Background: an optimization exercise with open tools, aiming at small area, a short achievable clock period and few clock cycles per item. Do not read the settings as production practice.
Where RTL was checked, it was by simulation tests only, not by an equivalence proof against the original.
Not every run is shown, and edits may drop behaviour that the tests do not exercise.
For runs 7 to 9, only the layout was checked, not whether the RTL still works.
In run 12 the design's own scripts or RTL, not TritonCTS, make the clock network.
The flow treats the clock pin as an ideal source. Dropping or thinning the clock tree relies on that and would not hold on a real chip.
No activity file was given, so power comes from the tool's default toggle rates.

Fig. 1: run 1, sizing map
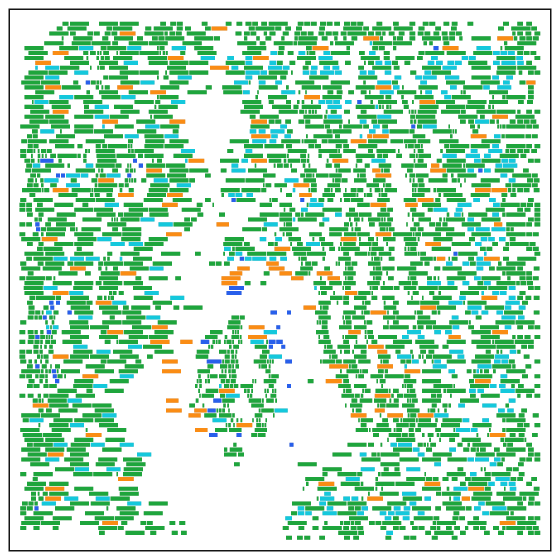
Fig. 2: run 1, clock tree after CTS
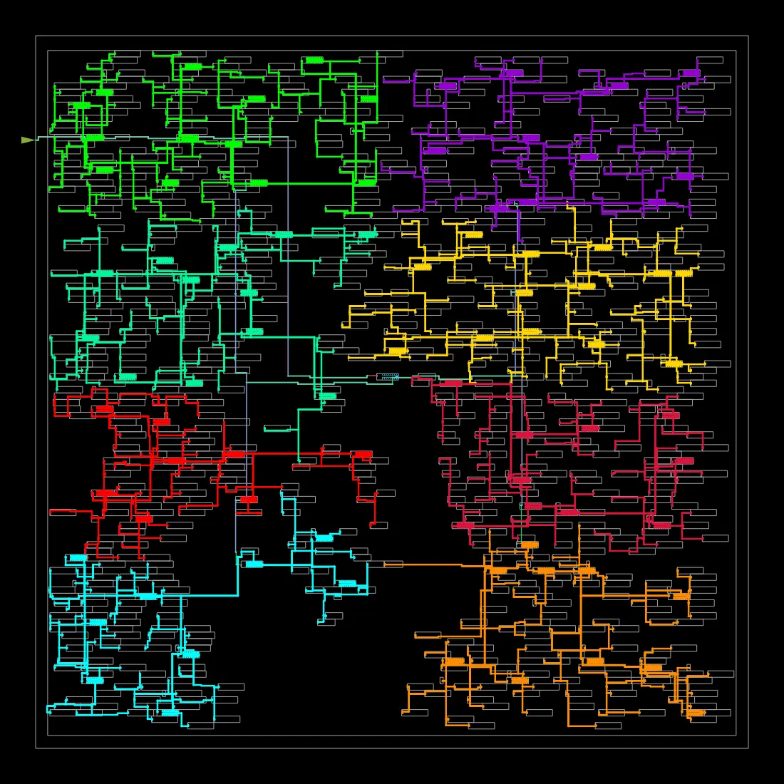
Fig. 3: run 1, close-up of the layout
The bar under the picture is 20 um long. Region (50, 50) to (100, 100) um. Cells in gray, sequential cells in the stronger gray; small squares are vias.
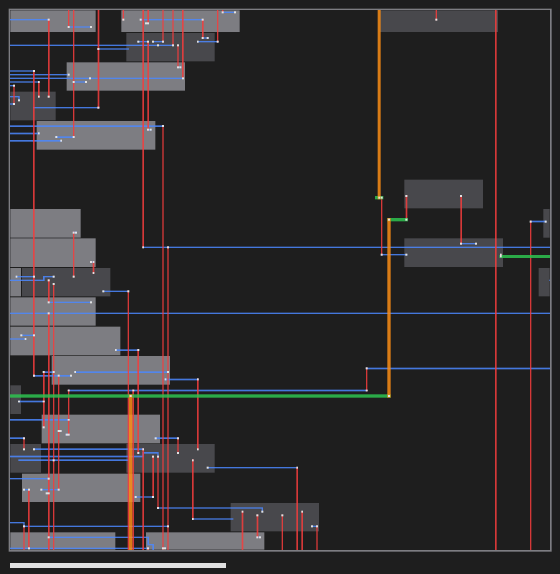
Fig. 4: run 1, routing congestion
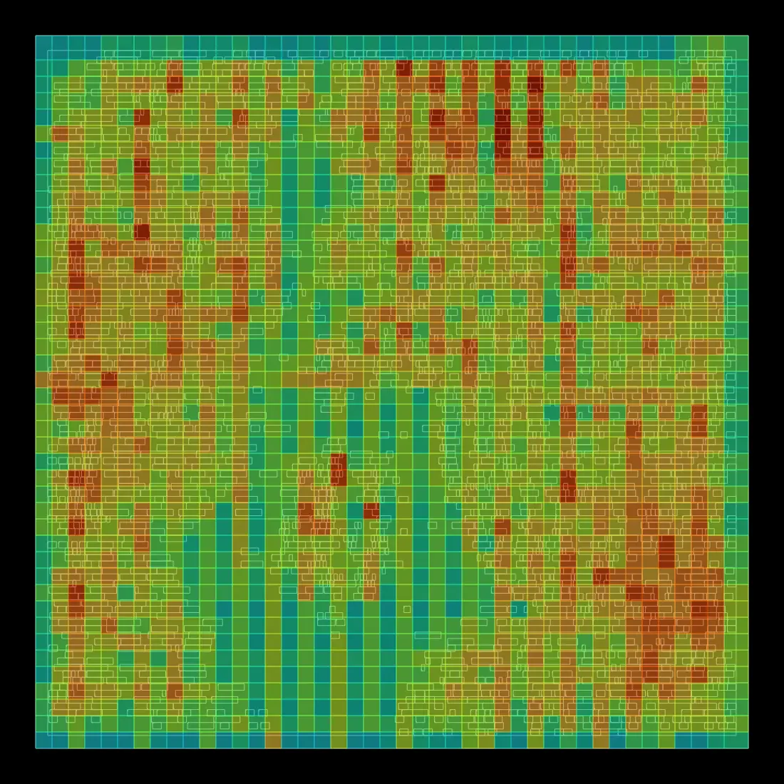
==> design/flow/design.v <==
module gups(
    clk,
    reset,
    address,
    data_in,
    dout,
    req,
    wr,
    ready,
    seed,
    range
);
input           clk, reset;
input   [63:0]  data_in;
output  [63:0]  dout;
output  [63:0]  address;
input   [63:0]  seed;
output          req;
output          wr;
input           ready;
input   [63:0]  range;
reg             write;
reg     [63:0]  data_out;
reg             request;
reg     [63:0]  addr;
reg     [31:0]  mask;
reg     [2:0]   count;
reg     [63:0]  data;
always @(posedge clk) begin
    if(reset == 1'b1) begin
        addr  <= seed;
        mask  <= 32'b1010_0001_1110_0110_0010_1011_1011_1000;
        count <= 3'b000;
        request <= 1'b0;
    end
    else if (count < 3'b100) begin
        addr  <= {addr[47:0], addr[63:48]^mask[15:0]};
        mask  <= {mask[30:0], mask[31]};
        count <= count + 1;
    end 
    if(count == 3'b100 && request == 1'b0) begin
        request <= 1'b1;
        write   <= 1'b0;
    end
    if(ready == 1'b1 && write == 1'b0) begin
        data_out <= data_in + 1;
        write    <= 1'b1;
    end
    if(ready == 1'b1 && write == 1'b1) begin
        request <= 1'b0;
        count   <= 2'b00;
    end
end 
assign req      = request;
assign dout     = data_out;
assign address  = addr & range;
assign wr       = write;
endmodule
module arb (
	clk,
	reset,
	addr_a,
	din_a,
	dout_a,
	req_a,
	wr_a,
	rdy_a,
	addr_m,
	din_m,
	dout_m,
	req_m,
	wr_m,
	rdy_m
);
input			clk, reset;
input	[255:0]	addr_a;
output	[255:0] din_a;
input	[255:0] dout_a;
input	[3:0]	req_a;
input	[3:0]	wr_a;
output	reg [3:0]	rdy_a;
output	reg [63:0]	addr_m;
input	[63:0]	din_m;
output	reg [63:0]	dout_m;
output	reg		req_m;
output	reg		wr_m;
input			rdy_m;
reg		[1:0]	current;
reg		[1:0]	last;
reg				working;
wire	[3:0]	shfand;
always @(posedge clk) begin
	if(reset == 1'b1) begin
		current <= 2'b00;
		last	<= 2'b11;
		working	<= 1'b0;
	end
	else if (working == 1'b0) begin
		if (((1 << ((last + 1) % 4)) & req_a) != 0) begin
			current <= (last + 1) % 4;
			working <= 1'b1;
		end
		else if (((1 << ((last + 2) % 4)) & req_a) != 0) begin
			current <= (last + 2) % 4;
			working <= 1'b1;
		end
		else if (((1 << ((last + 3) % 4)) & req_a) != 0) begin
			current <= (last + 3) % 4;
			working <= 1'b1;
		end
		else if (((1 << ((last + 4) % 4)) & req_a) != 0) begin
			current <= (last + 4) % 4;
			working <= 1'b1;
		end
	end
	else if (rdy_m == 1'b1) begin
		last 	<= current;
		working <= 1'b0;
	end
end
always @(posedge clk) begin
    if(working != 1'b1) begin
        req_m   = 1'b0;
        rdy_a   = 4'b0000;
        wr_m    = 1'b0;
    end
	else if (current == 2'b00) begin
		rdy_a 	= rdy_m ? 4'b0001 : 4'b0000; 
		addr_m 	= addr_a[063:000];
		dout_m	= dout_a[063:000];
		req_m	= req_a[0];
		wr_m	= wr_a[0];
	end
	else if (current == 2'b01) begin
		rdy_a 	= rdy_m ? 4'b0010 : 4'b0000; 
		addr_m 	= addr_a[127:064];
		dout_m	= dout_a[127:064];
		req_m	= req_a[1];
		wr_m	= wr_a[1];
	end
	else if (current == 2'b10) begin
		rdy_a 	= rdy_m ? 4'b0100 : 4'b0000; 
		addr_m 	= addr_a[191:128];
		dout_m	= dout_a[191:128];
		req_m	= req_a[2];
		wr_m	= wr_a[2];
	end
	else if (current == 2'b11) begin
		rdy_a 	= rdy_m ? 4'b1000 : 4'b0000; 
		addr_m 	= addr_a[255:192];
		dout_m	= dout_a[255:192];
		req_m	= req_a[3];
		wr_m	= wr_a[3];
	end		
end
assign din_a[255:192] = din_m;
assign din_a[191:128] = din_m;
assign din_a[127:064] = din_m;
assign din_a[063:000] = din_m;
endmodule
module sys (
	clk,
	reset,
	addr,
	din,
	dout,
	req,
	wr,
	rdy,
	seed0,
	seed1,
	seed2,
	seed3,
	range
);
input           clk, reset;
input   [63:0]  din;
output  [63:0]  dout;
output  [63:0]  addr;
input   [63:0]  seed0, seed1, seed2, seed3;
output          req;
output          wr;
input           rdy;
input   [63:0]  range;
wire	[255:0]	addr_a;
wire	[255:0] din_a;
wire	[255:0] dout_a;
wire	[3:0]	req_a;
wire	[3:0]	wr_a;
wire	[3:0]	rdy_a;
arb arbiter(clk, reset, addr_a, din_a, dout_a, req_a, wr_a,
	rdy_a, addr, din, dout,req, wr, rdy);
gups g0(clk, reset, addr_a[063:000], din_a[063:000], dout_a[063:000],
	req_a[0], wr_a[0], rdy_a[0], seed0, range);
gups g1(clk, reset, addr_a[127:064], din_a[127:064], dout_a[127:064],
	req_a[1], wr_a[1], rdy_a[1], seed1, range);
gups g2(clk, reset, addr_a[191:128], din_a[191:128], dout_a[191:128],
	req_a[2], wr_a[2], rdy_a[2], seed2, range);
gups g3(clk, reset, addr_a[255:192], din_a[255:192], dout_a[255:192],
	req_a[3], wr_a[3], rdy_a[3], seed3, range);
endmodule
==> design/flow/run.sh <==
#!/bin/bash
# synth_recipe.tcl (not shown) runs the flow's synth.tcl, then flattens the netlist and writes it again
# the make line also repeats each setting of config.mk as NAME=value (left out here)
make -C /OpenROAD-flow-scripts/flow DESIGN_CONFIG=/design/flow/config.mk WORK_HOME=/design/flow/orfs CLKGATE_MAP_FILE= SYNTH_SCRIPT=/design/flow/synth_recipe.tcl finish
==> design/flow/config.mk <==
export PLATFORM = sky130hd
export DESIGN_NAME = sys
export DESIGN_NICKNAME = sys
export VERILOG_FILES = /design/flow/design.v
export SDC_FILE = /design/flow/constraint.sdc
export NUM_CORES = 4
export LEC_CHECK = 0
export CAP_MARGIN = 20
export CORE_AREA = 5 5 295 295
export DIE_AREA = 0 0 300 300
export SLEW_MARGIN = 20
==> design/flow/constraint.sdc <==
create_clock -name core_clock -period 3.2 [get_ports {clk}]
set_input_delay 0.6400 -clock core_clock [delete_from_list [all_inputs] [get_ports {clk}]]
set_output_delay 0.6400 -clock core_clock [all_outputs]
set_load 0.01 [all_outputs]
==> metrics.md, run 1 <==
| Metric | Value |
|---|---|
| Critical Path AT | `2870 ps` |
| Final setup vio count | `0` |
| Hold EP | `g3.mask[18]` |
| Buffering overhead | `13.4%` |
| Buf/Inv on CP | `3` |
| Vias | `19600` |
| H-tree lvl count | `3` |
| Critical Path Stages | `8` |
| Seq area share | `52.4%` |
| Ports | `517` |
| Synth Area in XOR/XNOR | `3.45%` |
| Worst skew pair latency | `630 ps` |
| Clk tree area frac | `6.55%` |
| GRT Overall Usage | `20.1%` |
| M1 wire length | `38.1 mm` |
| WL met3 | `7.91 mm` |
| Fin cells | `3774` |
| GRT overflow | `0` |
| Status | `complete, no violations` |
| Worst hold margin | `469 ps` |
| RSZ-0062 raised after global routing | `false` |
| FILL cells | `6879` |
| Fin util | `51.2%` |
| Multi-input combinational area share | `24.2%` |
| Reg2Reg Depth | `7` |
| Tap cells | `1080` |
| Critical Path Start Type | `primary input` |
| Sw Ratio | `26.8%` |
| Start of the worst register-to-register path | `arbiter.last[0]` |
| Maximum clock path buffer count | `3` |
| Synth top area share | `57.9%` |
| Most common cell after layout, fill and taps aside | `edfxtp_1` |
| Combinational power | `7050 uW` |
Testbench counts for the RTL of run 1, summed over its fixed seeds: cycles 160,019, items 16,000.
About Fig. 1:
legend:
  _0 and _1 cells:
    color: green
    cells: 2159
    most_used: edfxtp_1
  _2 cells:
    color: cyan
    cells: 347
    most_used: mux2_2
  _6 and larger:
    color: orange
    cells: 123
    most_used: clkbuf_16
  _3 and _4 cells:
    color: blue
    cells: 47
    most_used: buf_4
Layout area overhead: 28.9%
Post-Layout Inst Area: 0.0428 mm2
post-route setup slack: 753 ps
Signal buffers: 564

About Fig. 2:
Num CTS Buffers: 87
Root Driver: clkbuf_16

About Fig. 3:
legend:
  metal 3:
    color: green
  metal 4:
    color: orange
  metal 2:
    color: red
  metal 1:
    color: blue
sequential cells in the window: 13
most frequent: edfxtp_1 (13), mux4_2 (5)
cells with their middle in the window: 21
netlist names of flops here include: g0.data_out (3), g1.data_out (3), g3.data_out (3)

About Fig. 4:
met1 Use GR: 25.7%
gr busiest metal: met2

==> run 1 -> run 2 <==
==> design/flow/design.v (replaced) <==
module sys (
	clk,
	reset,
	addr,
	din,
	dout,
	req,
	wr,
	rdy,
	seed0,
	seed1,
	seed2,
	seed3,
	range
);
input           clk, reset;
input   [63:0]  din;
output  [63:0]  dout;
output  [63:0]  addr;
input   [63:0]  seed0, seed1, seed2, seed3;
output          req;
output          wr;
input           rdy;
input   [63:0]  range;
reg     [63:0]  s0, s1, s2, s3;      
reg     [6:0]   t;                   
reg     [63:0]  addr_r;
reg     [63:0]  dout_r;
reg             req_r;
reg             wr_r;
reg     [63:0]  xpat;
always @(*) begin
	case (t[6:3])
		4'd0: xpat = 64'h2bb85771aee25dc5;
		4'd1: xpat = 64'h9032206540ca8195;
		4'd2: xpat = 64'h28935126a24d449a;
		4'd3: xpat = 64'ha28d451a8a341469;
		4'd4: xpat = 64'h036b06d60dac1b58;
		4'd5: xpat = 64'h1d093a137426e84d;
		4'd6: xpat = 64'hfb22f644ec88d910;
		4'd7: xpat = 64'h999933336666cccc;
		4'd8: xpat = 64'hb2216442c8849109;
		4'd9: xpat = 64'h09ab135626ac4d59;
		4'd10: xpat = 64'hb10a6215c42b8856;
		4'd11: xpat = 64'h3b147629ec52d8a5;
		4'd12: xpat = 64'h9af235e56bcad794;
		4'd13: xpat = 64'h8490092012402481;
		4'd14: xpat = 64'h62bbc5778aee15dc;
		4'd15: xpat = 64'h0000000000000000;
	default: xpat = 64'h0;
	endcase
end
reg     [63:0]  cur;
always @(*) begin
	case (t[2:1])
	2'd0: cur = s0;
	2'd1: cur = s1;
	2'd2: cur = s2;
	default: cur = s3;
	endcase
end
always @(posedge clk) begin
	if (reset) begin
		s0 <= seed0;
		s1 <= seed1;
		s2 <= seed2;
		s3 <= seed3;
	end
	if (reset)
		t <= 7'd0;
	else if (rdy)
		t <= t + 7'd1;
	req_r  <= ~reset;
	wr_r   <= t[0];
	addr_r <= (cur ^ xpat) & range;
	dout_r <= din + 64'd1;
end
assign req  = req_r;
assign wr   = wr_r;
assign addr = addr_r;
assign dout = dout_r;
endmodule
--- a/design/flow/config.mk
+++ b/design/flow/config.mk
@@ -6,6 +6,7 @@
 export NUM_CORES = 4
 export LEC_CHECK = 0
 export CAP_MARGIN = 20
-export CORE_AREA = 5 5 295 295
-export DIE_AREA = 0 0 300 300
+export CORE_MARGIN = 2
+export CORE_UTILIZATION = 50
+export PLACE_DENSITY = 0.7
 export SLEW_MARGIN = 20
==> run 2 against run 1 <==
  * Cell area is 48% lower
  * Sequential power down 57%
  * Largest power group unchanged
  * Combinational power is 81% lower
  * Highest routed layer unchanged
  * Critical endpoint is now dout_r[38]
==> metrics.md, run 2 <==
| Metric | Value |
|---|---|
| Status | `complete, no violations` |
| Gr busiest metal | `met2` |
| WL met3 | `4.05 mm` |
| Vias | `9487` |
| Critical Path Stages | `8` |
| GRT Overall Usage | `25.7%` |
| FILL cells | `1929` |
| Fin util | `75.1%` |
| Num CTS Buffers | `42` |
| Fin cells | `1891` |
| Worst hold margin | `447 ps` |
| Layout area overhead | `47.2%` |
| NetSw | `2550 uW` |
| Required time worst endpoint | `3640 ps` |
| Tap cells | `390` |
| RSZ-0062 raised after global routing | `false` |
| M1 wire length | `14.5 mm` |
| Post-Layout Inst Area | `0.0224 mm2` |
| Buf/Inv on CP | `2` |
| Seq area share | `48.3%` |
| Synth top area share | `50.6%` |
| Clk tree area frac | `6.38%` |
| Multi-input combinational area share | `19.0%` |
| Signal buffers | `530` |
| Met1 Use GR | `28.3%` |
| Final setup vio count | `0` |
| Maximum clock path buffer count | `3` |
| Root Driver | `clkbuf_16` |
| Post-route setup slack | `786 ps` |
| Reg2Reg Depth | `8` |
| Ports | `517` |
| Reg2reg setup slack | `1150 ps` |
| First-pass GRT wire length | `58.7 mm` |
| Combinational power | `1360 uW` |
| Placed Area | `0.0209 mm2` |
| Hold EP | `wr_r` |
| Most common cell after layout, fill and taps aside | `clkdlybuf4s50_1` |
| Critical Path Start Type | `primary input` |
| Worst skew pair latency | `520 ps` |
| Start of the worst register-to-register path | `t[0]` |
| GRT overflow | `0` |
Testbench counts for the RTL of run 2, summed over its fixed seeds: cycles 128,027, items 16,000.
Fig. 5: run 2, ports around the boundary
The bar under the picture is 50 um long. Pins as bars across the die edge, other pins in gray.
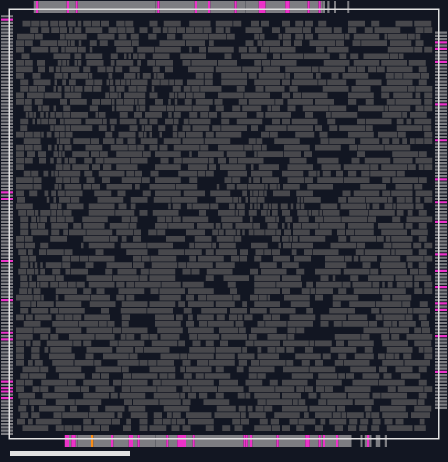
legend:
  reset:
    color: orange
    pins: 1
    direction: input
    edge: bottom
  seed2:
    color: magenta
    pins: 64
    direction: input
    edge: 24 bottom, 15 right, 14 top, 11 left
all pins by edge: 137 bottom, 135 top, 129 left, 116 right
DIE HEIGHT: 178 um
IO buf count: 516
die width: 178 um

Fig. 6: run 2, close-up of the layout
The bar under the picture is 20 um long. Region (20, 20) to (70, 70) um. Cells in gray, sequential cells in the stronger gray; small squares are vias.
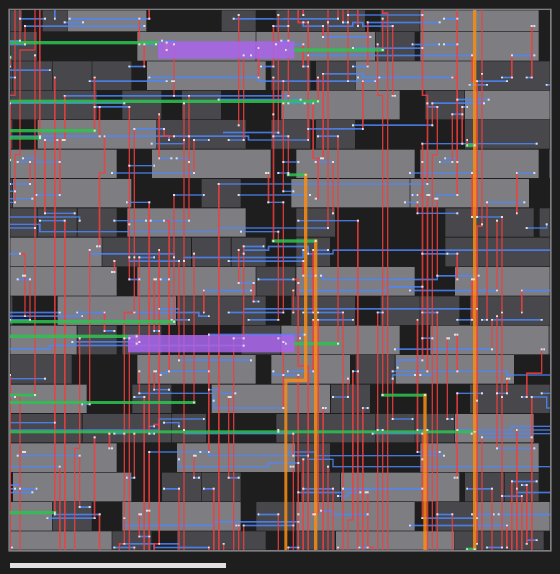
legend:
  metal 2:
    color: red
  metal 4:
    color: orange
  metal 1:
    color: blue
  metal 3:
    color: green
  metal 5:
    color: purple
cells with their middle in the window: 108
sequential cells in the window: 43
netlist names of flops here include: s1 (11), s3 (11), s0 (9)
most frequent: clkdlybuf4s50_1 (40), edfxtp_1 (40), mux4_2 (11)

Fig. 7: run 2, clock tree after CTS
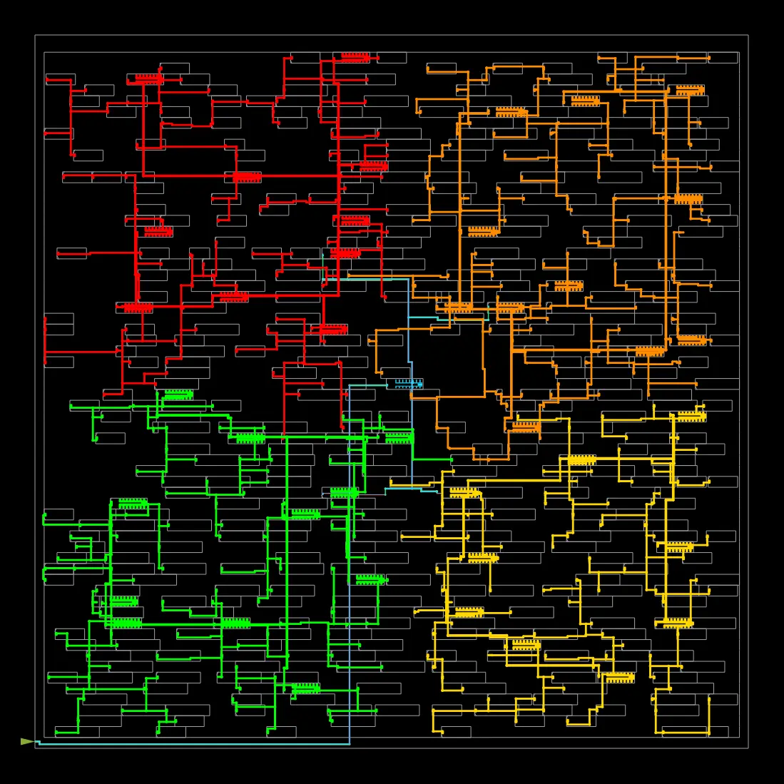
H-tree lvl count: 2
clock sinks: 412

Fig. 8: run 2, routing congestion
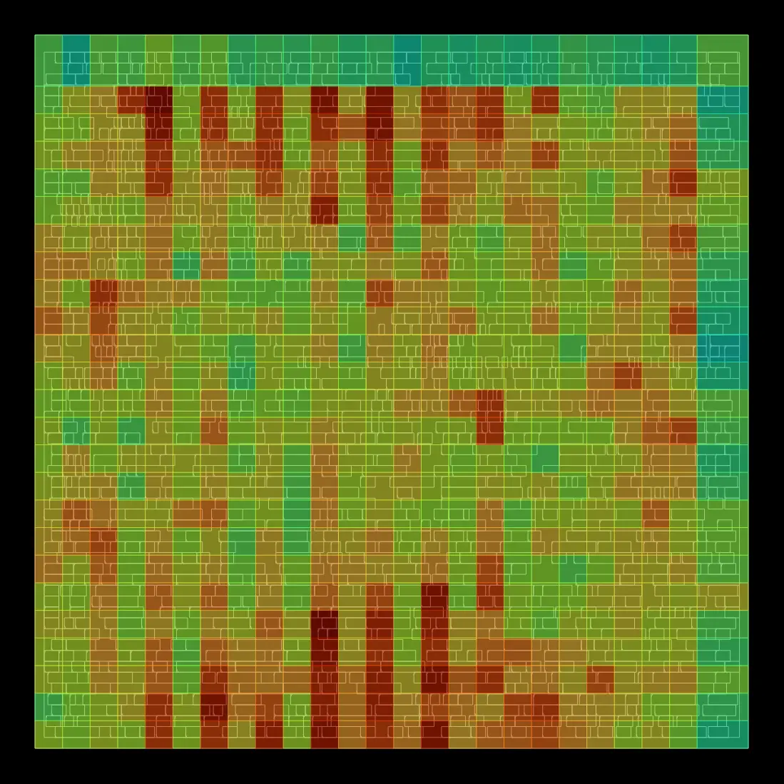

==> run 2 -> run 3 <==
--- a/design/flow/config.mk
+++ b/design/flow/config.mk
@@ -9,4 +9,5 @@
 export CORE_MARGIN = 2
 export CORE_UTILIZATION = 50
 export PLACE_DENSITY = 0.7
+export SETUP_SLACK_MARGIN = 1.2
 export SLEW_MARGIN = 20
Fig. 9: run 3, routing congestion
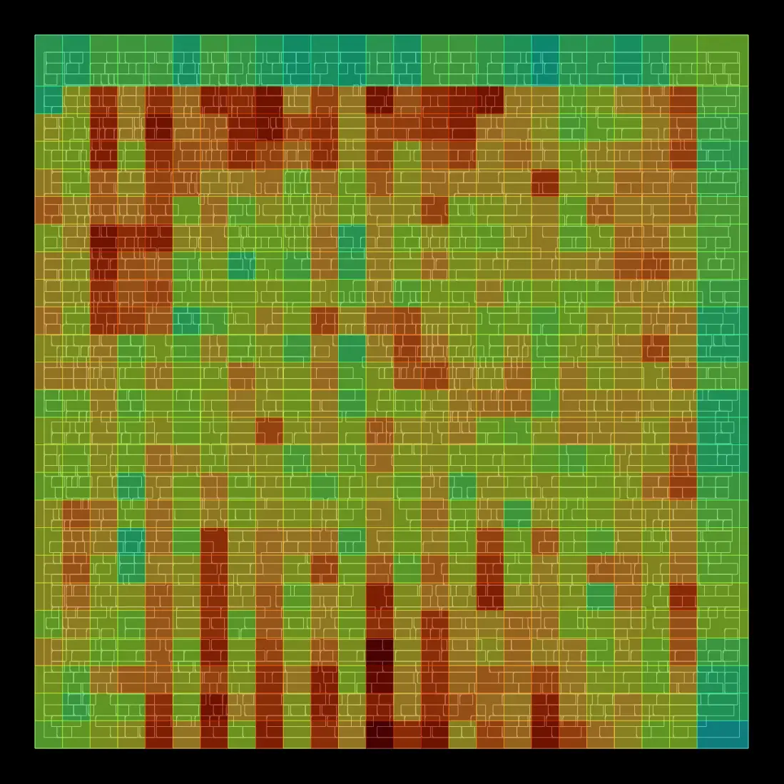
DR WL/cell: 22.5 um
met2 usage: 47.0%
GRT Overall Usage: 26.1%

Fig. 10: run 3, met2 routing
The bar under the picture is 50 um long.
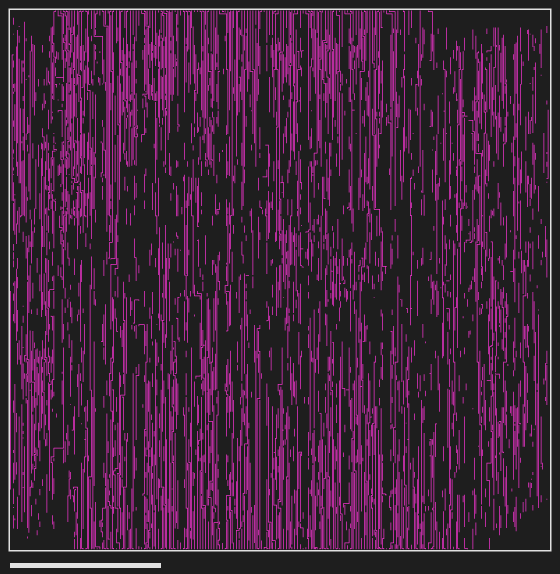
longest straight run: 67.5 um
main direction: vertical
share of all routed wire: 53%
wire length on this layer: 23.0 mm
nets with wire on the layer: 1676
drt total wl: 43.3 mm
Vias: 9786

Fig. 11: run 3, close-up of the layout
The bar under the picture is 20 um long. Region (20, 20) to (70, 70) um. Cells in gray, sequential cells in the stronger gray; small squares are vias.
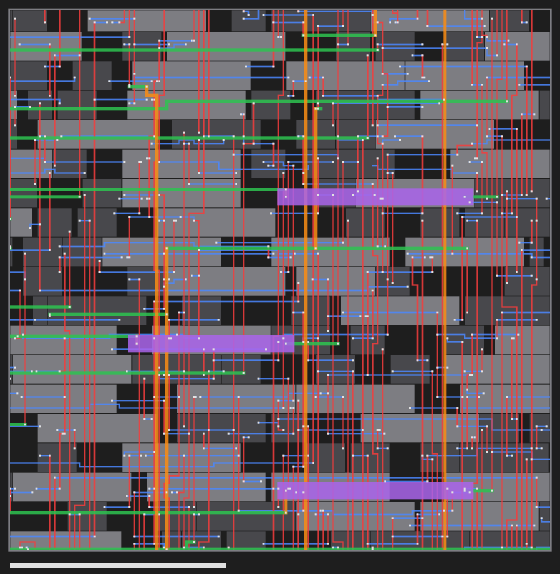
legend:
  metal 2:
    color: red
  metal 3:
    color: green
  metal 5:
    color: purple
  metal 4:
    color: orange
  metal 1:
    color: blue
most frequent: edfxtp_1 (39), clkdlybuf4s50_1 (37), mux4_2 (9)
netlist names of flops here include: s3 (11), s0 (10), s1 (9)
cells with their middle in the window: 110
sequential cells in the window: 42

==> run 3 against run 2 <==
  * Still clean
  * Worst setup slack better by 420 ps
  * Via count is 3.2% higher
  * Final cell count is 1.6% higher
  * Clock power is 3% lower
  * Die area stayed put
  * Hold slack worse by 100 ps
  * Sequential cell count stayed put
  * Combinational power is 4% lower
  * Critical endpoint is now dout_r[60]
  * Largest power group unchanged
==> metrics.md, run 3 <==
| Metric | Value |
|---|---|
| Status | `complete, no violations` |
| Synth Area in XOR/XNOR | `7.89%` |
| Placed Area | `0.0210 mm2` |
| Final setup vio count | `0` |
| WL met3 | `4.51 mm` |
| DIE HEIGHT | `178 um` |
| Gr busiest metal | `met2` |
| Clk tree area frac | `6.15%` |
| Fin util | `76.3%` |
| Required time worst endpoint | `3660 ps` |
| Num CTS Buffers | `43` |
| HP Class | `in2reg` |
| Worst Tran Pin Value | `710 ps` |
| Combinational power | `1310 uW` |
| Critical Path AT | `2450 ps` |
| GRT overflow | `0` |
| Sequential logic power | `6160 uW` |
| Maximum clock path buffer count | `3` |
| H-tree lvl count | `2` |
| Cells along the critical path | `clkdlybuf4s50_1 -> nand3_1 -> or2_4 -> or4_4 -> nor3_2 -> xor2_1` |
| Simple-gate share of the synthesized area | `8.60%` |
| Buffering overhead | `23.9%` |
| Reg2reg setup slack | `1260 ps` |
| Start of the worst register-to-register path | `t[1]` |
| Reg2Reg Depth | `8` |
| Layout area overhead | `49.5%` |
| Multi-input combinational area share | `19.8%` |
| Critical Path Stages | `6` |
| Root Driver | `clkbuf_16` |
| Sw Ratio | `20.8%` |
| Seq area share | `47.6%` |
| Post-Layout Inst Area | `0.0227 mm2` |
| Worst hold margin | `343 ps` |
| NetSw | `2570 uW` |
| First-pass GRT wire length | `59.5 mm` |
| Signal buffers | `559` |
| Worst skew pair latency | `530 ps` |
| Critical Path Start Type | `primary input` |
| Fin cells | `1922` |
| FILL cells | `1889` |
| Ports | `517` |
| Most common cell after layout, fill and taps aside | `clkdlybuf4s50_1` |
| RSZ-0062 raised after global routing | `true` |
Fig. 12: run 3, clock tree after CTS
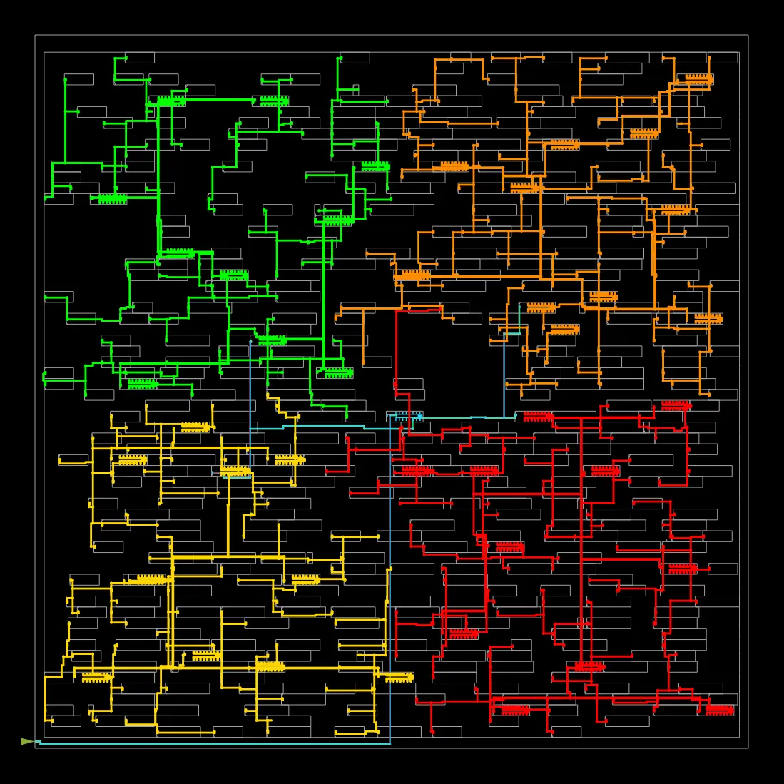

==> run 3 -> run 4 <==
==> design/flow/flow/run.sh (new file) <==
#!/bin/bash
# Standard ORFS layout, except that the port buffers are buf_1 cells
# (buffer_ports otherwise picks clkdlybuf4s50_1, a slow delay cell).
set -euo pipefail
bash standard.sh BUFFER_PORTS_ARGS="-buffer_cell sky130_fd_sc_hd__buf_1" finish > make_finish.log 2>&1
==> design/flow/standard.sh (new file) <==
#!/bin/bash
# synth_recipe.tcl (not shown) runs the flow's synth.tcl, then flattens the netlist and writes it again
# the make line also repeats each setting of config.mk as NAME=value (left out here)
make -C /OpenROAD-flow-scripts/flow DESIGN_CONFIG=/design/flow/config.mk WORK_HOME=/design/flow/orfs CLKGATE_MAP_FILE= SYNTH_SCRIPT=/design/flow/synth_recipe.tcl "${@:-finish}"
removed: design/flow/run.sh
Fig. 13: run 4, clock tree after CTS
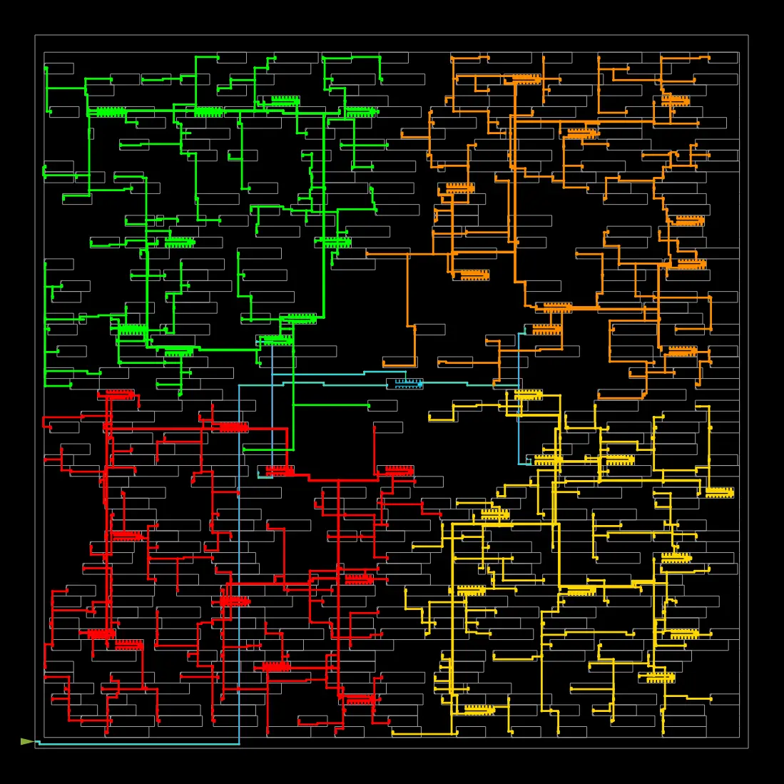
FFs & Latches: 412
Num CTS Buffers: 43

Fig. 14: run 4, ports around the boundary
The bar under the picture is 50 um long. Pins as bars across the die edge, other pins in gray.
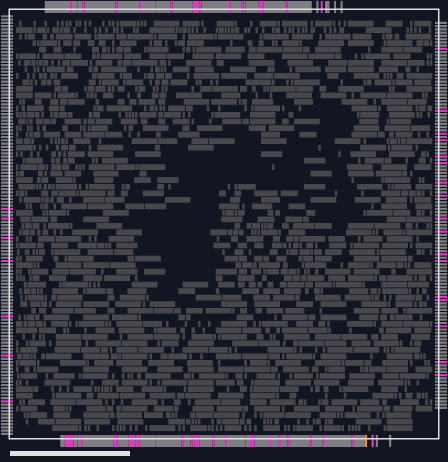
legend:
  seed2:
    color: magenta
    pins: 64
    direction: input
    edge: 26 bottom, 17 right, 14 top, 7 left
  reset:
    color: orange
    pins: 1
    direction: input
    edge: bottom
all pins by edge: 142 bottom, 129 left, 127 top, 119 right

Fig. 15: run 4, met2 routing
The bar under the picture is 50 um long.
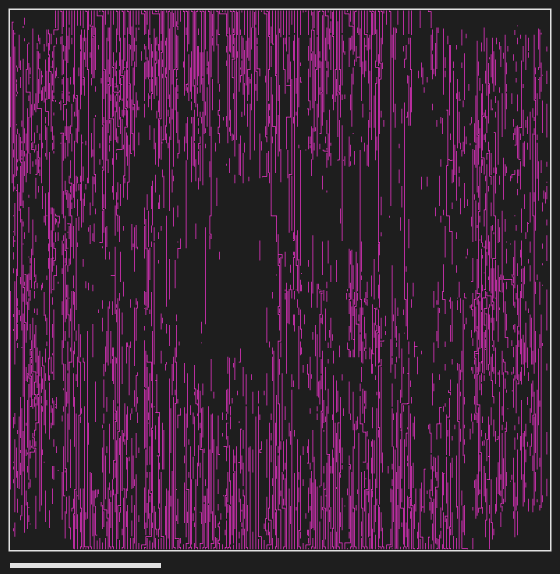
longest straight run: 68.8 um
nets with wire on the layer: 1636
share of all routed wire: 53%
drt total wl: 38.6 mm
met2 usage: 42.7%

==> run 4 against run 3 <==
  * Sequential share of layout area increased by 8.1 points
  * Largest power group unchanged
  * Sequential power about the same
  * Synthesized cell count unchanged
  * Hold slack got worse by 66 ps
  * Highest routed layer unchanged
  * Register-to-register slack improved by 30 ps
==> metrics.md, run 4 <==
| Metric | Value |
|---|---|
| Signal buffers | `535` |
| Synth top area share | `50.6%` |
| Start of the worst register-to-register path | `t[1]` |
| Sw Ratio | `20.6%` |
| Cells along the critical path | `buf_1 -> ha_4 -> and4_1 -> nor3b_4 -> buf_4 -> nand4_1 -> buf_4 -> nor4_1 -> xor2_1` |
| Buf/Inv on CP | `3` |
| Status | `complete, no violations` |
| Multi-input combinational area share | `22.3%` |
| Layout area overhead | `27.7%` |
| Ports | `517` |
| NetSw | `2560 uW` |
| Seq area share | `55.7%` |
| Sequential logic power | `6170 uW` |
| H-tree lvl count | `2` |
| Simple-gate share of the synthesized area | `8.60%` |
| GRT overflow | `0` |
| Reg2reg setup slack | `1290 ps` |
| Vias | `9496` |
| Critical Path AT | `2380 ps` |
| DR WL/cell | `20.4 um` |
| Final setup vio count | `0` |
| Post-route setup slack | `1270 ps` |
| First-pass GRT wire length | `55.3 mm` |
| Fin util | `65.2%` |
| Post-Layout Inst Area | `0.0194 mm2` |
| Hold EP | `s3[44]` |
| Synth Area in XOR/XNOR | `7.89%` |
| Die width | `178 um` |
| IO buf count | `516` |
| Required time worst endpoint | `3650 ps` |
| Placed Area | `0.0177 mm2` |
| Tap cells | `390` |
| Critical Path Start Type | `primary input` |
| Worst hold margin | `276 ps` |
| WL met3 | `3.52 mm` |
==> run 4 -> run 5 <==
==> design/flow/flow/run.sh (replaced) <==
#!/bin/bash
# Standard ORFS layout, except that the port buffers are buf_2 cells
# (buffer_ports otherwise picks clkdlybuf4s50_1, a slow delay cell).
set -euo pipefail
bash standard.sh BUFFER_PORTS_ARGS="-buffer_cell sky130_fd_sc_hd__buf_2" finish > make_finish.log 2>&1
Fig. 16: run 5, clock tree after CTS
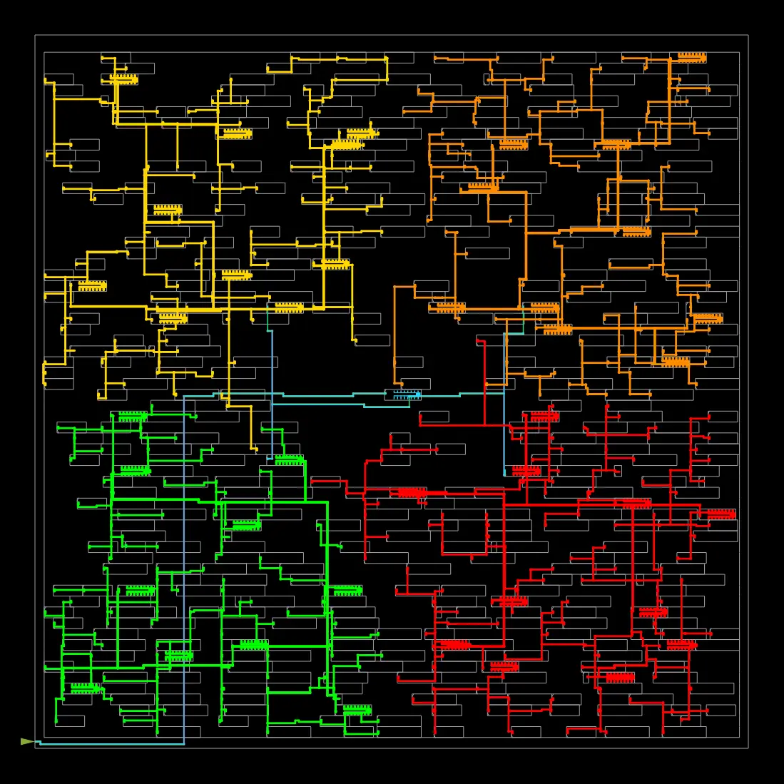
Num CTS Buffers: 42

Fig. 17: run 5, routing congestion
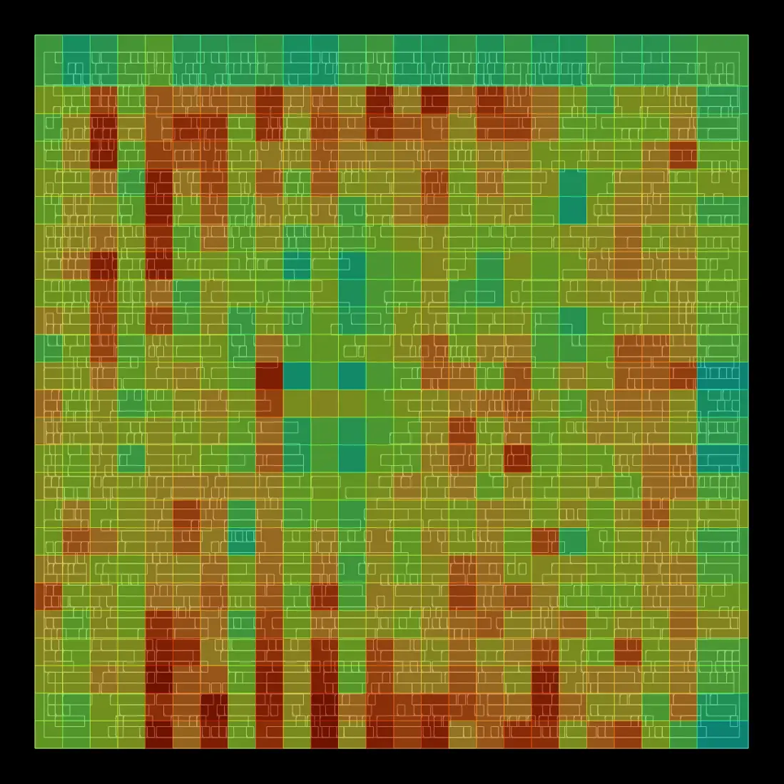
met1 Use GR: 26.5%
DR WL/cell: 20.8 um

==> run 5 against run 4 <==
  * Still clean
  * Register-to-register slack hardly changed
  * Cell area is 3.0% higher
  * Via count is 0.34% higher
  * Clock power shrank 8.4%
  * Global-route usage is 0.49 points higher
  * Power fell by 2.7%
  * Die area unchanged
  * Sequential cell count unchanged
  * Non-clock buffer count rose by 3
  * Sequential power about the same
  * First-iteration DRC count rose by 7.5%
  * Critical endpoint is now xpat[0]
  * Highest routed layer unchanged
==> metrics.md, run 5 <==
| Metric | Value |
|---|---|
| Fin util | `67.1%` |
| Synth Area in XOR/XNOR | `7.89%` |
| First-pass GRT wire length | `56.1 mm` |
| RSZ-0062 raised after global routing | `true` |
| Clk tree area frac | `7.02%` |
| Reg2reg setup slack | `1300 ps` |
| Ports | `517` |
| Synth top area share | `50.6%` |
| Critical Path Stages | `8` |
| Final setup vio count | `0` |
| Signal buffers | `538` |
| FILL cells | `2199` |
| Worst skew pair latency | `530 ps` |
| Status | `complete, no violations` |
| Post-Layout Inst Area | `0.0200 mm2` |
| Start of the worst register-to-register path | `t[0]` |
| Layout area overhead | `31.6%` |
| H-tree lvl count | `2` |
| Root Driver | `clkbuf_16` |
| Gr busiest metal | `met2` |
| GRT overflow | `0` |
| Top FF cell, synth | `edfxtp_1` |
| Drt total wl | `39.7 mm` |
| M1 wire length | `13.7 mm` |
| Placed Area | `0.0183 mm2` |
| Int Power | `9560 uW` |
| Cells along the critical path | `ha_2 -> nand4_1 -> xor2_2 -> nor2_4 -> clkinvlp_4 -> ha_2 -> and2_1 -> o21bai_1` |
| Critical Path AT | `2300 ps` |
| Setup TNS Final | `0 ps` |
| Reg2Reg Depth | `8` |
| Seq area share | `54.1%` |
| Critical Path Start Type | `flip-flop` |
| Buffering overhead | `14.2%` |
| Die width | `178 um` |
| Vias | `9528` |
| Met2 usage | `44.0%` |
| Maximum clock path buffer count | `3` |
| Worst hold margin | `282 ps` |
| Highest metal used | `met5` |
| NetSw | `2520 uW` |
| Most common cell after layout, fill and taps aside | `buf_2` |
| Buf/Inv on CP | `1` |
| Simple-gate share of the synthesized area | `8.60%` |
| Multi-input logic area | `0.00434 mm2` |
| Clock sinks | `412` |
| Logic inverters | `14` |
| Tap cells | `390` |
| WL met3 | `3.68 mm` |
| Sequential logic power | `6160 uW` |
| Worst Tran Pin Value | `929 ps` |
| DIE HEIGHT | `178 um` |
| Fin cells | `1902` |
Fig. 18: run 5, close-up of the layout
The bar under the picture is 20 um long. Region (20, 20) to (70, 70) um. Cells in gray, sequential cells in the stronger gray; small squares are vias.
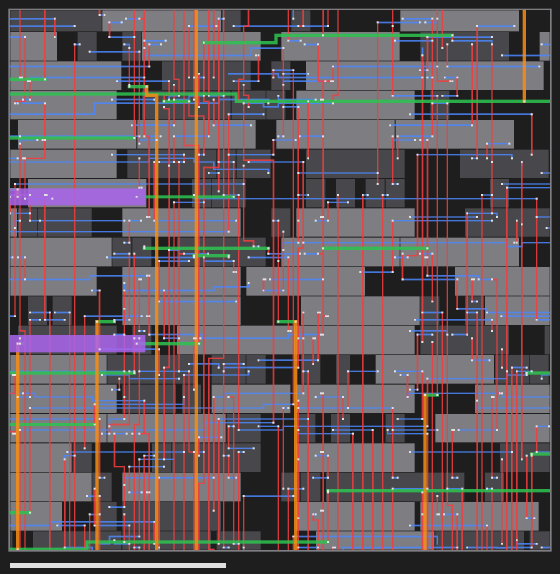
legend:
  metal 2:
    color: red
  metal 1:
    color: blue
  metal 4:
    color: orange
  metal 3:
    color: green
  metal 5:
    color: purple
most frequent: edfxtp_1 (43), buf_2 (39), mux4_2 (13)
sequential cells in the window: 46
cells with their middle in the window: 117
netlist names of flops here include: s0 (11), s2 (11), s3 (11)

==> run 5 -> run 6 <==
==> design/flow/run.sh (new file) <==
#!/bin/bash
# synth_recipe.tcl (not shown) runs the flow's synth.tcl, then flattens the netlist and writes it again
# the make line also repeats each setting of config.mk as NAME=value (left out here)
make -C /OpenROAD-flow-scripts/flow DESIGN_CONFIG=/design/flow/config.mk WORK_HOME=/design/flow/orfs CLKGATE_MAP_FILE= SYNTH_SCRIPT=/design/flow/synth_recipe.tcl finish
==> design/flow/config.mk (replaced) <==
export PLATFORM = sky130hd
export DESIGN_NAME = sys
export DESIGN_NICKNAME = sys
export VERILOG_FILES = /design/flow/design.v
export SDC_FILE = /design/flow/constraint.sdc
export NUM_CORES = 4
export LEC_CHECK = 0
export CAP_MARGIN = 20
export CORE_AREA = 5 5 295 295
export DIE_AREA = 0 0 300 300
export SLEW_MARGIN = 20
removed: design/flow/flow/run.sh
removed: design/flow/standard.sh
Fig. 19: run 6, routing congestion
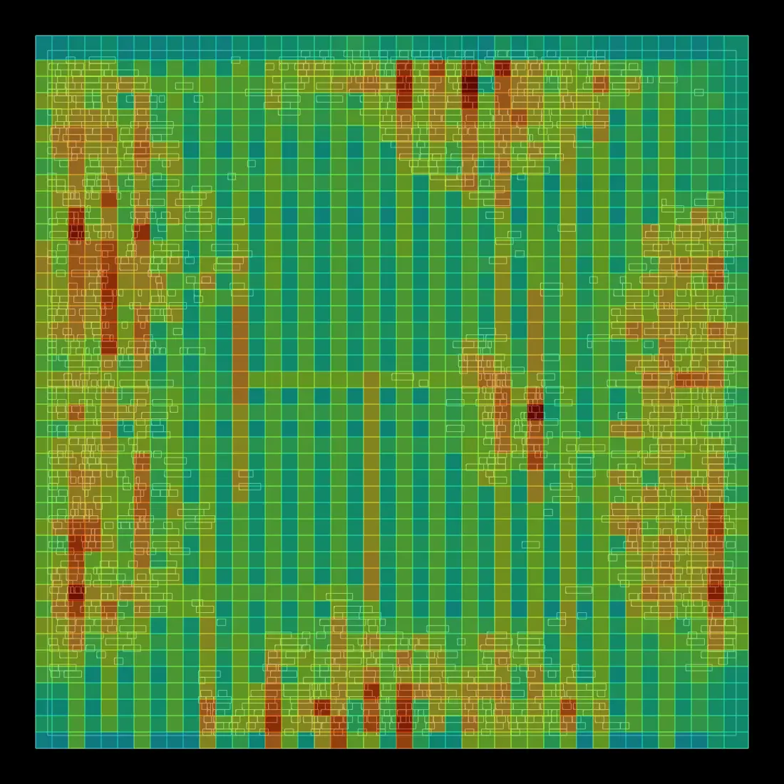
fin util: 28.1%
DR WL/cell: 20.3 um
GRT Overall Usage: 11.2%
met2 usage: 19.1%
met1 Use GR: 12.3%

Fig. 20: run 6, clock tree after CTS
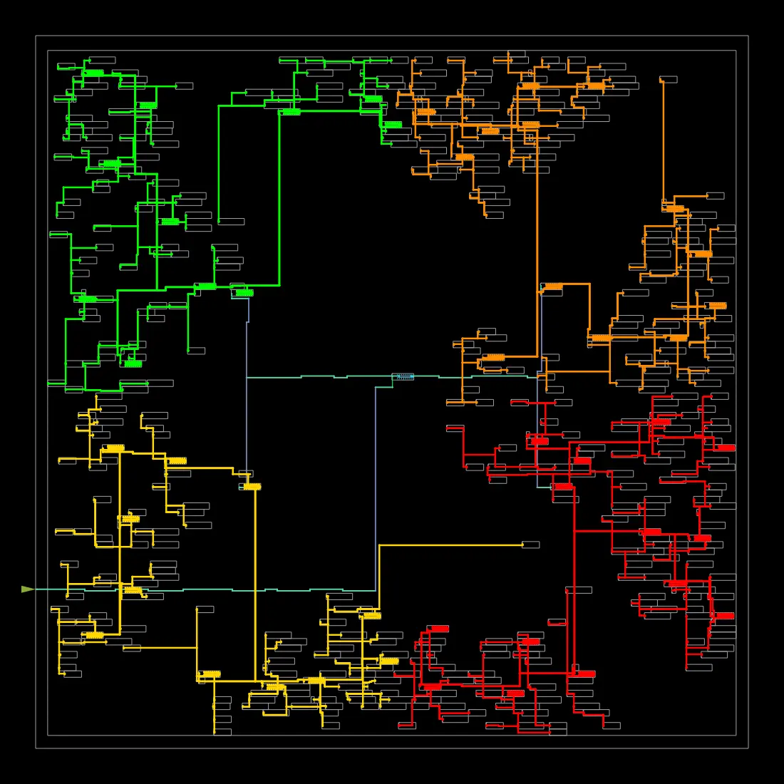
Num CTS Buffers: 50

Fig. 21: run 6, met2 routing
The bar under the picture is 100 um long.
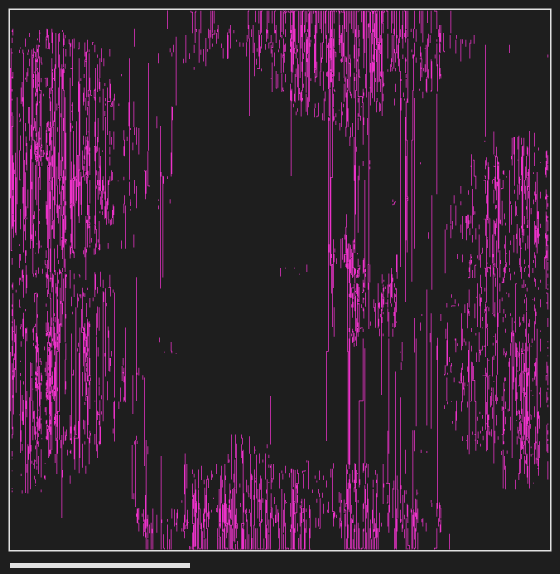
main direction: vertical
nets with wire on the layer: 1649
longest straight run: 130 um
share of all routed wire: 48%
drt total wl: 52.4 mm
Vias: 9724

==> run 6 against run 5 <==
  * Still clean
  * Synthesized cell count is the same
  * Critical path depth is the same
  * Sequential share of layout area is 8.0 points lower
  * Combinational power rose by 37%
  * Hold slack better by 8.9 ps
  * Synthesized area unchanged
  * Sequential cell count stayed put
  * Sequential power hardly changed
  * First-iteration DRC count shrank 21%
  * Core utilization fell by 39 points
  * Largest power group unchanged
==> metrics.md, run 6 <==
| Metric | Value |
|---|---|
| H-tree lvl count | `2` |
| DIE HEIGHT | `300 um` |
| Hold EP | `t[4]` |
| Critical Path Stages | `8` |
| Fin cells | `2587` |
| Status | `complete, no violations` |
| Root Driver | `clkbuf_16` |
| Sequential logic power | `6170 uW` |
| Worst skew pair latency | `590 ps` |
| Combinational power | `1400 uW` |
| Clk tree area frac | `7.08%` |
| Required time worst endpoint | `3710 ps` |
| Reg2Reg Depth | `4` |
| GRT overflow | `0` |
| FILL cells | `8450` |
| Gr busiest metal | `met2` |
| Maximum clock path buffer count | `3` |
| Seq area share | `46.1%` |
| Setup TNS Final | `0 ps` |
| FFs & Latches | `412` |
| Int Power | `10300 uW` |
| Start of the worst register-to-register path | `t[1]` |
| Cells along the critical path | `clkdlybuf4s50_1 -> ha_1 -> and4_1 -> nor3b_4 -> nand4_1 -> buf_4 -> nor3_1 -> xor2_1` |
| Logic inverters | `14` |
| Signal buffers | `531` |
| HP Class | `in2reg` |
| Placed Area | `0.0218 mm2` |
| Top FF cell, synth | `edfxtp_1` |
Fig. 22: run 6, close-up of the layout
The bar under the picture is 20 um long. Region (50, 50) to (100, 100) um. Cells in gray, sequential cells in the stronger gray; small squares are vias.
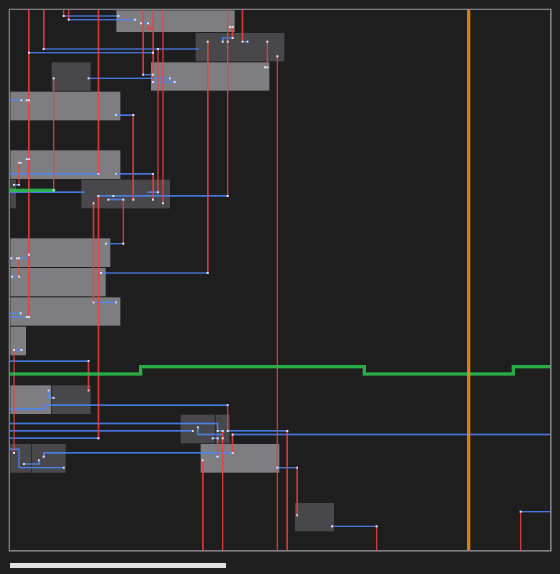

==> run 7: a larger rewrite; changed files in full <==
removed: design/flow/run.sh
==> design/flow/design.v <==
module sys (
	clk,
	reset,
	addr,
	din,
	dout,
	req,
	wr,
	rdy,
	seed0,
	seed1,
	seed2,
	seed3,
	range
);
input           clk, reset;
input   [63:0]  din;
output  [63:0]  dout;
output  [63:0]  addr;
input   [63:0]  seed0, seed1, seed2, seed3;
output          req;
output          wr;
input           rdy;
input   [63:0]  range;
reg     [63:0]  s0, s1, s2, s3;      
reg     [6:0]   t;                   
reg     [63:0]  addr_r;
reg     [63:0]  dout_r;
reg             req_r;
reg             wr_r;
reg     [7:1]   pre;                 
wire    [63:0]  xpat;
localparam [15:0] X0 = 16'h2b2b;
assign xpat[0] = X0[t[6:3]];
localparam [15:0] X1 = 16'h0404;
assign xpat[1] = X1[t[6:3]];
localparam [15:0] X2 = 16'h5ca3;
assign xpat[2] = X2[t[6:3]];
localparam [15:0] X3 = 16'h43bc;
assign xpat[3] = X3[t[6:3]];
localparam [15:0] X4 = 16'h5656;
assign xpat[4] = X4[t[6:3]];
localparam [15:0] X5 = 16'h0808;
assign xpat[5] = X5[t[6:3]];
localparam [15:0] X6 = 16'h46b9;
assign xpat[6] = X6[t[6:3]];
localparam [15:0] X7 = 16'h7887;
assign xpat[7] = X7[t[6:3]];
localparam [15:0] X8 = 16'h5353;
assign xpat[8] = X8[t[6:3]];
localparam [15:0] X9 = 16'h1010;
assign xpat[9] = X9[t[6:3]];
localparam [15:0] X10 = 16'h728d;
assign xpat[10] = X10[t[6:3]];
localparam [15:0] X11 = 16'h0ef1;
assign xpat[11] = X11[t[6:3]];
localparam [15:0] X12 = 16'h5959;
assign xpat[12] = X12[t[6:3]];
localparam [15:0] X13 = 16'h2020;
assign xpat[13] = X13[t[6:3]];
localparam [15:0] X14 = 16'h1ae5;
assign xpat[14] = X14[t[6:3]];
localparam [15:0] X15 = 16'h1de2;
assign xpat[15] = X15[t[6:3]];
localparam [15:0] X16 = 16'h0404;
assign xpat[16] = X16[t[6:3]];
localparam [15:0] X17 = 16'h5ca3;
assign xpat[17] = X17[t[6:3]];
localparam [15:0] X18 = 16'h43bc;
assign xpat[18] = X18[t[6:3]];
localparam [15:0] X19 = 16'h5656;
assign xpat[19] = X19[t[6:3]];
localparam [15:0] X20 = 16'h0808;
assign xpat[20] = X20[t[6:3]];
localparam [15:0] X21 = 16'h46b9;
assign xpat[21] = X21[t[6:3]];
localparam [15:0] X22 = 16'h7887;
assign xpat[22] = X22[t[6:3]];
localparam [15:0] X23 = 16'h5353;
assign xpat[23] = X23[t[6:3]];
localparam [15:0] X24 = 16'h1010;
assign xpat[24] = X24[t[6:3]];
localparam [15:0] X25 = 16'h728d;
assign xpat[25] = X25[t[6:3]];
localparam [15:0] X26 = 16'h0ef1;
assign xpat[26] = X26[t[6:3]];
localparam [15:0] X27 = 16'h5959;
assign xpat[27] = X27[t[6:3]];
localparam [15:0] X28 = 16'h2020;
assign xpat[28] = X28[t[6:3]];
localparam [15:0] X29 = 16'h1ae5;
assign xpat[29] = X29[t[6:3]];
localparam [15:0] X30 = 16'h1de2;
assign xpat[30] = X30[t[6:3]];
localparam [15:0] X31 = 16'h4d4d;
assign xpat[31] = X31[t[6:3]];
localparam [15:0] X32 = 16'h5ca3;
assign xpat[32] = X32[t[6:3]];
localparam [15:0] X33 = 16'h43bc;
assign xpat[33] = X33[t[6:3]];
localparam [15:0] X34 = 16'h5656;
assign xpat[34] = X34[t[6:3]];
localparam [15:0] X35 = 16'h0808;
assign xpat[35] = X35[t[6:3]];
localparam [15:0] X36 = 16'h46b9;
assign xpat[36] = X36[t[6:3]];
localparam [15:0] X37 = 16'h7887;
assign xpat[37] = X37[t[6:3]];
localparam [15:0] X38 = 16'h5353;
assign xpat[38] = X38[t[6:3]];
localparam [15:0] X39 = 16'h1010;
assign xpat[39] = X39[t[6:3]];
localparam [15:0] X40 = 16'h728d;
assign xpat[40] = X40[t[6:3]];
localparam [15:0] X41 = 16'h0ef1;
assign xpat[41] = X41[t[6:3]];
localparam [15:0] X42 = 16'h5959;
assign xpat[42] = X42[t[6:3]];
localparam [15:0] X43 = 16'h2020;
assign xpat[43] = X43[t[6:3]];
localparam [15:0] X44 = 16'h1ae5;
assign xpat[44] = X44[t[6:3]];
localparam [15:0] X45 = 16'h1de2;
assign xpat[45] = X45[t[6:3]];
localparam [15:0] X46 = 16'h4d4d;
assign xpat[46] = X46[t[6:3]];
localparam [15:0] X47 = 16'h4040;
assign xpat[47] = X47[t[6:3]];
localparam [15:0] X48 = 16'h43bc;
assign xpat[48] = X48[t[6:3]];
localparam [15:0] X49 = 16'h5656;
assign xpat[49] = X49[t[6:3]];
localparam [15:0] X50 = 16'h0808;
assign xpat[50] = X50[t[6:3]];
localparam [15:0] X51 = 16'h46b9;
assign xpat[51] = X51[t[6:3]];
localparam [15:0] X52 = 16'h7887;
assign xpat[52] = X52[t[6:3]];
localparam [15:0] X53 = 16'h5353;
assign xpat[53] = X53[t[6:3]];
localparam [15:0] X54 = 16'h1010;
assign xpat[54] = X54[t[6:3]];
localparam [15:0] X55 = 16'h728d;
assign xpat[55] = X55[t[6:3]];
localparam [15:0] X56 = 16'h0ef1;
assign xpat[56] = X56[t[6:3]];
localparam [15:0] X57 = 16'h5959;
assign xpat[57] = X57[t[6:3]];
localparam [15:0] X58 = 16'h2020;
assign xpat[58] = X58[t[6:3]];
localparam [15:0] X59 = 16'h1ae5;
assign xpat[59] = X59[t[6:3]];
localparam [15:0] X60 = 16'h1de2;
assign xpat[60] = X60[t[6:3]];
localparam [15:0] X61 = 16'h4d4d;
assign xpat[61] = X61[t[6:3]];
localparam [15:0] X62 = 16'h4040;
assign xpat[62] = X62[t[6:3]];
localparam [15:0] X63 = 16'h35ca;
assign xpat[63] = X63[t[6:3]];
reg     [63:0]  cur;
always @(*) begin
	case (t[2:1])
	2'd0: cur = s0;
	2'd1: cur = s1;
	2'd2: cur = s2;
	default: cur = s3;
	endcase
end
wire    [63:0]  carry;
genvar          i;
generate
	for (i = 0; i < 64; i = i + 1) begin : g_carry
		if (i < 8)
			assign carry[i] = &{1'b1, din[i - i%8 +: 8] | (8'hff << (i%8))};
		else
			assign carry[i] = pre[i/8] & &(din[i - i%8 +: 8] | (8'hff << (i%8)));
	end
	for (i = 1; i < 8; i = i + 1) begin : g_pre
		always @(posedge clk)
			pre[i] <= &din[8*i-1:0];
	end
endgenerate
always @(posedge clk) begin
	if (reset) begin
		s0 <= seed0;
		s1 <= seed1;
		s2 <= seed2;
		s3 <= seed3;
	end
	if (reset)
		t <= 7'd0;
	else if (rdy)
		t <= t + 7'd1;
	req_r  <= ~reset;
	wr_r   <= t[0];
	addr_r <= (cur ^ xpat) & range;
	dout_r <= din ^ carry;
end
assign req  = req_r;
assign wr   = wr_r;
assign addr = addr_r;
assign dout = dout_r;
endmodule
==> design/flow/flow/run.sh <==
#!/bin/bash
# Standard ORFS layout, except that the port buffers are buf_1 cells
# (buffer_ports otherwise picks clkdlybuf4s50_1, a slow delay cell).
set -euo pipefail
bash standard.sh BUFFER_PORTS_ARGS="-buffer_cell sky130_fd_sc_hd__buf_1" finish > make_finish.log 2>&1
==> design/flow/standard.sh <==
#!/bin/bash
# synth_recipe.tcl (not shown) runs the flow's synth.tcl, then flattens the netlist and writes it again
# the make line also repeats each setting of config.mk as NAME=value (left out here)
make -C /OpenROAD-flow-scripts/flow DESIGN_CONFIG=/design/flow/config.mk WORK_HOME=/design/flow/orfs CLKGATE_MAP_FILE= SYNTH_SCRIPT=/design/flow/synth_recipe.tcl "${@:-finish}"
==> design/flow/config.mk <==
export PLATFORM = sky130hd
export DESIGN_NAME = sys
export DESIGN_NICKNAME = sys
export VERILOG_FILES = /design/flow/design.v
export SDC_FILE = /design/flow/constraint.sdc
export NUM_CORES = 4
export LEC_CHECK = 0
export CAP_MARGIN = 20
export CORE_MARGIN = 2
export CORE_UTILIZATION = 50
export PLACE_DENSITY = 0.7
export SETUP_SLACK_MARGIN = 1.6
export SLEW_MARGIN = 20
Fig. 23: run 7, close-up of the layout
The bar under the picture is 20 um long. Region (19, 19) to (69, 69) um. Cells in gray, sequential cells in the stronger gray; small squares are vias.
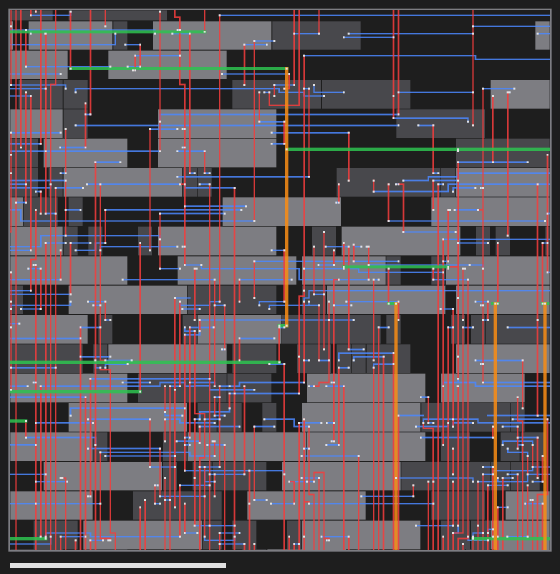
legend:
  metal 1:
    color: blue
  metal 2:
    color: red
  metal 3:
    color: green
  metal 4:
    color: orange
cells with their middle in the window: 110
most frequent: edfxtp_1 (31), buf_1 (25), dfxtp_2 (8)
sequential cells in the window: 41
netlist names of flops here include: s1 (8), s2 (8), s3 (8)

Fig. 24: run 7, met2 routing
The bar under the picture is 50 um long.
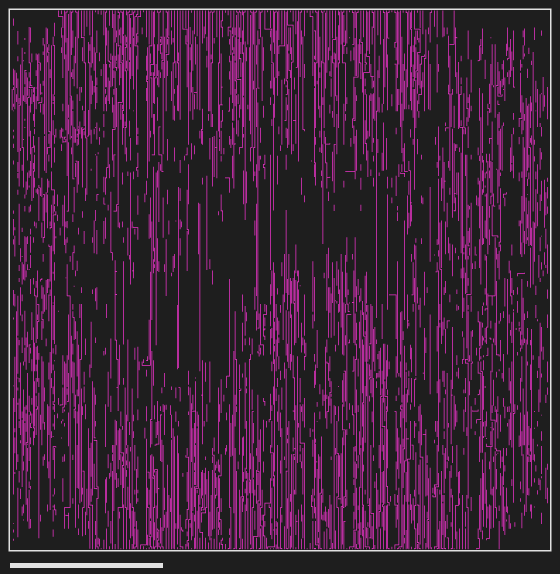
main direction: vertical
nets with wire on the layer: 1649
longest straight run: 70.7 um
wire length on this layer: 20.9 mm
met2 usage: 45.0%
drt total wl: 38.7 mm
Vias: 9378

==> run 7 against run 6 <==
  * Largest cell class unchanged
  * Largest power group unchanged
  * Sequential cell count down 12
  * Via count down 3.6%
  * Sequential share of layout area up 6.4 points
  * Die area down 66%
  * Register-to-register slack better by 250 ps
==> metrics.md, run 7 <==
| Metric | Value |
|---|---|
| Worst hold margin | `282 ps` |
| WL met3 | `2.97 mm` |
| Post-route setup slack | `1290 ps` |
| DIE HEIGHT | `176 um` |
| Critical Path Start Type | `flip-flop` |
| Simple-gate share of the synthesized area | `6.48%` |
| Cells along the critical path | `buf_12 -> ha_4 -> or2_4 -> mux4_2 -> xor2_1 -> and2_1` |
| DP Wirelength | `27.5 mm` |
| Root Driver | `clkbuf_16` |
| HP Class | `in2reg` |
| Layout area overhead | `37.9%` |
| Multi-input combinational area share | `21.1%` |
| Critical Path AT | `2320 ps` |
| Ports | `517` |
| Reg2reg setup slack | `1290 ps` |
| Hold EP | `dout_r[0]` |
| Most common cell after layout, fill and taps aside | `buf_1` |
| Logic inverters | `11` |
| Worst Tran Pin Value | `623 ps` |
| Top FF cell, synth | `edfxtp_1` |
| FFs & Latches | `400` |
| Critical Path Stages | `6` |
| Post-Layout Inst Area | `0.0204 mm2` |
| Required time worst endpoint | `3610 ps` |
| Buffering overhead | `17.1%` |
| Clk tree area frac | `6.63%` |
| Fin cells | `1856` |
| Start of the worst register-to-register path | `t[4]` |
| Buf/Inv on CP | `1` |
| Tap cells | `384` |
| First-pass GRT wire length | `55.9 mm` |
| H-tree lvl count | `2` |
| NetSw | `2530 uW` |
| Synth top area share | `52.0%` |
| Mapped Area | `0.0148 mm2` |
| Met1 Use GR | `26.6%` |
| Status | `complete, no violations` |
| Int Power | `9420 uW` |
| Reg2Reg Depth | `6` |
| Num CTS Buffers | `41` |
| Worst skew pair latency | `520 ps` |
| Combinational power | `1150 uW` |
| Setup TNS Final | `0 ps` |
| Final setup vio count | `0` |
| Sequential logic power | `6050 uW` |
| Maximum clock path buffer count | `3` |
| Placed Area | `0.0173 mm2` |
| Die width | `176 um` |
| GRT Overall Usage | `24.4%` |
| RSZ-0062 raised after global routing | `true` |
| Synth Area in XOR/XNOR | `7.75%` |
| Gr busiest metal | `met2` |
| Synth Warn # | `1` |
| Most frequent cells in the layout | `382 x buf_1, 256 x edfxtp_1, 92 x buf_6, 82 x dfxtp_2, 64 x mux4_2` |
| Highest metal used | `met5` |
| Signal buffers | `576` |
Fig. 25: run 7, routing congestion
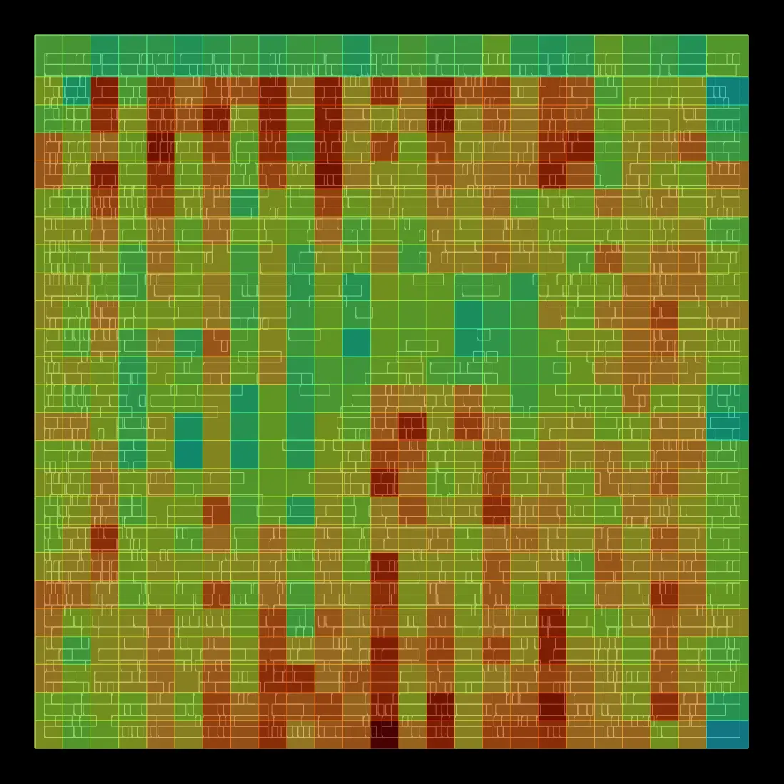
DR WL/cell: 20.9 um
met3 usage: 6.32%
fin util: 70.4%

==> run 7 -> run 8 <==
--- a/design/flow/config.mk
+++ b/design/flow/config.mk
@@ -8,6 +8,9 @@
 export CAP_MARGIN = 20
 export CORE_MARGIN = 2
 export CORE_UTILIZATION = 50
+export CTS_BUF_LIST = sky130_fd_sc_hd__clkbuf_8
+export CTS_CLUSTER_DIAMETER = 60
+export CTS_CLUSTER_SIZE = 30
 export PLACE_DENSITY = 0.7
 export SETUP_SLACK_MARGIN = 1.6
 export SLEW_MARGIN = 20
==> run 8 against run 7 <==
  * Register-to-register slack about the same
  * Largest power group unchanged
  * Clock power fell by 29%
  * Sequential share of layout area rose by 1.6 points
==> metrics.md, run 8 <==
| Metric | Value |
|---|---|
| Setup TNS Final | `0 ps` |
| Critical Path Start Type | `flip-flop` |
| HP Class | `in2reg` |
| Post-Layout Inst Area | `0.0198 mm2` |
| M1 wire length | `13.1 mm` |
| Int Power | `8010 uW` |
| Critical Path AT | `2420 ps` |
| Mapped Area | `0.0148 mm2` |
| Status | `complete, no violations` |
| Ports | `517` |
| Sequential logic power | `6030 uW` |
| Synth top area share | `52.0%` |
| Hold path depth | `1` |
| Tap cells | `384` |
| DP Wirelength | `27.5 mm` |
| FILL cells | `2053` |
| Cells along the critical path | `buf_12 -> ha_4 -> or2_4 -> mux4_2 -> xor2_1 -> and2_1` |
| Reg2Reg Depth | `6` |
| Signal buffers | `576` |
| WL met3 | `3.03 mm` |
| Fin cells | `1844` |
| Most frequent cells in the layout | `385 x buf_1, 256 x edfxtp_1, 90 x buf_6, 80 x dfxtp_2, 65 x mux4_2` |
| Critical Path Stages | `6` |
| Seq area share | `54.1%` |
| Most common cell after layout, fill and taps aside | `buf_1` |
| Combinational power | `1130 uW` |
| Start of the worst register-to-register path | `t[4]` |
| First-pass GRT wire length | `54.6 mm` |
| GRT overflow | `0` |
| Worst hold margin | `171 ps` |
| Sw Ratio | `23.7%` |
| Logic inverters | `11` |
| Vias | `9252` |
| Buf/Inv on CP | `1` |
| Gr busiest metal | `met2` |
| Top FF cell, synth | `edfxtp_1` |
| Synth Warn # | `1` |
| Met1 Use GR | `26.5%` |
| Final setup vio count | `0` |
| Reg2reg setup slack | `1300 ps` |
| DR WL/cell | `20.6 um` |
| Layout area overhead | `33.7%` |
Fig. 26: run 8, ports around the boundary
The bar under the picture is 50 um long. Pins as bars across the die edge, other pins in gray.
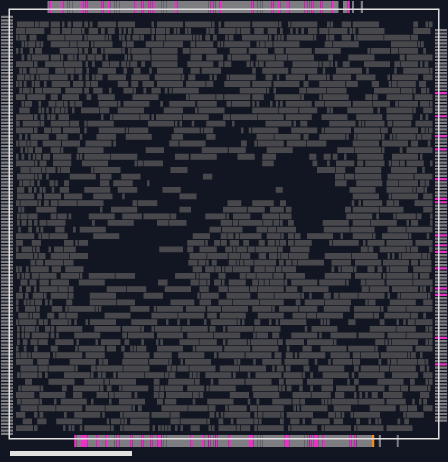
legend:
  seed2:
    color: magenta
    pins: 64
    direction: input
    edge: 27 bottom, 22 top, 15 right
  reset:
    color: orange
    pins: 1
    direction: input
    edge: bottom
all pins by edge: 136 bottom, 135 top, 127 left, 119 right
die width: 176 um
DIE HEIGHT: 176 um

Fig. 27: run 8, routing congestion
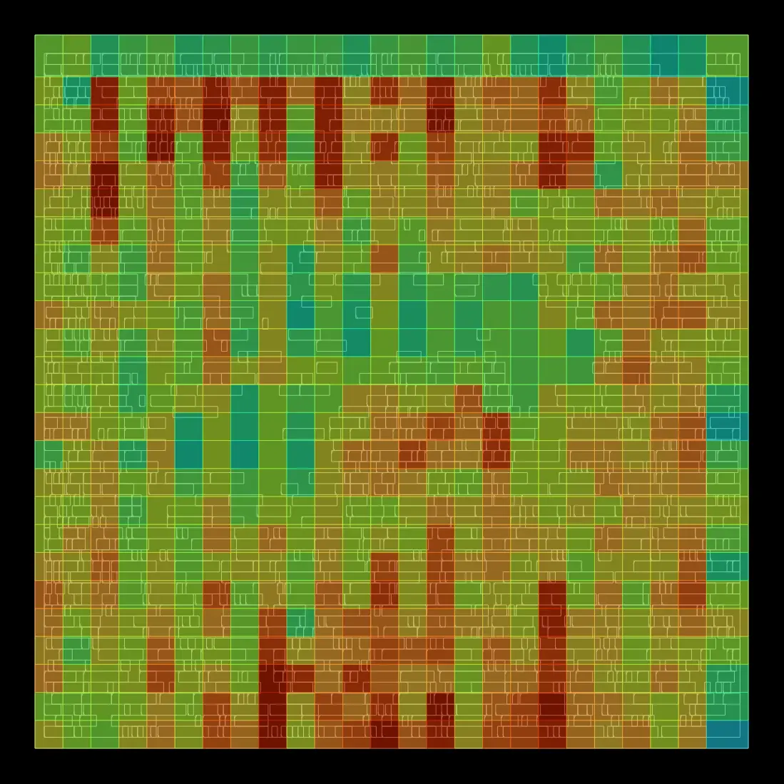
met2 usage: 44.0%
GRT Overall Usage: 23.9%
fin util: 68.3%
met3 usage: 6.26%

Fig. 28: run 8, clock tree after CTS
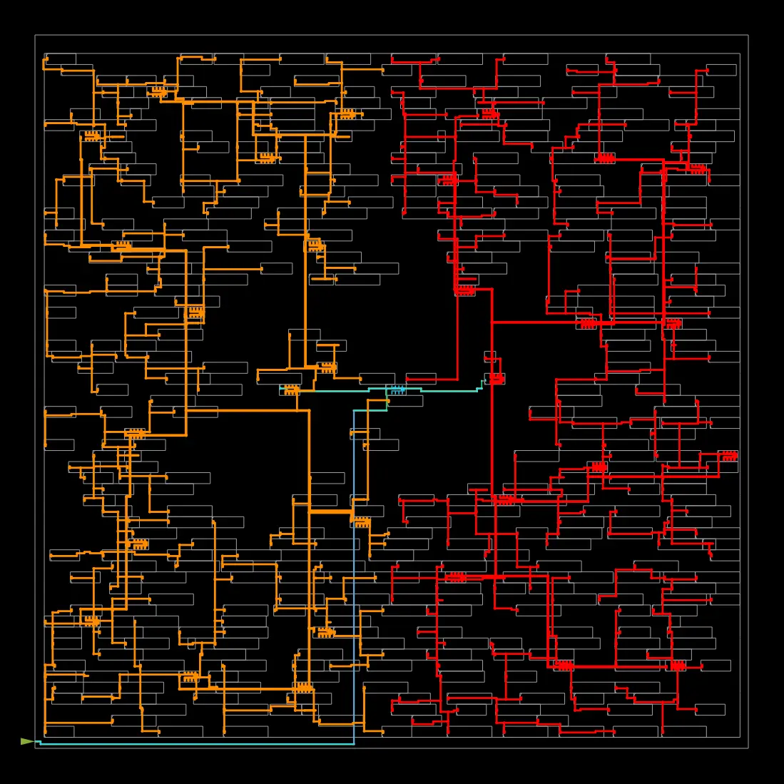
Root Driver: clkbuf_8
clock sinks: 400
FFs & Latches: 400
Num CTS Buffers: 31
H-tree lvl count: 1

Fig. 29: run 8, close-up of the layout
The bar under the picture is 20 um long. Region (19, 19) to (69, 69) um. Cells in gray, sequential cells in the stronger gray; small squares are vias.
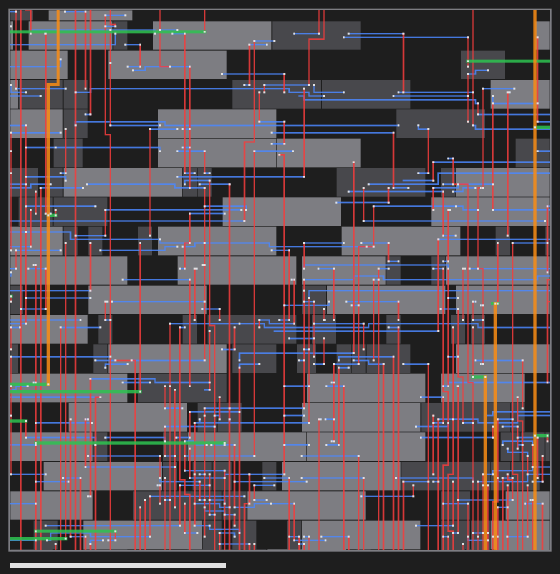

==> run 9: a larger rewrite; changed files in full <==
==> design/flow/design.v <==
module sys (
	clk,
	reset,
	addr,
	din,
	dout,
	req,
	wr,
	rdy,
	seed0,
	seed1,
	seed2,
	seed3,
	range
);
input           clk, reset;
input   [63:0]  din;
output  [63:0]  dout;
output  [63:0]  addr;
input   [63:0]  seed0, seed1, seed2, seed3;
output          req;
output          wr;
input           rdy;
input   [63:0]  range;
reg     [63:0]  s0, s1, s2, s3;      
reg     [6:0]   t;                   
reg     [63:0]  addr_r;
reg     [63:0]  dout_r;
reg             req_r;
reg             wr_r;
reg     [7:1]   pre;                 
wire    [1:0]   gn = t[2:1] + {1'b0, t[0]};
wire    [3:0]   kn = t[6:3] + {3'b000, &t[2:0]};
reg     [3:0]   h;                   
reg     [18:0]  xc;                  
localparam [15:0] X0 = 16'h0404;
localparam [15:0] X1 = 16'h0808;
localparam [15:0] X2 = 16'h0ef1;
localparam [15:0] X3 = 16'h1010;
localparam [15:0] X4 = 16'h1ae5;
localparam [15:0] X5 = 16'h1de2;
localparam [15:0] X6 = 16'h2020;
localparam [15:0] X7 = 16'h2b2b;
localparam [15:0] X8 = 16'h35ca;
localparam [15:0] X9 = 16'h4040;
localparam [15:0] X10 = 16'h43bc;
localparam [15:0] X11 = 16'h46b9;
localparam [15:0] X12 = 16'h4d4d;
localparam [15:0] X13 = 16'h5353;
localparam [15:0] X14 = 16'h5656;
localparam [15:0] X15 = 16'h5959;
localparam [15:0] X16 = 16'h5ca3;
localparam [15:0] X17 = 16'h728d;
localparam [15:0] X18 = 16'h7887;
wire    [63:0]  xpat;
assign xpat[0] = xc[7];
assign xpat[1] = xc[0];
assign xpat[2] = xc[16];
assign xpat[3] = xc[10];
assign xpat[4] = xc[14];
assign xpat[5] = xc[1];
assign xpat[6] = xc[11];
assign xpat[7] = xc[18];
assign xpat[8] = xc[13];
assign xpat[9] = xc[3];
assign xpat[10] = xc[17];
assign xpat[11] = xc[2];
assign xpat[12] = xc[15];
assign xpat[13] = xc[6];
assign xpat[14] = xc[4];
assign xpat[15] = xc[5];
assign xpat[16] = xc[0];
assign xpat[17] = xc[16];
assign xpat[18] = xc[10];
assign xpat[19] = xc[14];
assign xpat[20] = xc[1];
assign xpat[21] = xc[11];
assign xpat[22] = xc[18];
assign xpat[23] = xc[13];
assign xpat[24] = xc[3];
assign xpat[25] = xc[17];
assign xpat[26] = xc[2];
assign xpat[27] = xc[15];
assign xpat[28] = xc[6];
assign xpat[29] = xc[4];
assign xpat[30] = xc[5];
assign xpat[31] = xc[12];
assign xpat[32] = xc[16];
assign xpat[33] = xc[10];
assign xpat[34] = xc[14];
assign xpat[35] = xc[1];
assign xpat[36] = xc[11];
assign xpat[37] = xc[18];
assign xpat[38] = xc[13];
assign xpat[39] = xc[3];
assign xpat[40] = xc[17];
assign xpat[41] = xc[2];
assign xpat[42] = xc[15];
assign xpat[43] = xc[6];
assign xpat[44] = xc[4];
assign xpat[45] = xc[5];
assign xpat[46] = xc[12];
assign xpat[47] = xc[9];
assign xpat[48] = xc[10];
assign xpat[49] = xc[14];
assign xpat[50] = xc[1];
assign xpat[51] = xc[11];
assign xpat[52] = xc[18];
assign xpat[53] = xc[13];
assign xpat[54] = xc[3];
assign xpat[55] = xc[17];
assign xpat[56] = xc[2];
assign xpat[57] = xc[15];
assign xpat[58] = xc[6];
assign xpat[59] = xc[4];
assign xpat[60] = xc[5];
assign xpat[61] = xc[12];
assign xpat[62] = xc[9];
assign xpat[63] = xc[8];
wire    [63:0]  cur = (s0 & {64{h[0]}}) | (s1 & {64{h[1]}}) |
                      (s2 & {64{h[2]}}) | (s3 & {64{h[3]}});
wire    [63:0]  carry;
genvar          i;
generate
	for (i = 0; i < 64; i = i + 1) begin : g_carry
		if (i < 8)
			assign carry[i] = &{1'b1, din[i - i%8 +: 8] | (8'hff << (i%8))};
		else
			assign carry[i] = pre[i/8] & &(din[i - i%8 +: 8] | (8'hff << (i%8)));
	end
	for (i = 1; i < 8; i = i + 1) begin : g_pre
		always @(posedge clk)
			pre[i] <= &din[8*i-1:0];
	end
endgenerate
always @(posedge clk) begin
	if (reset) begin
		s0 <= seed0;
		s1 <= seed1;
		s2 <= seed2;
		s3 <= seed3;
	end
	if (reset)
		t <= 7'd0;
	else if (rdy)
		t <= t + 7'd1;
	h      <= 4'b0001 << gn;
	xc[0] <= X0[kn];
	xc[1] <= X1[kn];
	xc[2] <= X2[kn];
	xc[3] <= X3[kn];
	xc[4] <= X4[kn];
	xc[5] <= X5[kn];
	xc[6] <= X6[kn];
	xc[7] <= X7[kn];
	xc[8] <= X8[kn];
	xc[9] <= X9[kn];
	xc[10] <= X10[kn];
	xc[11] <= X11[kn];
	xc[12] <= X12[kn];
	xc[13] <= X13[kn];
	xc[14] <= X14[kn];
	xc[15] <= X15[kn];
	xc[16] <= X16[kn];
	xc[17] <= X17[kn];
	xc[18] <= X18[kn];
	req_r  <= ~reset;
	wr_r   <= t[0];
	addr_r <= (cur ^ xpat) & range;
	dout_r <= din ^ carry;
end
assign req  = req_r;
assign wr   = wr_r;
assign addr = addr_r;
assign dout = dout_r;
endmodule
==> design/flow/config.mk <==
export PLATFORM = sky130hd
export DESIGN_NAME = sys
export DESIGN_NICKNAME = sys
export VERILOG_FILES = /design/flow/design.v
export SDC_FILE = /design/flow/constraint.sdc
export NUM_CORES = 4
export LEC_CHECK = 0
export CAP_MARGIN = 20
export CORE_MARGIN = 2
export CORE_UTILIZATION = 50
export PLACE_DENSITY = 0.7
export SETUP_SLACK_MARGIN = 1.4
export SLEW_MARGIN = 20
Fig. 30: run 9, close-up of the layout
The bar under the picture is 20 um long. Region (20, 20) to (70, 70) um. Cells in gray, sequential cells in the stronger gray; small squares are vias.
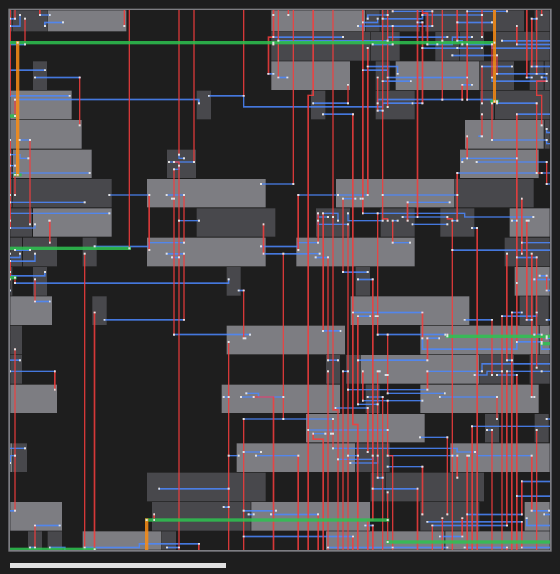
legend:
  metal 3:
    color: green
  metal 1:
    color: blue
  metal 2:
    color: red
  metal 4:
    color: orange
sequential cells in the window: 30
netlist names of flops here include: dout_r (7), s0 (5), s1 (5)
most frequent: buf_1 (20), edfxtp_1 (16), dfxtp_1 (12)
cells with their middle in the window: 85

Fig. 31: run 9, met2 routing
The bar under the picture is 50 um long.
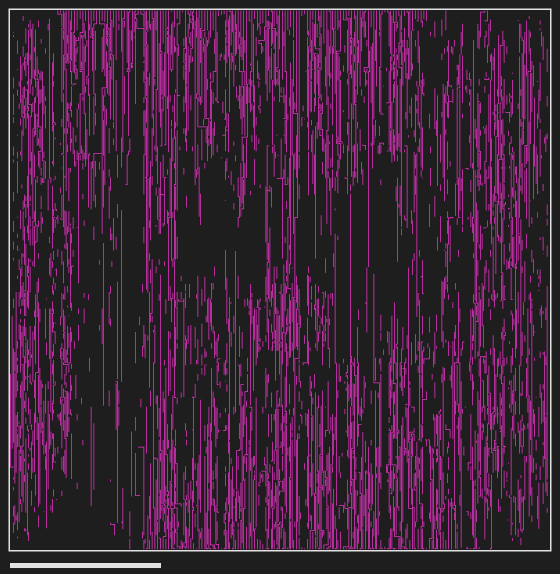
longest straight run: 66.8 um
share of all routed wire: 53%
wire length on this layer: 21.8 mm
Vias: 9976
met2 usage: 45.5%
drt total wl: 41.3 mm

==> run 9 against run 8 <==
  * Non-clock buffer count shrank 38
  * Via count increased by 7.8%
  * Die area grew 3.7%
  * Cell area shrank 1.5%
  * Core utilization fell by 4.3 points
  * Critical path depth is 1 higher
  * Critical path type unchanged
  * Critical endpoint is now xc[10]
  * Largest cell class unchanged
  * Highest routed layer unchanged
==> metrics.md, run 9 <==
| Metric | Value |
|---|---|
| Status | `complete, no violations` |
| Synth Area in XOR/XNOR | `7.46%` |
| Buffering overhead | `11.6%` |
| Logic inverters | `10` |
| NetSw | `2930 uW` |
| Ports | `517` |
| Clock sinks | `423` |
| FFs & Latches | `423` |
| Tap cells | `396` |
| DP Wirelength | `29.6 mm` |
| Fin util | `64.0%` |
| Die width | `179 um` |
| Final setup vio count | `0` |
| Simple-gate share of the synthesized area | `6.40%` |
| GRT overflow | `0` |
| First-pass GRT wire length | `58.2 mm` |
| Top FF cell, synth | `edfxtp_1` |
| Start of the worst register-to-register path | `t[0]` |
| DIE HEIGHT | `179 um` |
| RSZ-0062 raised after global routing | `true` |
| Post-route setup slack | `1280 ps` |
| Combinational power | `1360 uW` |
| Most common cell after layout, fill and taps aside | `buf_1` |
| Mapped Area | `0.0153 mm2` |
| Int Power | `9810 uW` |
| Signal buffers | `538` |
| M1 wire length | `14.8 mm` |
| Setup TNS Final | `0 ps` |
| Root Driver | `clkbuf_16` |
| Buf/Inv on CP | `1` |
| Most frequent cells in the layout | `515 x buf_1, 256 x edfxtp_1, 161 x dfxtp_1, 102 x xnor2_1, 71 x and2_1` |
| HP Class | `in2reg` |
| Maximum clock path buffer count | `3` |
| Worst skew pair latency | `540 ps` |
| Num CTS Buffers | `44` |
| Sequential logic power | `6480 uW` |
| Synth Warn # | `1` |
Fig. 32: run 9, routing congestion
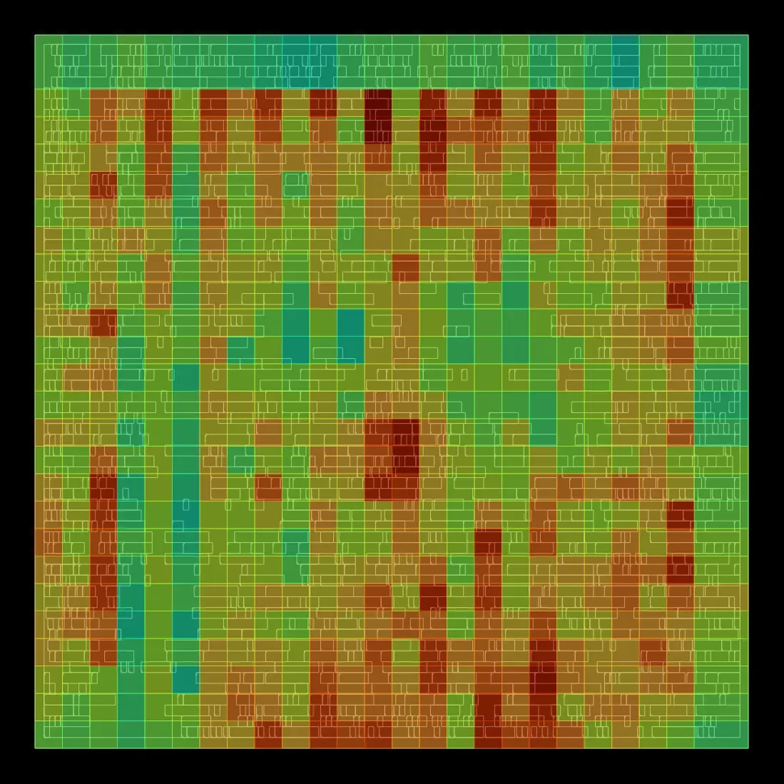
met1 Use GR: 27.2%
met3 usage: 6.68%
GRT Overall Usage: 24.6%

Fig. 33: run 9, clock tree after CTS
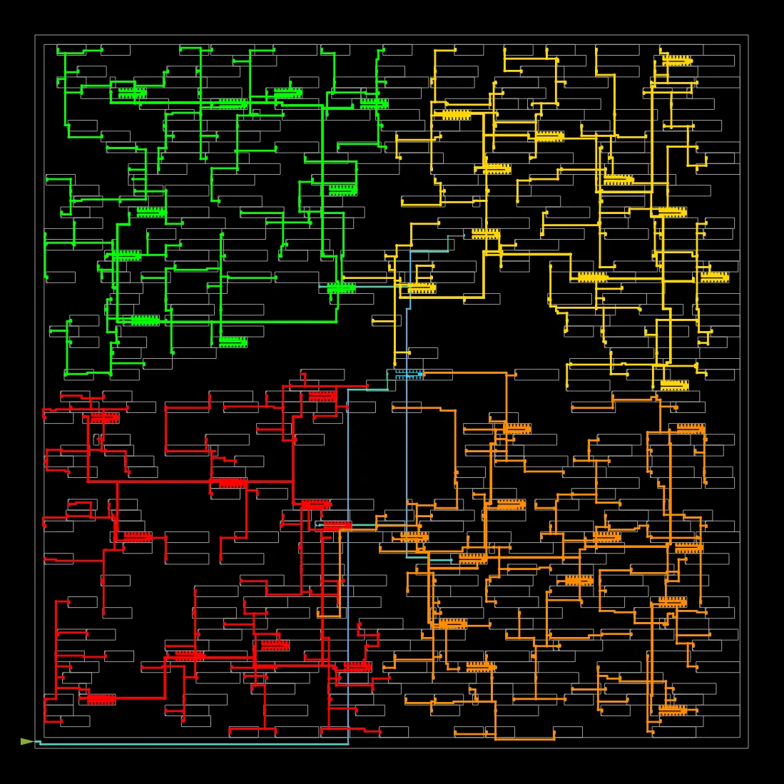

==> run 9 -> run 10 <==
--- a/design/flow/design.v
+++ b/design/flow/design.v
@@ -23,14 +23,9 @@
 input           rdy;
 input   [63:0]  range;
 reg     [63:0]  s0, s1, s2, s3;      
-reg     [6:0]   t;                   
-reg     [63:0]  addr_r;
-reg     [63:0]  dout_r;
-reg             req_r;
-reg             wr_r;
-reg     [7:1]   pre;                 
-wire    [1:0]   gn = t[2:1] + {1'b0, t[0]};
-wire    [3:0]   kn = t[6:3] + {3'b000, &t[2:0]};
+reg             wr_n;                
+reg     [3:0]   g_n;                 
+reg     [3:0]   k_n;                 
 reg     [3:0]   h;                   
 reg     [18:0]  xc;                  
 localparam [15:0] X0 = 16'h0404;
@@ -52,6 +47,11 @@
 localparam [15:0] X16 = 16'h5ca3;
 localparam [15:0] X17 = 16'h728d;
 localparam [15:0] X18 = 16'h7887;
+reg     [63:0]  addr_r;
+reg     [63:0]  dout_r;
+reg             req_r;
+reg             wr_r;
+reg     [6:0]   gq;                  
 wire    [63:0]  xpat;
 assign xpat[0] = xc[7];
 assign xpat[1] = xc[0];
@@ -126,11 +126,11 @@
 		if (i < 8)
 			assign carry[i] = &{1'b1, din[i - i%8 +: 8] | (8'hff << (i%8))};
 		else
-			assign carry[i] = pre[i/8] & &(din[i - i%8 +: 8] | (8'hff << (i%8)));
+			assign carry[i] = &gq[i/8-1:0] & &(din[i - i%8 +: 8] | (8'hff << (i%8)));
 	end
-	for (i = 1; i < 8; i = i + 1) begin : g_pre
+	for (i = 0; i < 7; i = i + 1) begin : g_gq
 		always @(posedge clk)
-			pre[i] <= &din[8*i-1:0];
+			gq[i] <= &din[8*i+7:8*i];
 	end
 endgenerate
 always @(posedge clk) begin
@@ -140,32 +140,41 @@
 		s2 <= seed2;
 		s3 <= seed3;
 	end
-	if (reset)
-		t <= 7'd0;
-	else if (rdy)
-		t <= t + 7'd1;
-	h      <= 4'b0001 << gn;
-	xc[0] <= X0[kn];
-	xc[1] <= X1[kn];
-	xc[2] <= X2[kn];
-	xc[3] <= X3[kn];
-	xc[4] <= X4[kn];
-	xc[5] <= X5[kn];
-	xc[6] <= X6[kn];
-	xc[7] <= X7[kn];
-	xc[8] <= X8[kn];
-	xc[9] <= X9[kn];
-	xc[10] <= X10[kn];
-	xc[11] <= X11[kn];
-	xc[12] <= X12[kn];
-	xc[13] <= X13[kn];
-	xc[14] <= X14[kn];
-	xc[15] <= X15[kn];
-	xc[16] <= X16[kn];
-	xc[17] <= X17[kn];
-	xc[18] <= X18[kn];
+	if (reset) begin
+		wr_n <= 1'b0;
+		g_n  <= 4'b0001;
+		k_n  <= 4'd0;
+	end
+	else if (rdy) begin
+		wr_n <= ~wr_n;
+		if (!wr_n) begin
+			g_n <= {g_n[2:0], g_n[3]};
+			if (g_n[3])
+				k_n <= k_n + 4'd1;
+		end
+	end
+	h      <= g_n;
+	xc[0] <= X0[k_n];
+	xc[1] <= X1[k_n];
+	xc[2] <= X2[k_n];
+	xc[3] <= X3[k_n];
+	xc[4] <= X4[k_n];
+	xc[5] <= X5[k_n];
+	xc[6] <= X6[k_n];
+	xc[7] <= X7[k_n];
+	xc[8] <= X8[k_n];
+	xc[9] <= X9[k_n];
+	xc[10] <= X10[k_n];
+	xc[11] <= X11[k_n];
+	xc[12] <= X12[k_n];
+	xc[13] <= X13[k_n];
+	xc[14] <= X14[k_n];
+	xc[15] <= X15[k_n];
+	xc[16] <= X16[k_n];
+	xc[17] <= X17[k_n];
+	xc[18] <= X18[k_n];
 	req_r  <= ~reset;
-	wr_r   <= t[0];
+	wr_r   <= wr_n;
 	addr_r <= (cur ^ xpat) & range;
 	dout_r <= din ^ carry;
 end
--- a/design/flow/config.mk
+++ b/design/flow/config.mk
@@ -7,7 +7,9 @@
 export LEC_CHECK = 0
 export CAP_MARGIN = 20
 export CORE_MARGIN = 2
-export CORE_UTILIZATION = 50
-export PLACE_DENSITY = 0.7
-export SETUP_SLACK_MARGIN = 1.4
+export CORE_UTILIZATION = 65
+export CTS_CLUSTER_DIAMETER = 50
+export CTS_CLUSTER_SIZE = 25
+export PLACE_DENSITY = 0.8
+export SETUP_SLACK_MARGIN = 1.5
 export SLEW_MARGIN = 20
Fig. 34: run 10, clock tree after CTS
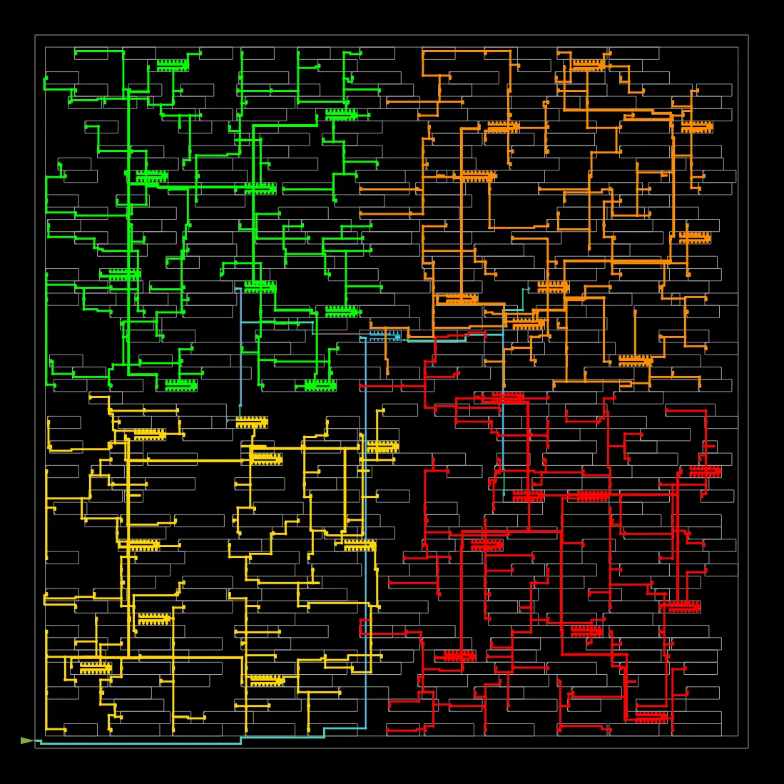
Num CTS Buffers: 37
Root Driver: clkbuf_16
H-tree lvl count: 2

Fig. 35: run 10, met2 routing
The bar under the picture is 50 um long.
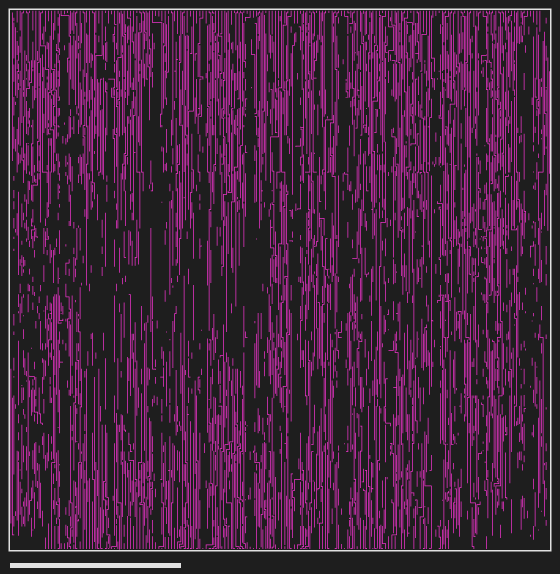
longest straight run: 61.5 um
main direction: vertical
share of all routed wire: 52%
wire length on this layer: 21.8 mm
drt total wl: 41.6 mm
Vias: 10100
met2 usage: 56.3%

Fig. 36: run 10, routing congestion
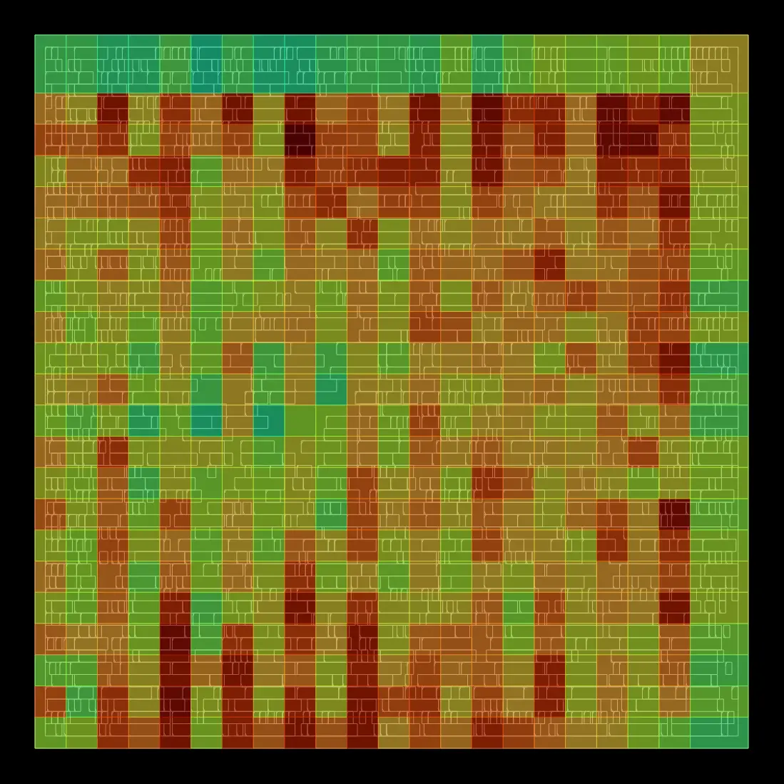
DR WL/cell: 22.8 um
met3 usage: 10.2%
GRT Overall Usage: 32.1%

==> run 10 against run 9 <==
  * Still clean on timing, DRC and antenna
  * Clock skew rose by 1.8 ps
  * Core utilization rose by 17 points
  * First-iteration DRC count rose by 39%
  * Critical endpoint is now addr[20]
  * Highest routed layer unchanged
==> metrics.md, run 10 <==
| Metric | Value |
|---|---|
| Worst Tran Pin Value | `593 ps` |
| Post-route setup slack | `1520 ps` |
| FILL cells | `1344` |
| Seq pwr share | `53.0%` |
| Most frequent cells in the layout | `488 x buf_1, 256 x edfxtp_1, 156 x dfxtp_1, 104 x xnor2_1, 67 x and2_1` |
| Int Power | `9280 uW` |
| Buf/Inv on CP | `1` |
| Multi-input logic area | `0.00395 mm2` |
| M1 wire length | `13.9 mm` |
| Cells along the critical path | `buf_1` |
| Signal buffers | `530` |
| Buffering overhead | `11.5%` |
| Required time worst endpoint | `2560 ps` |
| Layout area overhead | `23.5%` |
| Top FF cell, synth | `edfxtp_1` |
| Hold path depth | `1` |
| Gr busiest metal | `met2` |
| NetSw | `2810 uW` |
| Status | `complete, no violations` |
| Multi-input combinational area share | `20.8%` |
| DP Wirelength | `29.5 mm` |
| Combinational power | `1010 uW` |
| Simple-gate share of the synthesized area | `6.34%` |
| Setup crit end | `addr[20]` |
| HP Class | `in2reg` |
| Sw Ratio | `23.3%` |
| DIE HEIGHT | `158 um` |
| Maximum clock path buffer count | `3` |
| Synth Warn # | `1` |
| First DRT Iteration DRCs | `774` |
| Seq area share | `58.5%` |
| Reg2reg setup slack | `1520 ps` |
| Mapped Area | `0.0154 mm2` |
| Tap cells | `319` |
| Clock sinks | `425` |
| Die width | `158 um` |
| GRT overflow | `0` |
| Setup TNS Final | `0 ps` |
| Critical Path Stages | `1` |
| Reg2Reg Depth | `5` |
| First-pass GRT wire length | `57.9 mm` |
| Fin util | `81.3%` |
| Sequential logic power | `6410 uW` |
| Worst skew pair latency | `520 ps` |
| Ports | `517` |
| Highest metal used | `met5` |
| Fin cells | `1822` |
| Placed Area | `0.0176 mm2` |
| Worst hold margin | `280 ps` |
| Met1 Use GR | `34.7%` |
| RSZ-0062 raised after global routing | `false` |
| Most common cell after layout, fill and taps aside | `buf_1` |
| Final setup vio count | `0` |
| Start of the worst register-to-register path | `h[0]` |
Testbench counts for the RTL of run 10, summed over its fixed seeds: cycles 128,027, items 16,000.
==> run 10 -> run 11 <==
--- a/design/flow/config.mk
+++ b/design/flow/config.mk
@@ -8,8 +8,6 @@
 export CAP_MARGIN = 20
 export CORE_MARGIN = 2
 export CORE_UTILIZATION = 65
-export CTS_CLUSTER_DIAMETER = 50
-export CTS_CLUSTER_SIZE = 25
 export PLACE_DENSITY = 0.8
 export SETUP_SLACK_MARGIN = 1.5
 export SLEW_MARGIN = 20
Fig. 37: run 11, clock tree after CTS
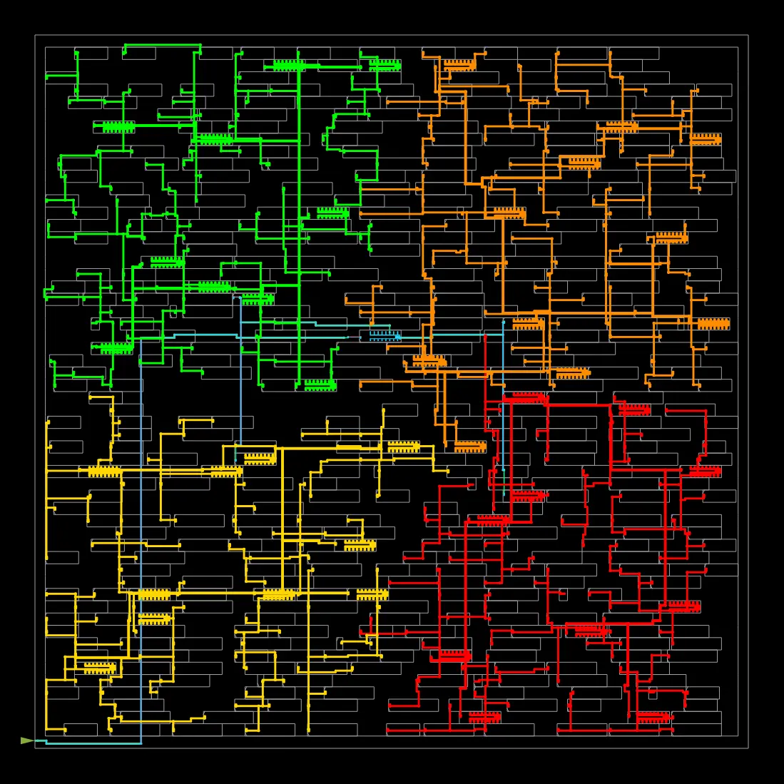
clock sinks: 425
Num CTS Buffers: 42
FFs & Latches: 425

Fig. 38: run 11, routing congestion
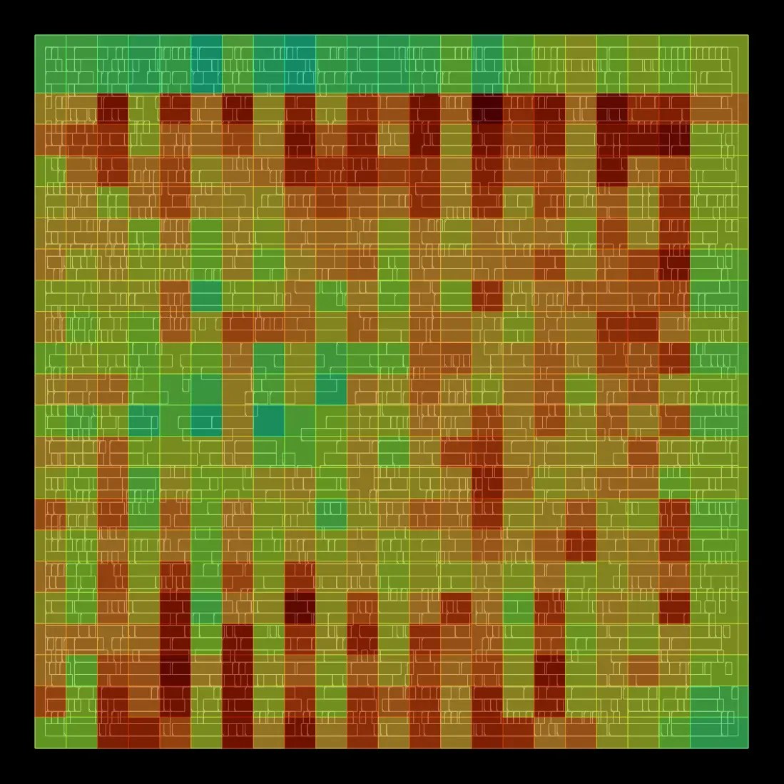
met1 Use GR: 35.2%
DR WL/cell: 22.6 um
met3 usage: 9.53%
met2 usage: 56.8%
fin util: 81.7%

Fig. 39: run 11, met2 routing
The bar under the picture is 50 um long.
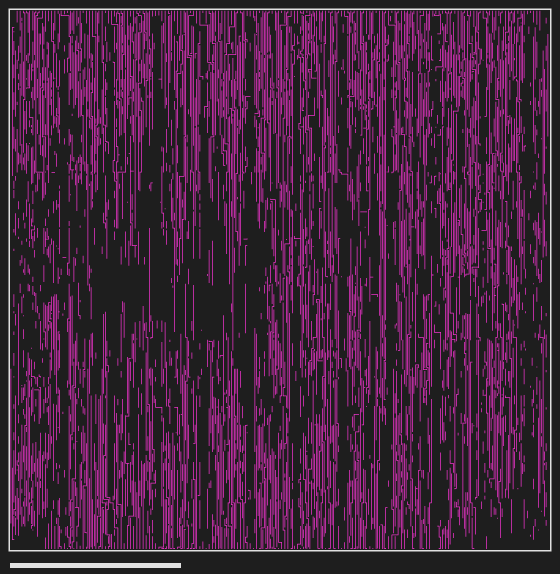
longest straight run: 70.4 um
wire length on this layer: 21.7 mm
Vias: 10100
drt total wl: 41.5 mm

==> run 11 against run 10 <==
  * Hold slack got worse by 6.6 ps
  * Largest cell class unchanged
  * Sequential share of layout area down 0.26 points
  * Clock-buffer cell count rose by 24
  * Global-route usage stayed put
  * Core utilization grew 0.34 points
  * Largest power group unchanged
  * Critical path depth stayed put
  * Routed wire length barely moved
  * Fmax shrank 0.28%
  * Sequential cell count unchanged
  * Clock skew is essentially flat
==> metrics.md, run 11 <==
| Metric | Value |
|---|---|
| Final setup vio count | `0` |
| Int Power | `9480 uW` |
| IO buf count | `516` |
| Setup TNS Final | `0 ps` |
| Setup crit end | `addr[56]` |
| Start of the worst register-to-register path | `h[0]` |
| First-pass GRT wire length | `57.8 mm` |
| GRT Overall Usage | `32.1%` |
| DP Wirelength | `29.5 mm` |
| Hold path depth | `1` |
| Critical Path Stages | `1` |
| H-tree lvl count | `2` |
| Status | `complete, no violations` |
| Post-Layout Inst Area | `0.0191 mm2` |
| NetSw | `2690 uW` |
| Synth top area share | `50.0%` |
| Worst skew pair latency | `530 ps` |
| Multi-input logic area | `0.00395 mm2` |
| Buf/Inv on CP | `1` |
| Mapped Area | `0.0154 mm2` |
| Critical Path AT | `1040 ps` |
| Seq area share | `58.3%` |
| Die width | `158 um` |
| Worst hold margin | `273 ps` |
| First DRT Iteration DRCs | `736` |
| Simple-gate share of the synthesized area | `6.34%` |
==> run 11 -> run 12 <==
==> design/flow/flow/run.sh (replaced) <==
#!/bin/bash
# Standard ORFS layout with two changes:
#  - port buffers are buf_1 cells (buffer_ports otherwise picks
#    clkdlybuf4s50_1, a slow delay cell);
#  - the clock tree is built by flow/cts.tcl (two buffer levels) instead of
#    TritonCTS (three levels), which lowers the clock latency.
# Each step's full output goes to make_<step>.log here; ORFS's own logs are
# under orfs/logs.
set -euo pipefail
here=$(pwd)
export CTREE_TCL=$here/flow/ctree.tcl
A=(BUFFER_PORTS_ARGS="-buffer_cell sky130_fd_sc_hd__buf_1")
bash standard.sh "${A[@]}" place > make_place.log 2>&1
bash standard.sh "${A[@]}" run RUN_SCRIPT="$here/flow/cts.tcl" RUN_LOG_NAME_STEM=4_1_cts > make_cts.log 2>&1
bash standard.sh "${A[@]}" finish > make_finish.log 2>&1
==> design/flow/flow/ctree.tcl (new file) <==
# Custom two-level clock tree: the clock port drives NMID buffers, each of
# which drives NLEAF/NMID leaf buffers; each leaf drives one cluster of
# flip-flops. Clusters come from splitting the sinks into equal-count
# columns by x, then each column into equal-count groups by y.
proc ctree_build {clk_port nmid_x nmid_y nleaf_x nleaf_y mid_cell leaf_cell} {
  set block [ord::get_db_block]
  set net [[$block findBTerm $clk_port] getNet]
  set sinks {}
  foreach it [$net getITerms] {
    set inst [$it getInst]
    set bb [$inst getBBox]
    set x [expr {([$bb xMin] + [$bb xMax]) / 2}]
    set y [expr {([$bb yMin] + [$bb yMax]) / 2}]
    lappend sinks [list $x $y [$inst getName] [[$it getMTerm] getName]]
  }
  set n [llength $sinks]
  puts "ctree: $n sinks"
  # split into nmid_x*nleaf_x columns, then each into nmid_y*nleaf_y rows
  set ncol [expr {$nmid_x * $nleaf_x}]
  set nrow [expr {$nmid_y * $nleaf_y}]
  set byx [lsort -integer -index 0 $sinks]
  set leaves {}
  for {set c 0} {$c < $ncol} {incr c} {
    set lo [expr {($c * $n) / $ncol}]
    set hi [expr {(($c + 1) * $n) / $ncol - 1}]
    set col [lsort -integer -index 1 [lrange $byx $lo $hi]]
    set m [llength $col]
    for {set r 0} {$r < $nrow} {incr r} {
      set lo2 [expr {($r * $m) / $nrow}]
      set hi2 [expr {(($r + 1) * $m) / $nrow - 1}]
      lappend leaves [list $c $r [lrange $col $lo2 $hi2]]
    }
  }
  set site_w 460
  set row_h 2720
  # leaf buffers
  set li 0
  array set mids {}
  foreach lf $leaves {
    lassign $lf c r members
    set sx 0; set sy 0
    foreach s $members { incr sx [lindex $s 0]; incr sy [lindex $s 1] }
    set cx [expr {$sx / [llength $members]}]
    set cy [expr {$sy / [llength $members]}]
    set name "ctree_leaf_$li"
    set nname "ctree_leafnet_$li"
    make_instance $name $leaf_cell
    odb::dbNet_create $block $nname
    foreach s $members {
      set pin "[lindex $s 2]/[lindex $s 3]"
      disconnect_pin $clk_port $pin
      connect_pin $nname $pin
    }
    connect_pin $nname $name/X
    set inst [$block findInst $name]
    $inst setLocation [expr {($cx / $site_w) * $site_w}] [expr {($cy / $row_h) * $row_h}]
    $inst setPlacementStatus PLACED
    [$block findNet $nname] setSigType CLOCK
    set mx [expr {$c / $nleaf_x}]
    set my [expr {$r / $nleaf_y}]
    lappend mids($mx,$my) [list $name $cx $cy]
    incr li
  }
  # mid buffers
  set mi 0
  foreach key [lsort [array names mids]] {
    set sx 0; set sy 0
    foreach l $mids($key) { incr sx [lindex $l 1]; incr sy [lindex $l 2] }
    set k [llength $mids($key)]
    set cx [expr {$sx / $k}]; set cy [expr {$sy / $k}]
    set name "ctree_mid_$mi"
    set nname "ctree_midnet_$mi"
    make_instance $name $mid_cell
    odb::dbNet_create $block $nname
    foreach l $mids($key) { connect_pin $nname [lindex $l 0]/A }
    connect_pin $nname $name/X
    connect_pin $clk_port $name/A
    set inst [$block findInst $name]
    $inst setLocation [expr {($cx / $site_w) * $site_w}] [expr {($cy / $row_h) * $row_h}]
    $inst setPlacementStatus PLACED
    [$block findNet $nname] setSigType CLOCK
    incr mi
  }
  $net setSigType CLOCK
  puts "ctree: $li leaf buffers, $mi mid buffers"
}
==> design/flow/flow/cts.tcl (new file) <==
# ORFS's cts.tcl with TritonCTS replaced by a two-level clock tree built by
# ctree.tcl (clock port -> 4 buffers -> 16 leaf buffers -> flip-flops).
utl::set_metrics_stage "cts__{}"
source $::env(SCRIPTS_DIR)/load.tcl
erase_non_stage_variables cts
load_design 3_place.odb 3_place.sdc

repair_clock_inverters

set_dont_use $::env(DONT_USE_CELLS)

source $::env(CTREE_TCL)
ctree_build clk 2 2 2 2 sky130_fd_sc_hd__clkbuf_16 sky130_fd_sc_hd__clkbuf_16
set_propagated_clock [all_clocks]

estimate_parasitics -placement

set_placement_padding -global \
  -left $::env(CELL_PAD_IN_SITES_DETAIL_PLACEMENT) \
  -right $::env(CELL_PAD_IN_SITES_DETAIL_PLACEMENT)
detailed_placement
estimate_parasitics -placement

repair_timing_helper
detailed_placement
check_placement -verbose

report_clock_latency
report_metrics 4 "cts final"

orfs_write_db $::env(RESULTS_DIR)/4_1_cts.odb
orfs_write_sdc $::env(RESULTS_DIR)/4_cts.sdc
Fig. 40: run 12, close-up of the layout
The bar under the picture is 20 um long. Region (14, 14) to (64, 64) um. Cells in gray, sequential cells in the stronger gray; small squares are vias.
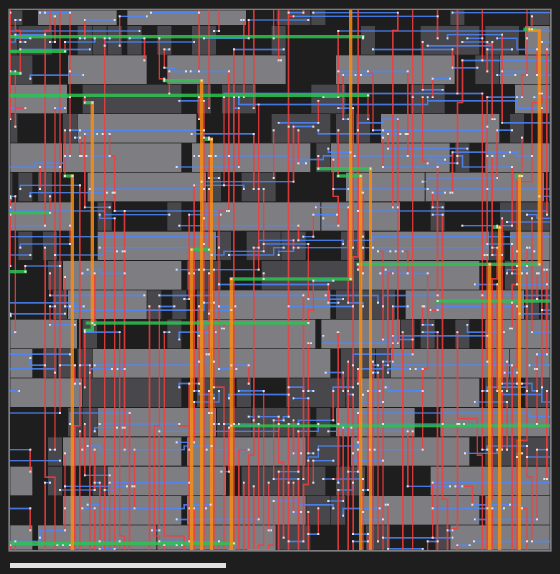
legend:
  metal 1:
    color: blue
  metal 3:
    color: green
  metal 4:
    color: orange
  metal 2:
    color: red
sequential cells in the window: 51
netlist names of flops here include: s0 (11), s1 (11), dout_r (8)
most frequent: buf_1 (54), edfxtp_1 (38), dfxtp_1 (13)
cells with their middle in the window: 141

Fig. 41: run 12, routing congestion
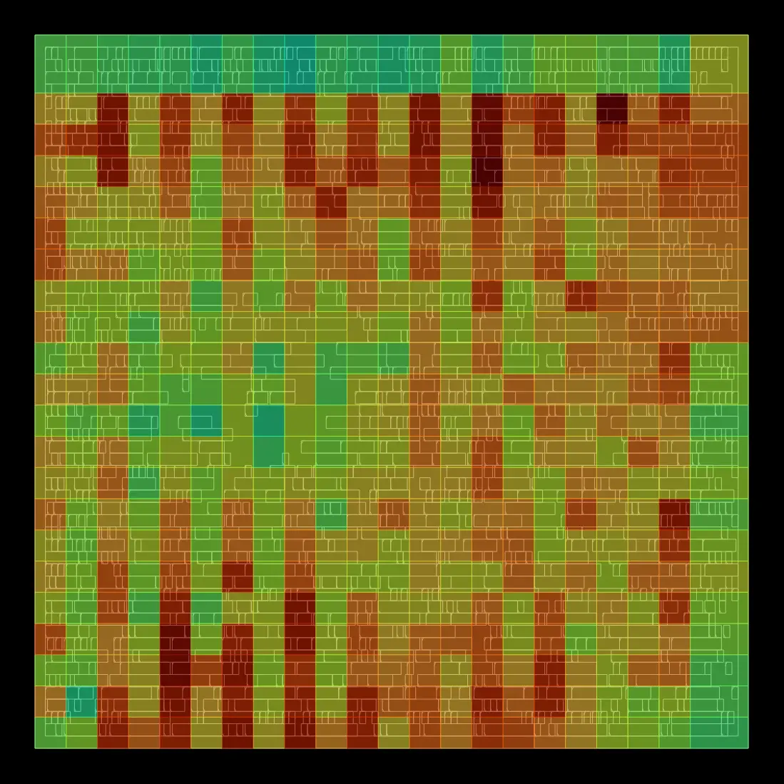
fin util: 77.8%
met2 usage: 53.8%
GRT Overall Usage: 30.3%

Fig. 42: run 12, ports around the boundary
The bar under the picture is 50 um long. Pins as bars across the die edge, other pins in gray.
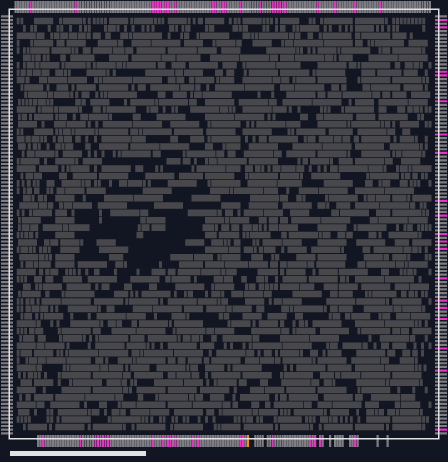
legend:
  seed2:
    color: magenta
    pins: 64
    direction: input
    edge: 24 top, 21 bottom, 19 right
  reset:
    color: orange
    pins: 1
    direction: input
    edge: bottom
all pins by edge: 167 top, 122 bottom, 114 right, 114 left
die width: 158 um
DIE HEIGHT: 158 um

==> run 12 against run 11 <==
  * Still clean
  * Routed wire length is 3.9% lower
  * Sequential power hardly changed
  * Register-to-register slack better by 30 ps
  * Core utilization is 3.8 points lower
  * Synthesized area stayed put
  * Power is 18% lower
  * Critical endpoint is now addr_r[3]
  * Largest cell class unchanged
  * Largest power group unchanged
==> metrics.md, run 12 <==
| Metric | Value |
|---|---|
| Drt total wl | `39.9 mm` |
| Cells along the critical path | `buf_4 -> a22o_1 -> a221oi_2 -> xnor2_1 -> and2_1` |
| DP Wirelength | `29.5 mm` |
| Synth Area in XOR/XNOR | `7.24%` |
| Multi-input logic area | `0.00395 mm2` |
| Synth top area share | `50.0%` |
| Buf/Inv on CP | `1` |
| Simple-gate share of the synthesized area | `6.34%` |
| Setup crit end | `addr_r[3]` |
| Int Power | `7830 uW` |
| Critical Path Stages | `5` |
| Sw Ratio | `21.8%` |
| Sequential logic power | `6400 uW` |
| Hold EP | `h[0]` |
| Placed Area | `0.0176 mm2` |
| Logic inverters | `10` |
| Met3 usage | `8.16%` |
| Start of the worst register-to-register path | `h[0]` |
| Reg2reg setup slack | `1590 ps` |
| Post-Layout Inst Area | `0.0182 mm2` |
| Seq pwr share | `64.0%` |
| M1 wire length | `13.6 mm` |
| Setup TNS Final | `0 ps` |
| NetSw | `2180 uW` |
| Fin cells | `1780` |
| Reg2Reg Depth | `5` |
| Vias | `9835` |
| Worst Tran Pin Value | `584 ps` |
| Multi-input combinational area share | `21.8%` |
| Met1 Use GR | `34.2%` |
| GRT overflow | `0` |
| HP Class | `reg2reg` |
| RSZ-0062 raised after global routing | `false` |
| Tightest slew margin relative to the limit | `61.0%` |
| Ports | `517` |
| Highest metal used | `met5` |
| Final setup vio count | `0` |
| Most common cell after layout, fill and taps aside | `buf_1` |
| Worst hold margin | `368 ps` |
| IO buf count | `516` |
| Critical Path AT | `1850 ps` |
| Critical Path Start Type | `flip-flop` |
| Combinational power | `988 uW` |
| DR WL/cell | `22.4 um` |
| Fin. max-slew vios | `0` |
| FFs & Latches | `425` |
| Status | `complete, no violations` |
| First DRT Iteration DRCs | `757` |
| WL met3 | `3.86 mm` |
| Required time worst endpoint | `3440 ps` |
| Layout area overhead | `18.2%` |
| Synth Warn # | `1` |
| Hold path depth | `0` |
| Top FF cell, synth | `edfxtp_1` |
| Post-route setup slack | `1590 ps` |
| Routed wl met2 | `20.5 mm` |
| FILL cells | `1476` |

==> gallery <==
Sizing map.
picture 1
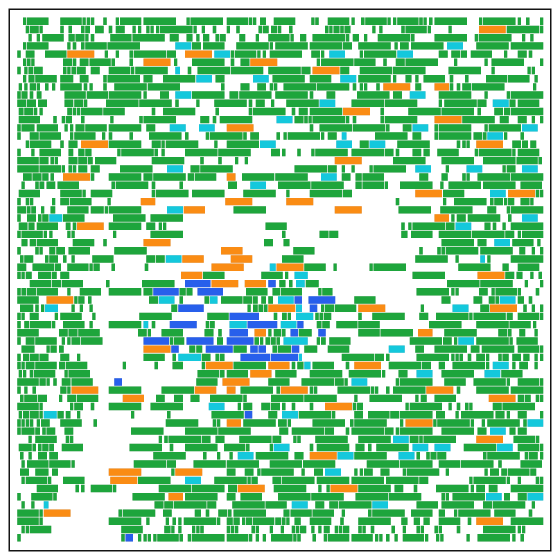
picture 2
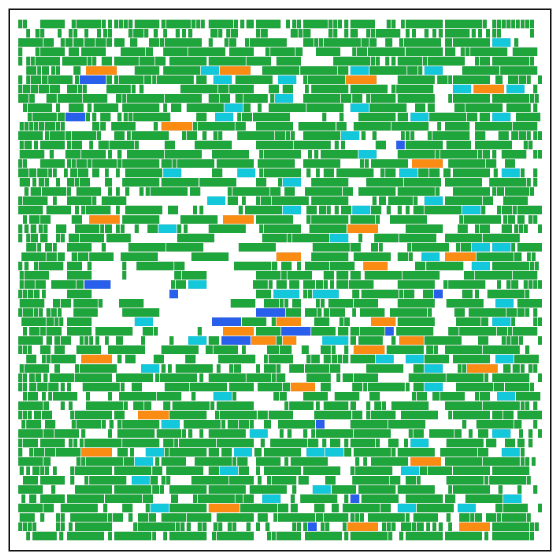
picture 3
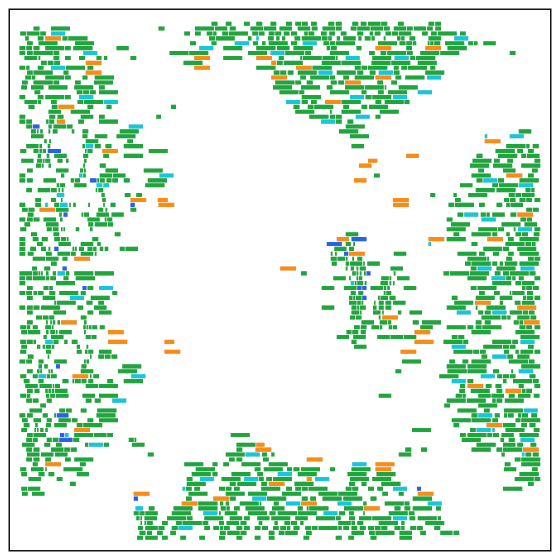
picture 4
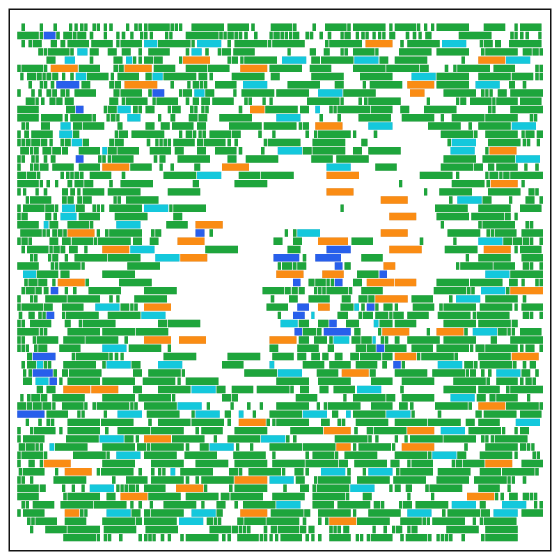
picture 5
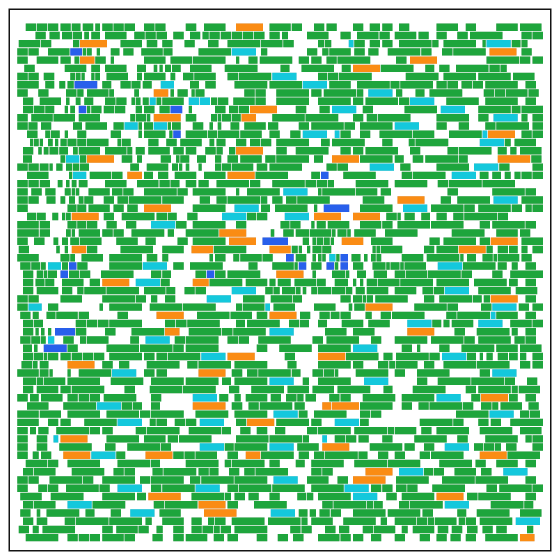
picture 6
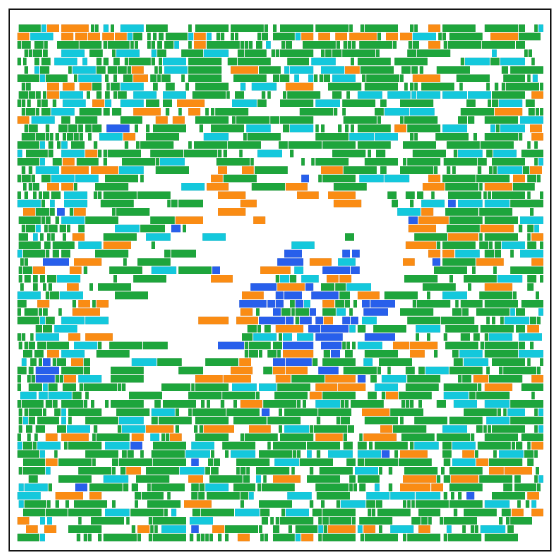
picture 6 -> run 7
picture 4 -> run 4
picture 5 -> run 2
picture 2 -> run 12
picture 1 -> run 9
picture 3 -> run 6
The one with the most cells is picture 3.

Key to picture 1:
legend:
  _0 and _1 cells:
    color: green
    cells: 1351
    most_used: buf_1
  _2 cells:
    color: cyan
    cells: 81
    most_used: a221oi_2
  _6 and larger:
    color: orange
    cells: 67
    most_used: clkbuf_16
  _3 and _4 cells:
    color: blue
    cells: 28
    most_used: buf_4


## Gallery

Sizing map.
image #1
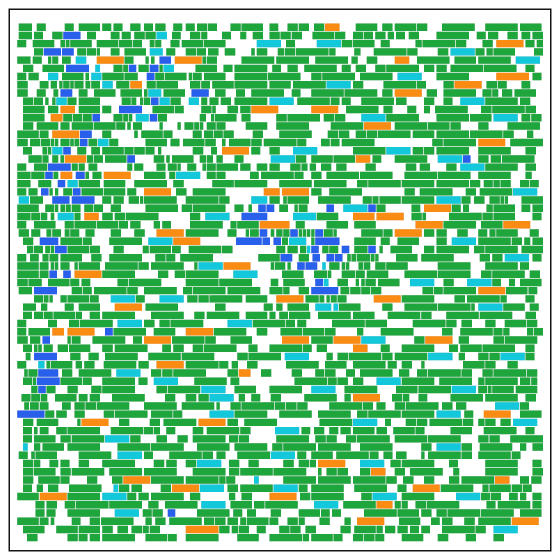
image #2
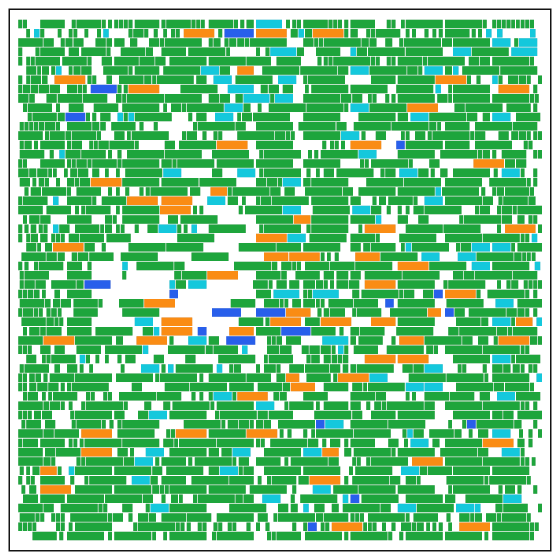
image #3
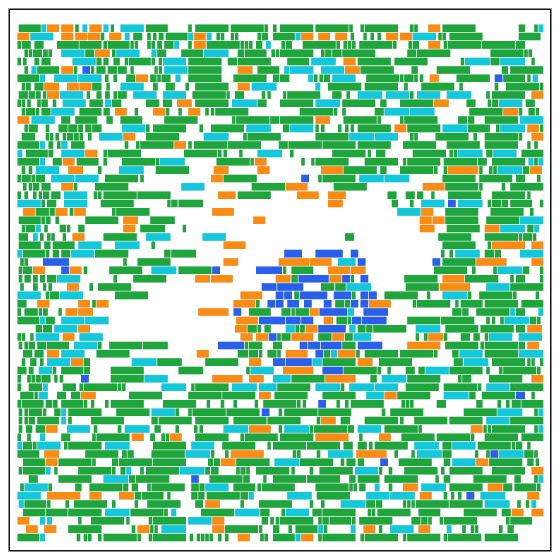
image #4
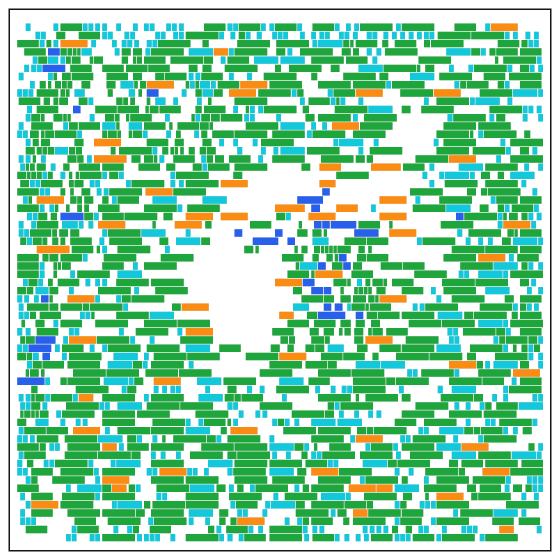
Run 8 is image #3.
Run 5 is image #4.
Run 3 is image #1.
Run 11 is image #2.

Key to image #3:
legend:
  _2 cells:
    color: cyan
    cells: 211
    most_used: dfxtp_2
  _3 and _4 cells:
    color: blue
    cells: 58
    most_used: buf_4
  _0 and _1 cells:
    color: green
    cells: 1017
    most_used: buf_1
  _6 and larger:
    color: orange
    cells: 166
    most_used: buf_6

[static timing again, ports no longer ideal]
How much do the figures lean on ideal ports? The routed layouts below were timed once more, with nothing changed but the port constraints.
Step 1 (the two cells are an assumption about what drives the block):
set clk [get_ports {clk}]
set_driving_cell -lib_cell sky130_fd_sc_hd__clkbuf_16 $clk
set_driving_cell -lib_cell sky130_fd_sc_hd__buf_2 [delete_from_list [all_inputs] $clk]
Step 2 adds t to the input delays and takes it off the output delays; t is the mean of the earliest and latest rising clock arrival at the registers after step 1. Input paths then give back, and output paths get back, about the clock's delay inside the block.
a / b / c = ideal ports / drivers / drivers and shift; a / b = the first two.
| run | t, ns | setup WS [ns] | worst hold slack (ns) |
|---|---|---|---|
| run 1 | 0.673 | 0.753 / 0.787 / 0.114 | 0.469 / 0.469 / 0.469 |
| run 2 | 0.569 | 0.786 / 0.813 / 0.244 | 0.447 / 0.447 / 0.447 |
| run 3 | 0.575 | 1.206 / 1.184 / 0.609 | 0.343 / 0.324 / 0.418 |
| run 4 | 0.568 | 1.274 / 1.287 / 0.719 | 0.276 / 0.254 / 0.419 |
| run 5 | 0.573 | 1.296 / 1.296 / 0.786 | 0.282 / 0.255 / 0.393 |
| run 6 | 0.631 | 0.824 / 0.857 / 0.226 | 0.291 / 0.365 / 0.428 |
| run 7 | 0.560 | 1.292 / 1.292 / 1.178 | 0.282 / 0.253 / 0.431 |
| run 8 | 0.661 | 1.298 / 1.298 / 1.126 | 0.171 / 0.146 / 0.416 |
| run 9 | 0.582 | 1.283 / 1.283 / 1.038 | 0.265 / 0.237 / 0.504 |
| run 10 | 0.565 | 1.521 / 1.469 / 1.273 | 0.280 / 0.256 / 0.365 |
| run 11 | 0.571 | 1.516 / 1.466 / 1.266 | 0.273 / 0.254 / 0.362 |
| run 12 | 0.426 | 1.591 / 1.520 / 1.274 | 0.368 / 0.368 / 0.368 |
After both steps setup and hold are still met in every run listed. For run 1, which loses most, drivers alone change the setup slack by +0.034 ns; drivers and shift together by -0.639 ns.
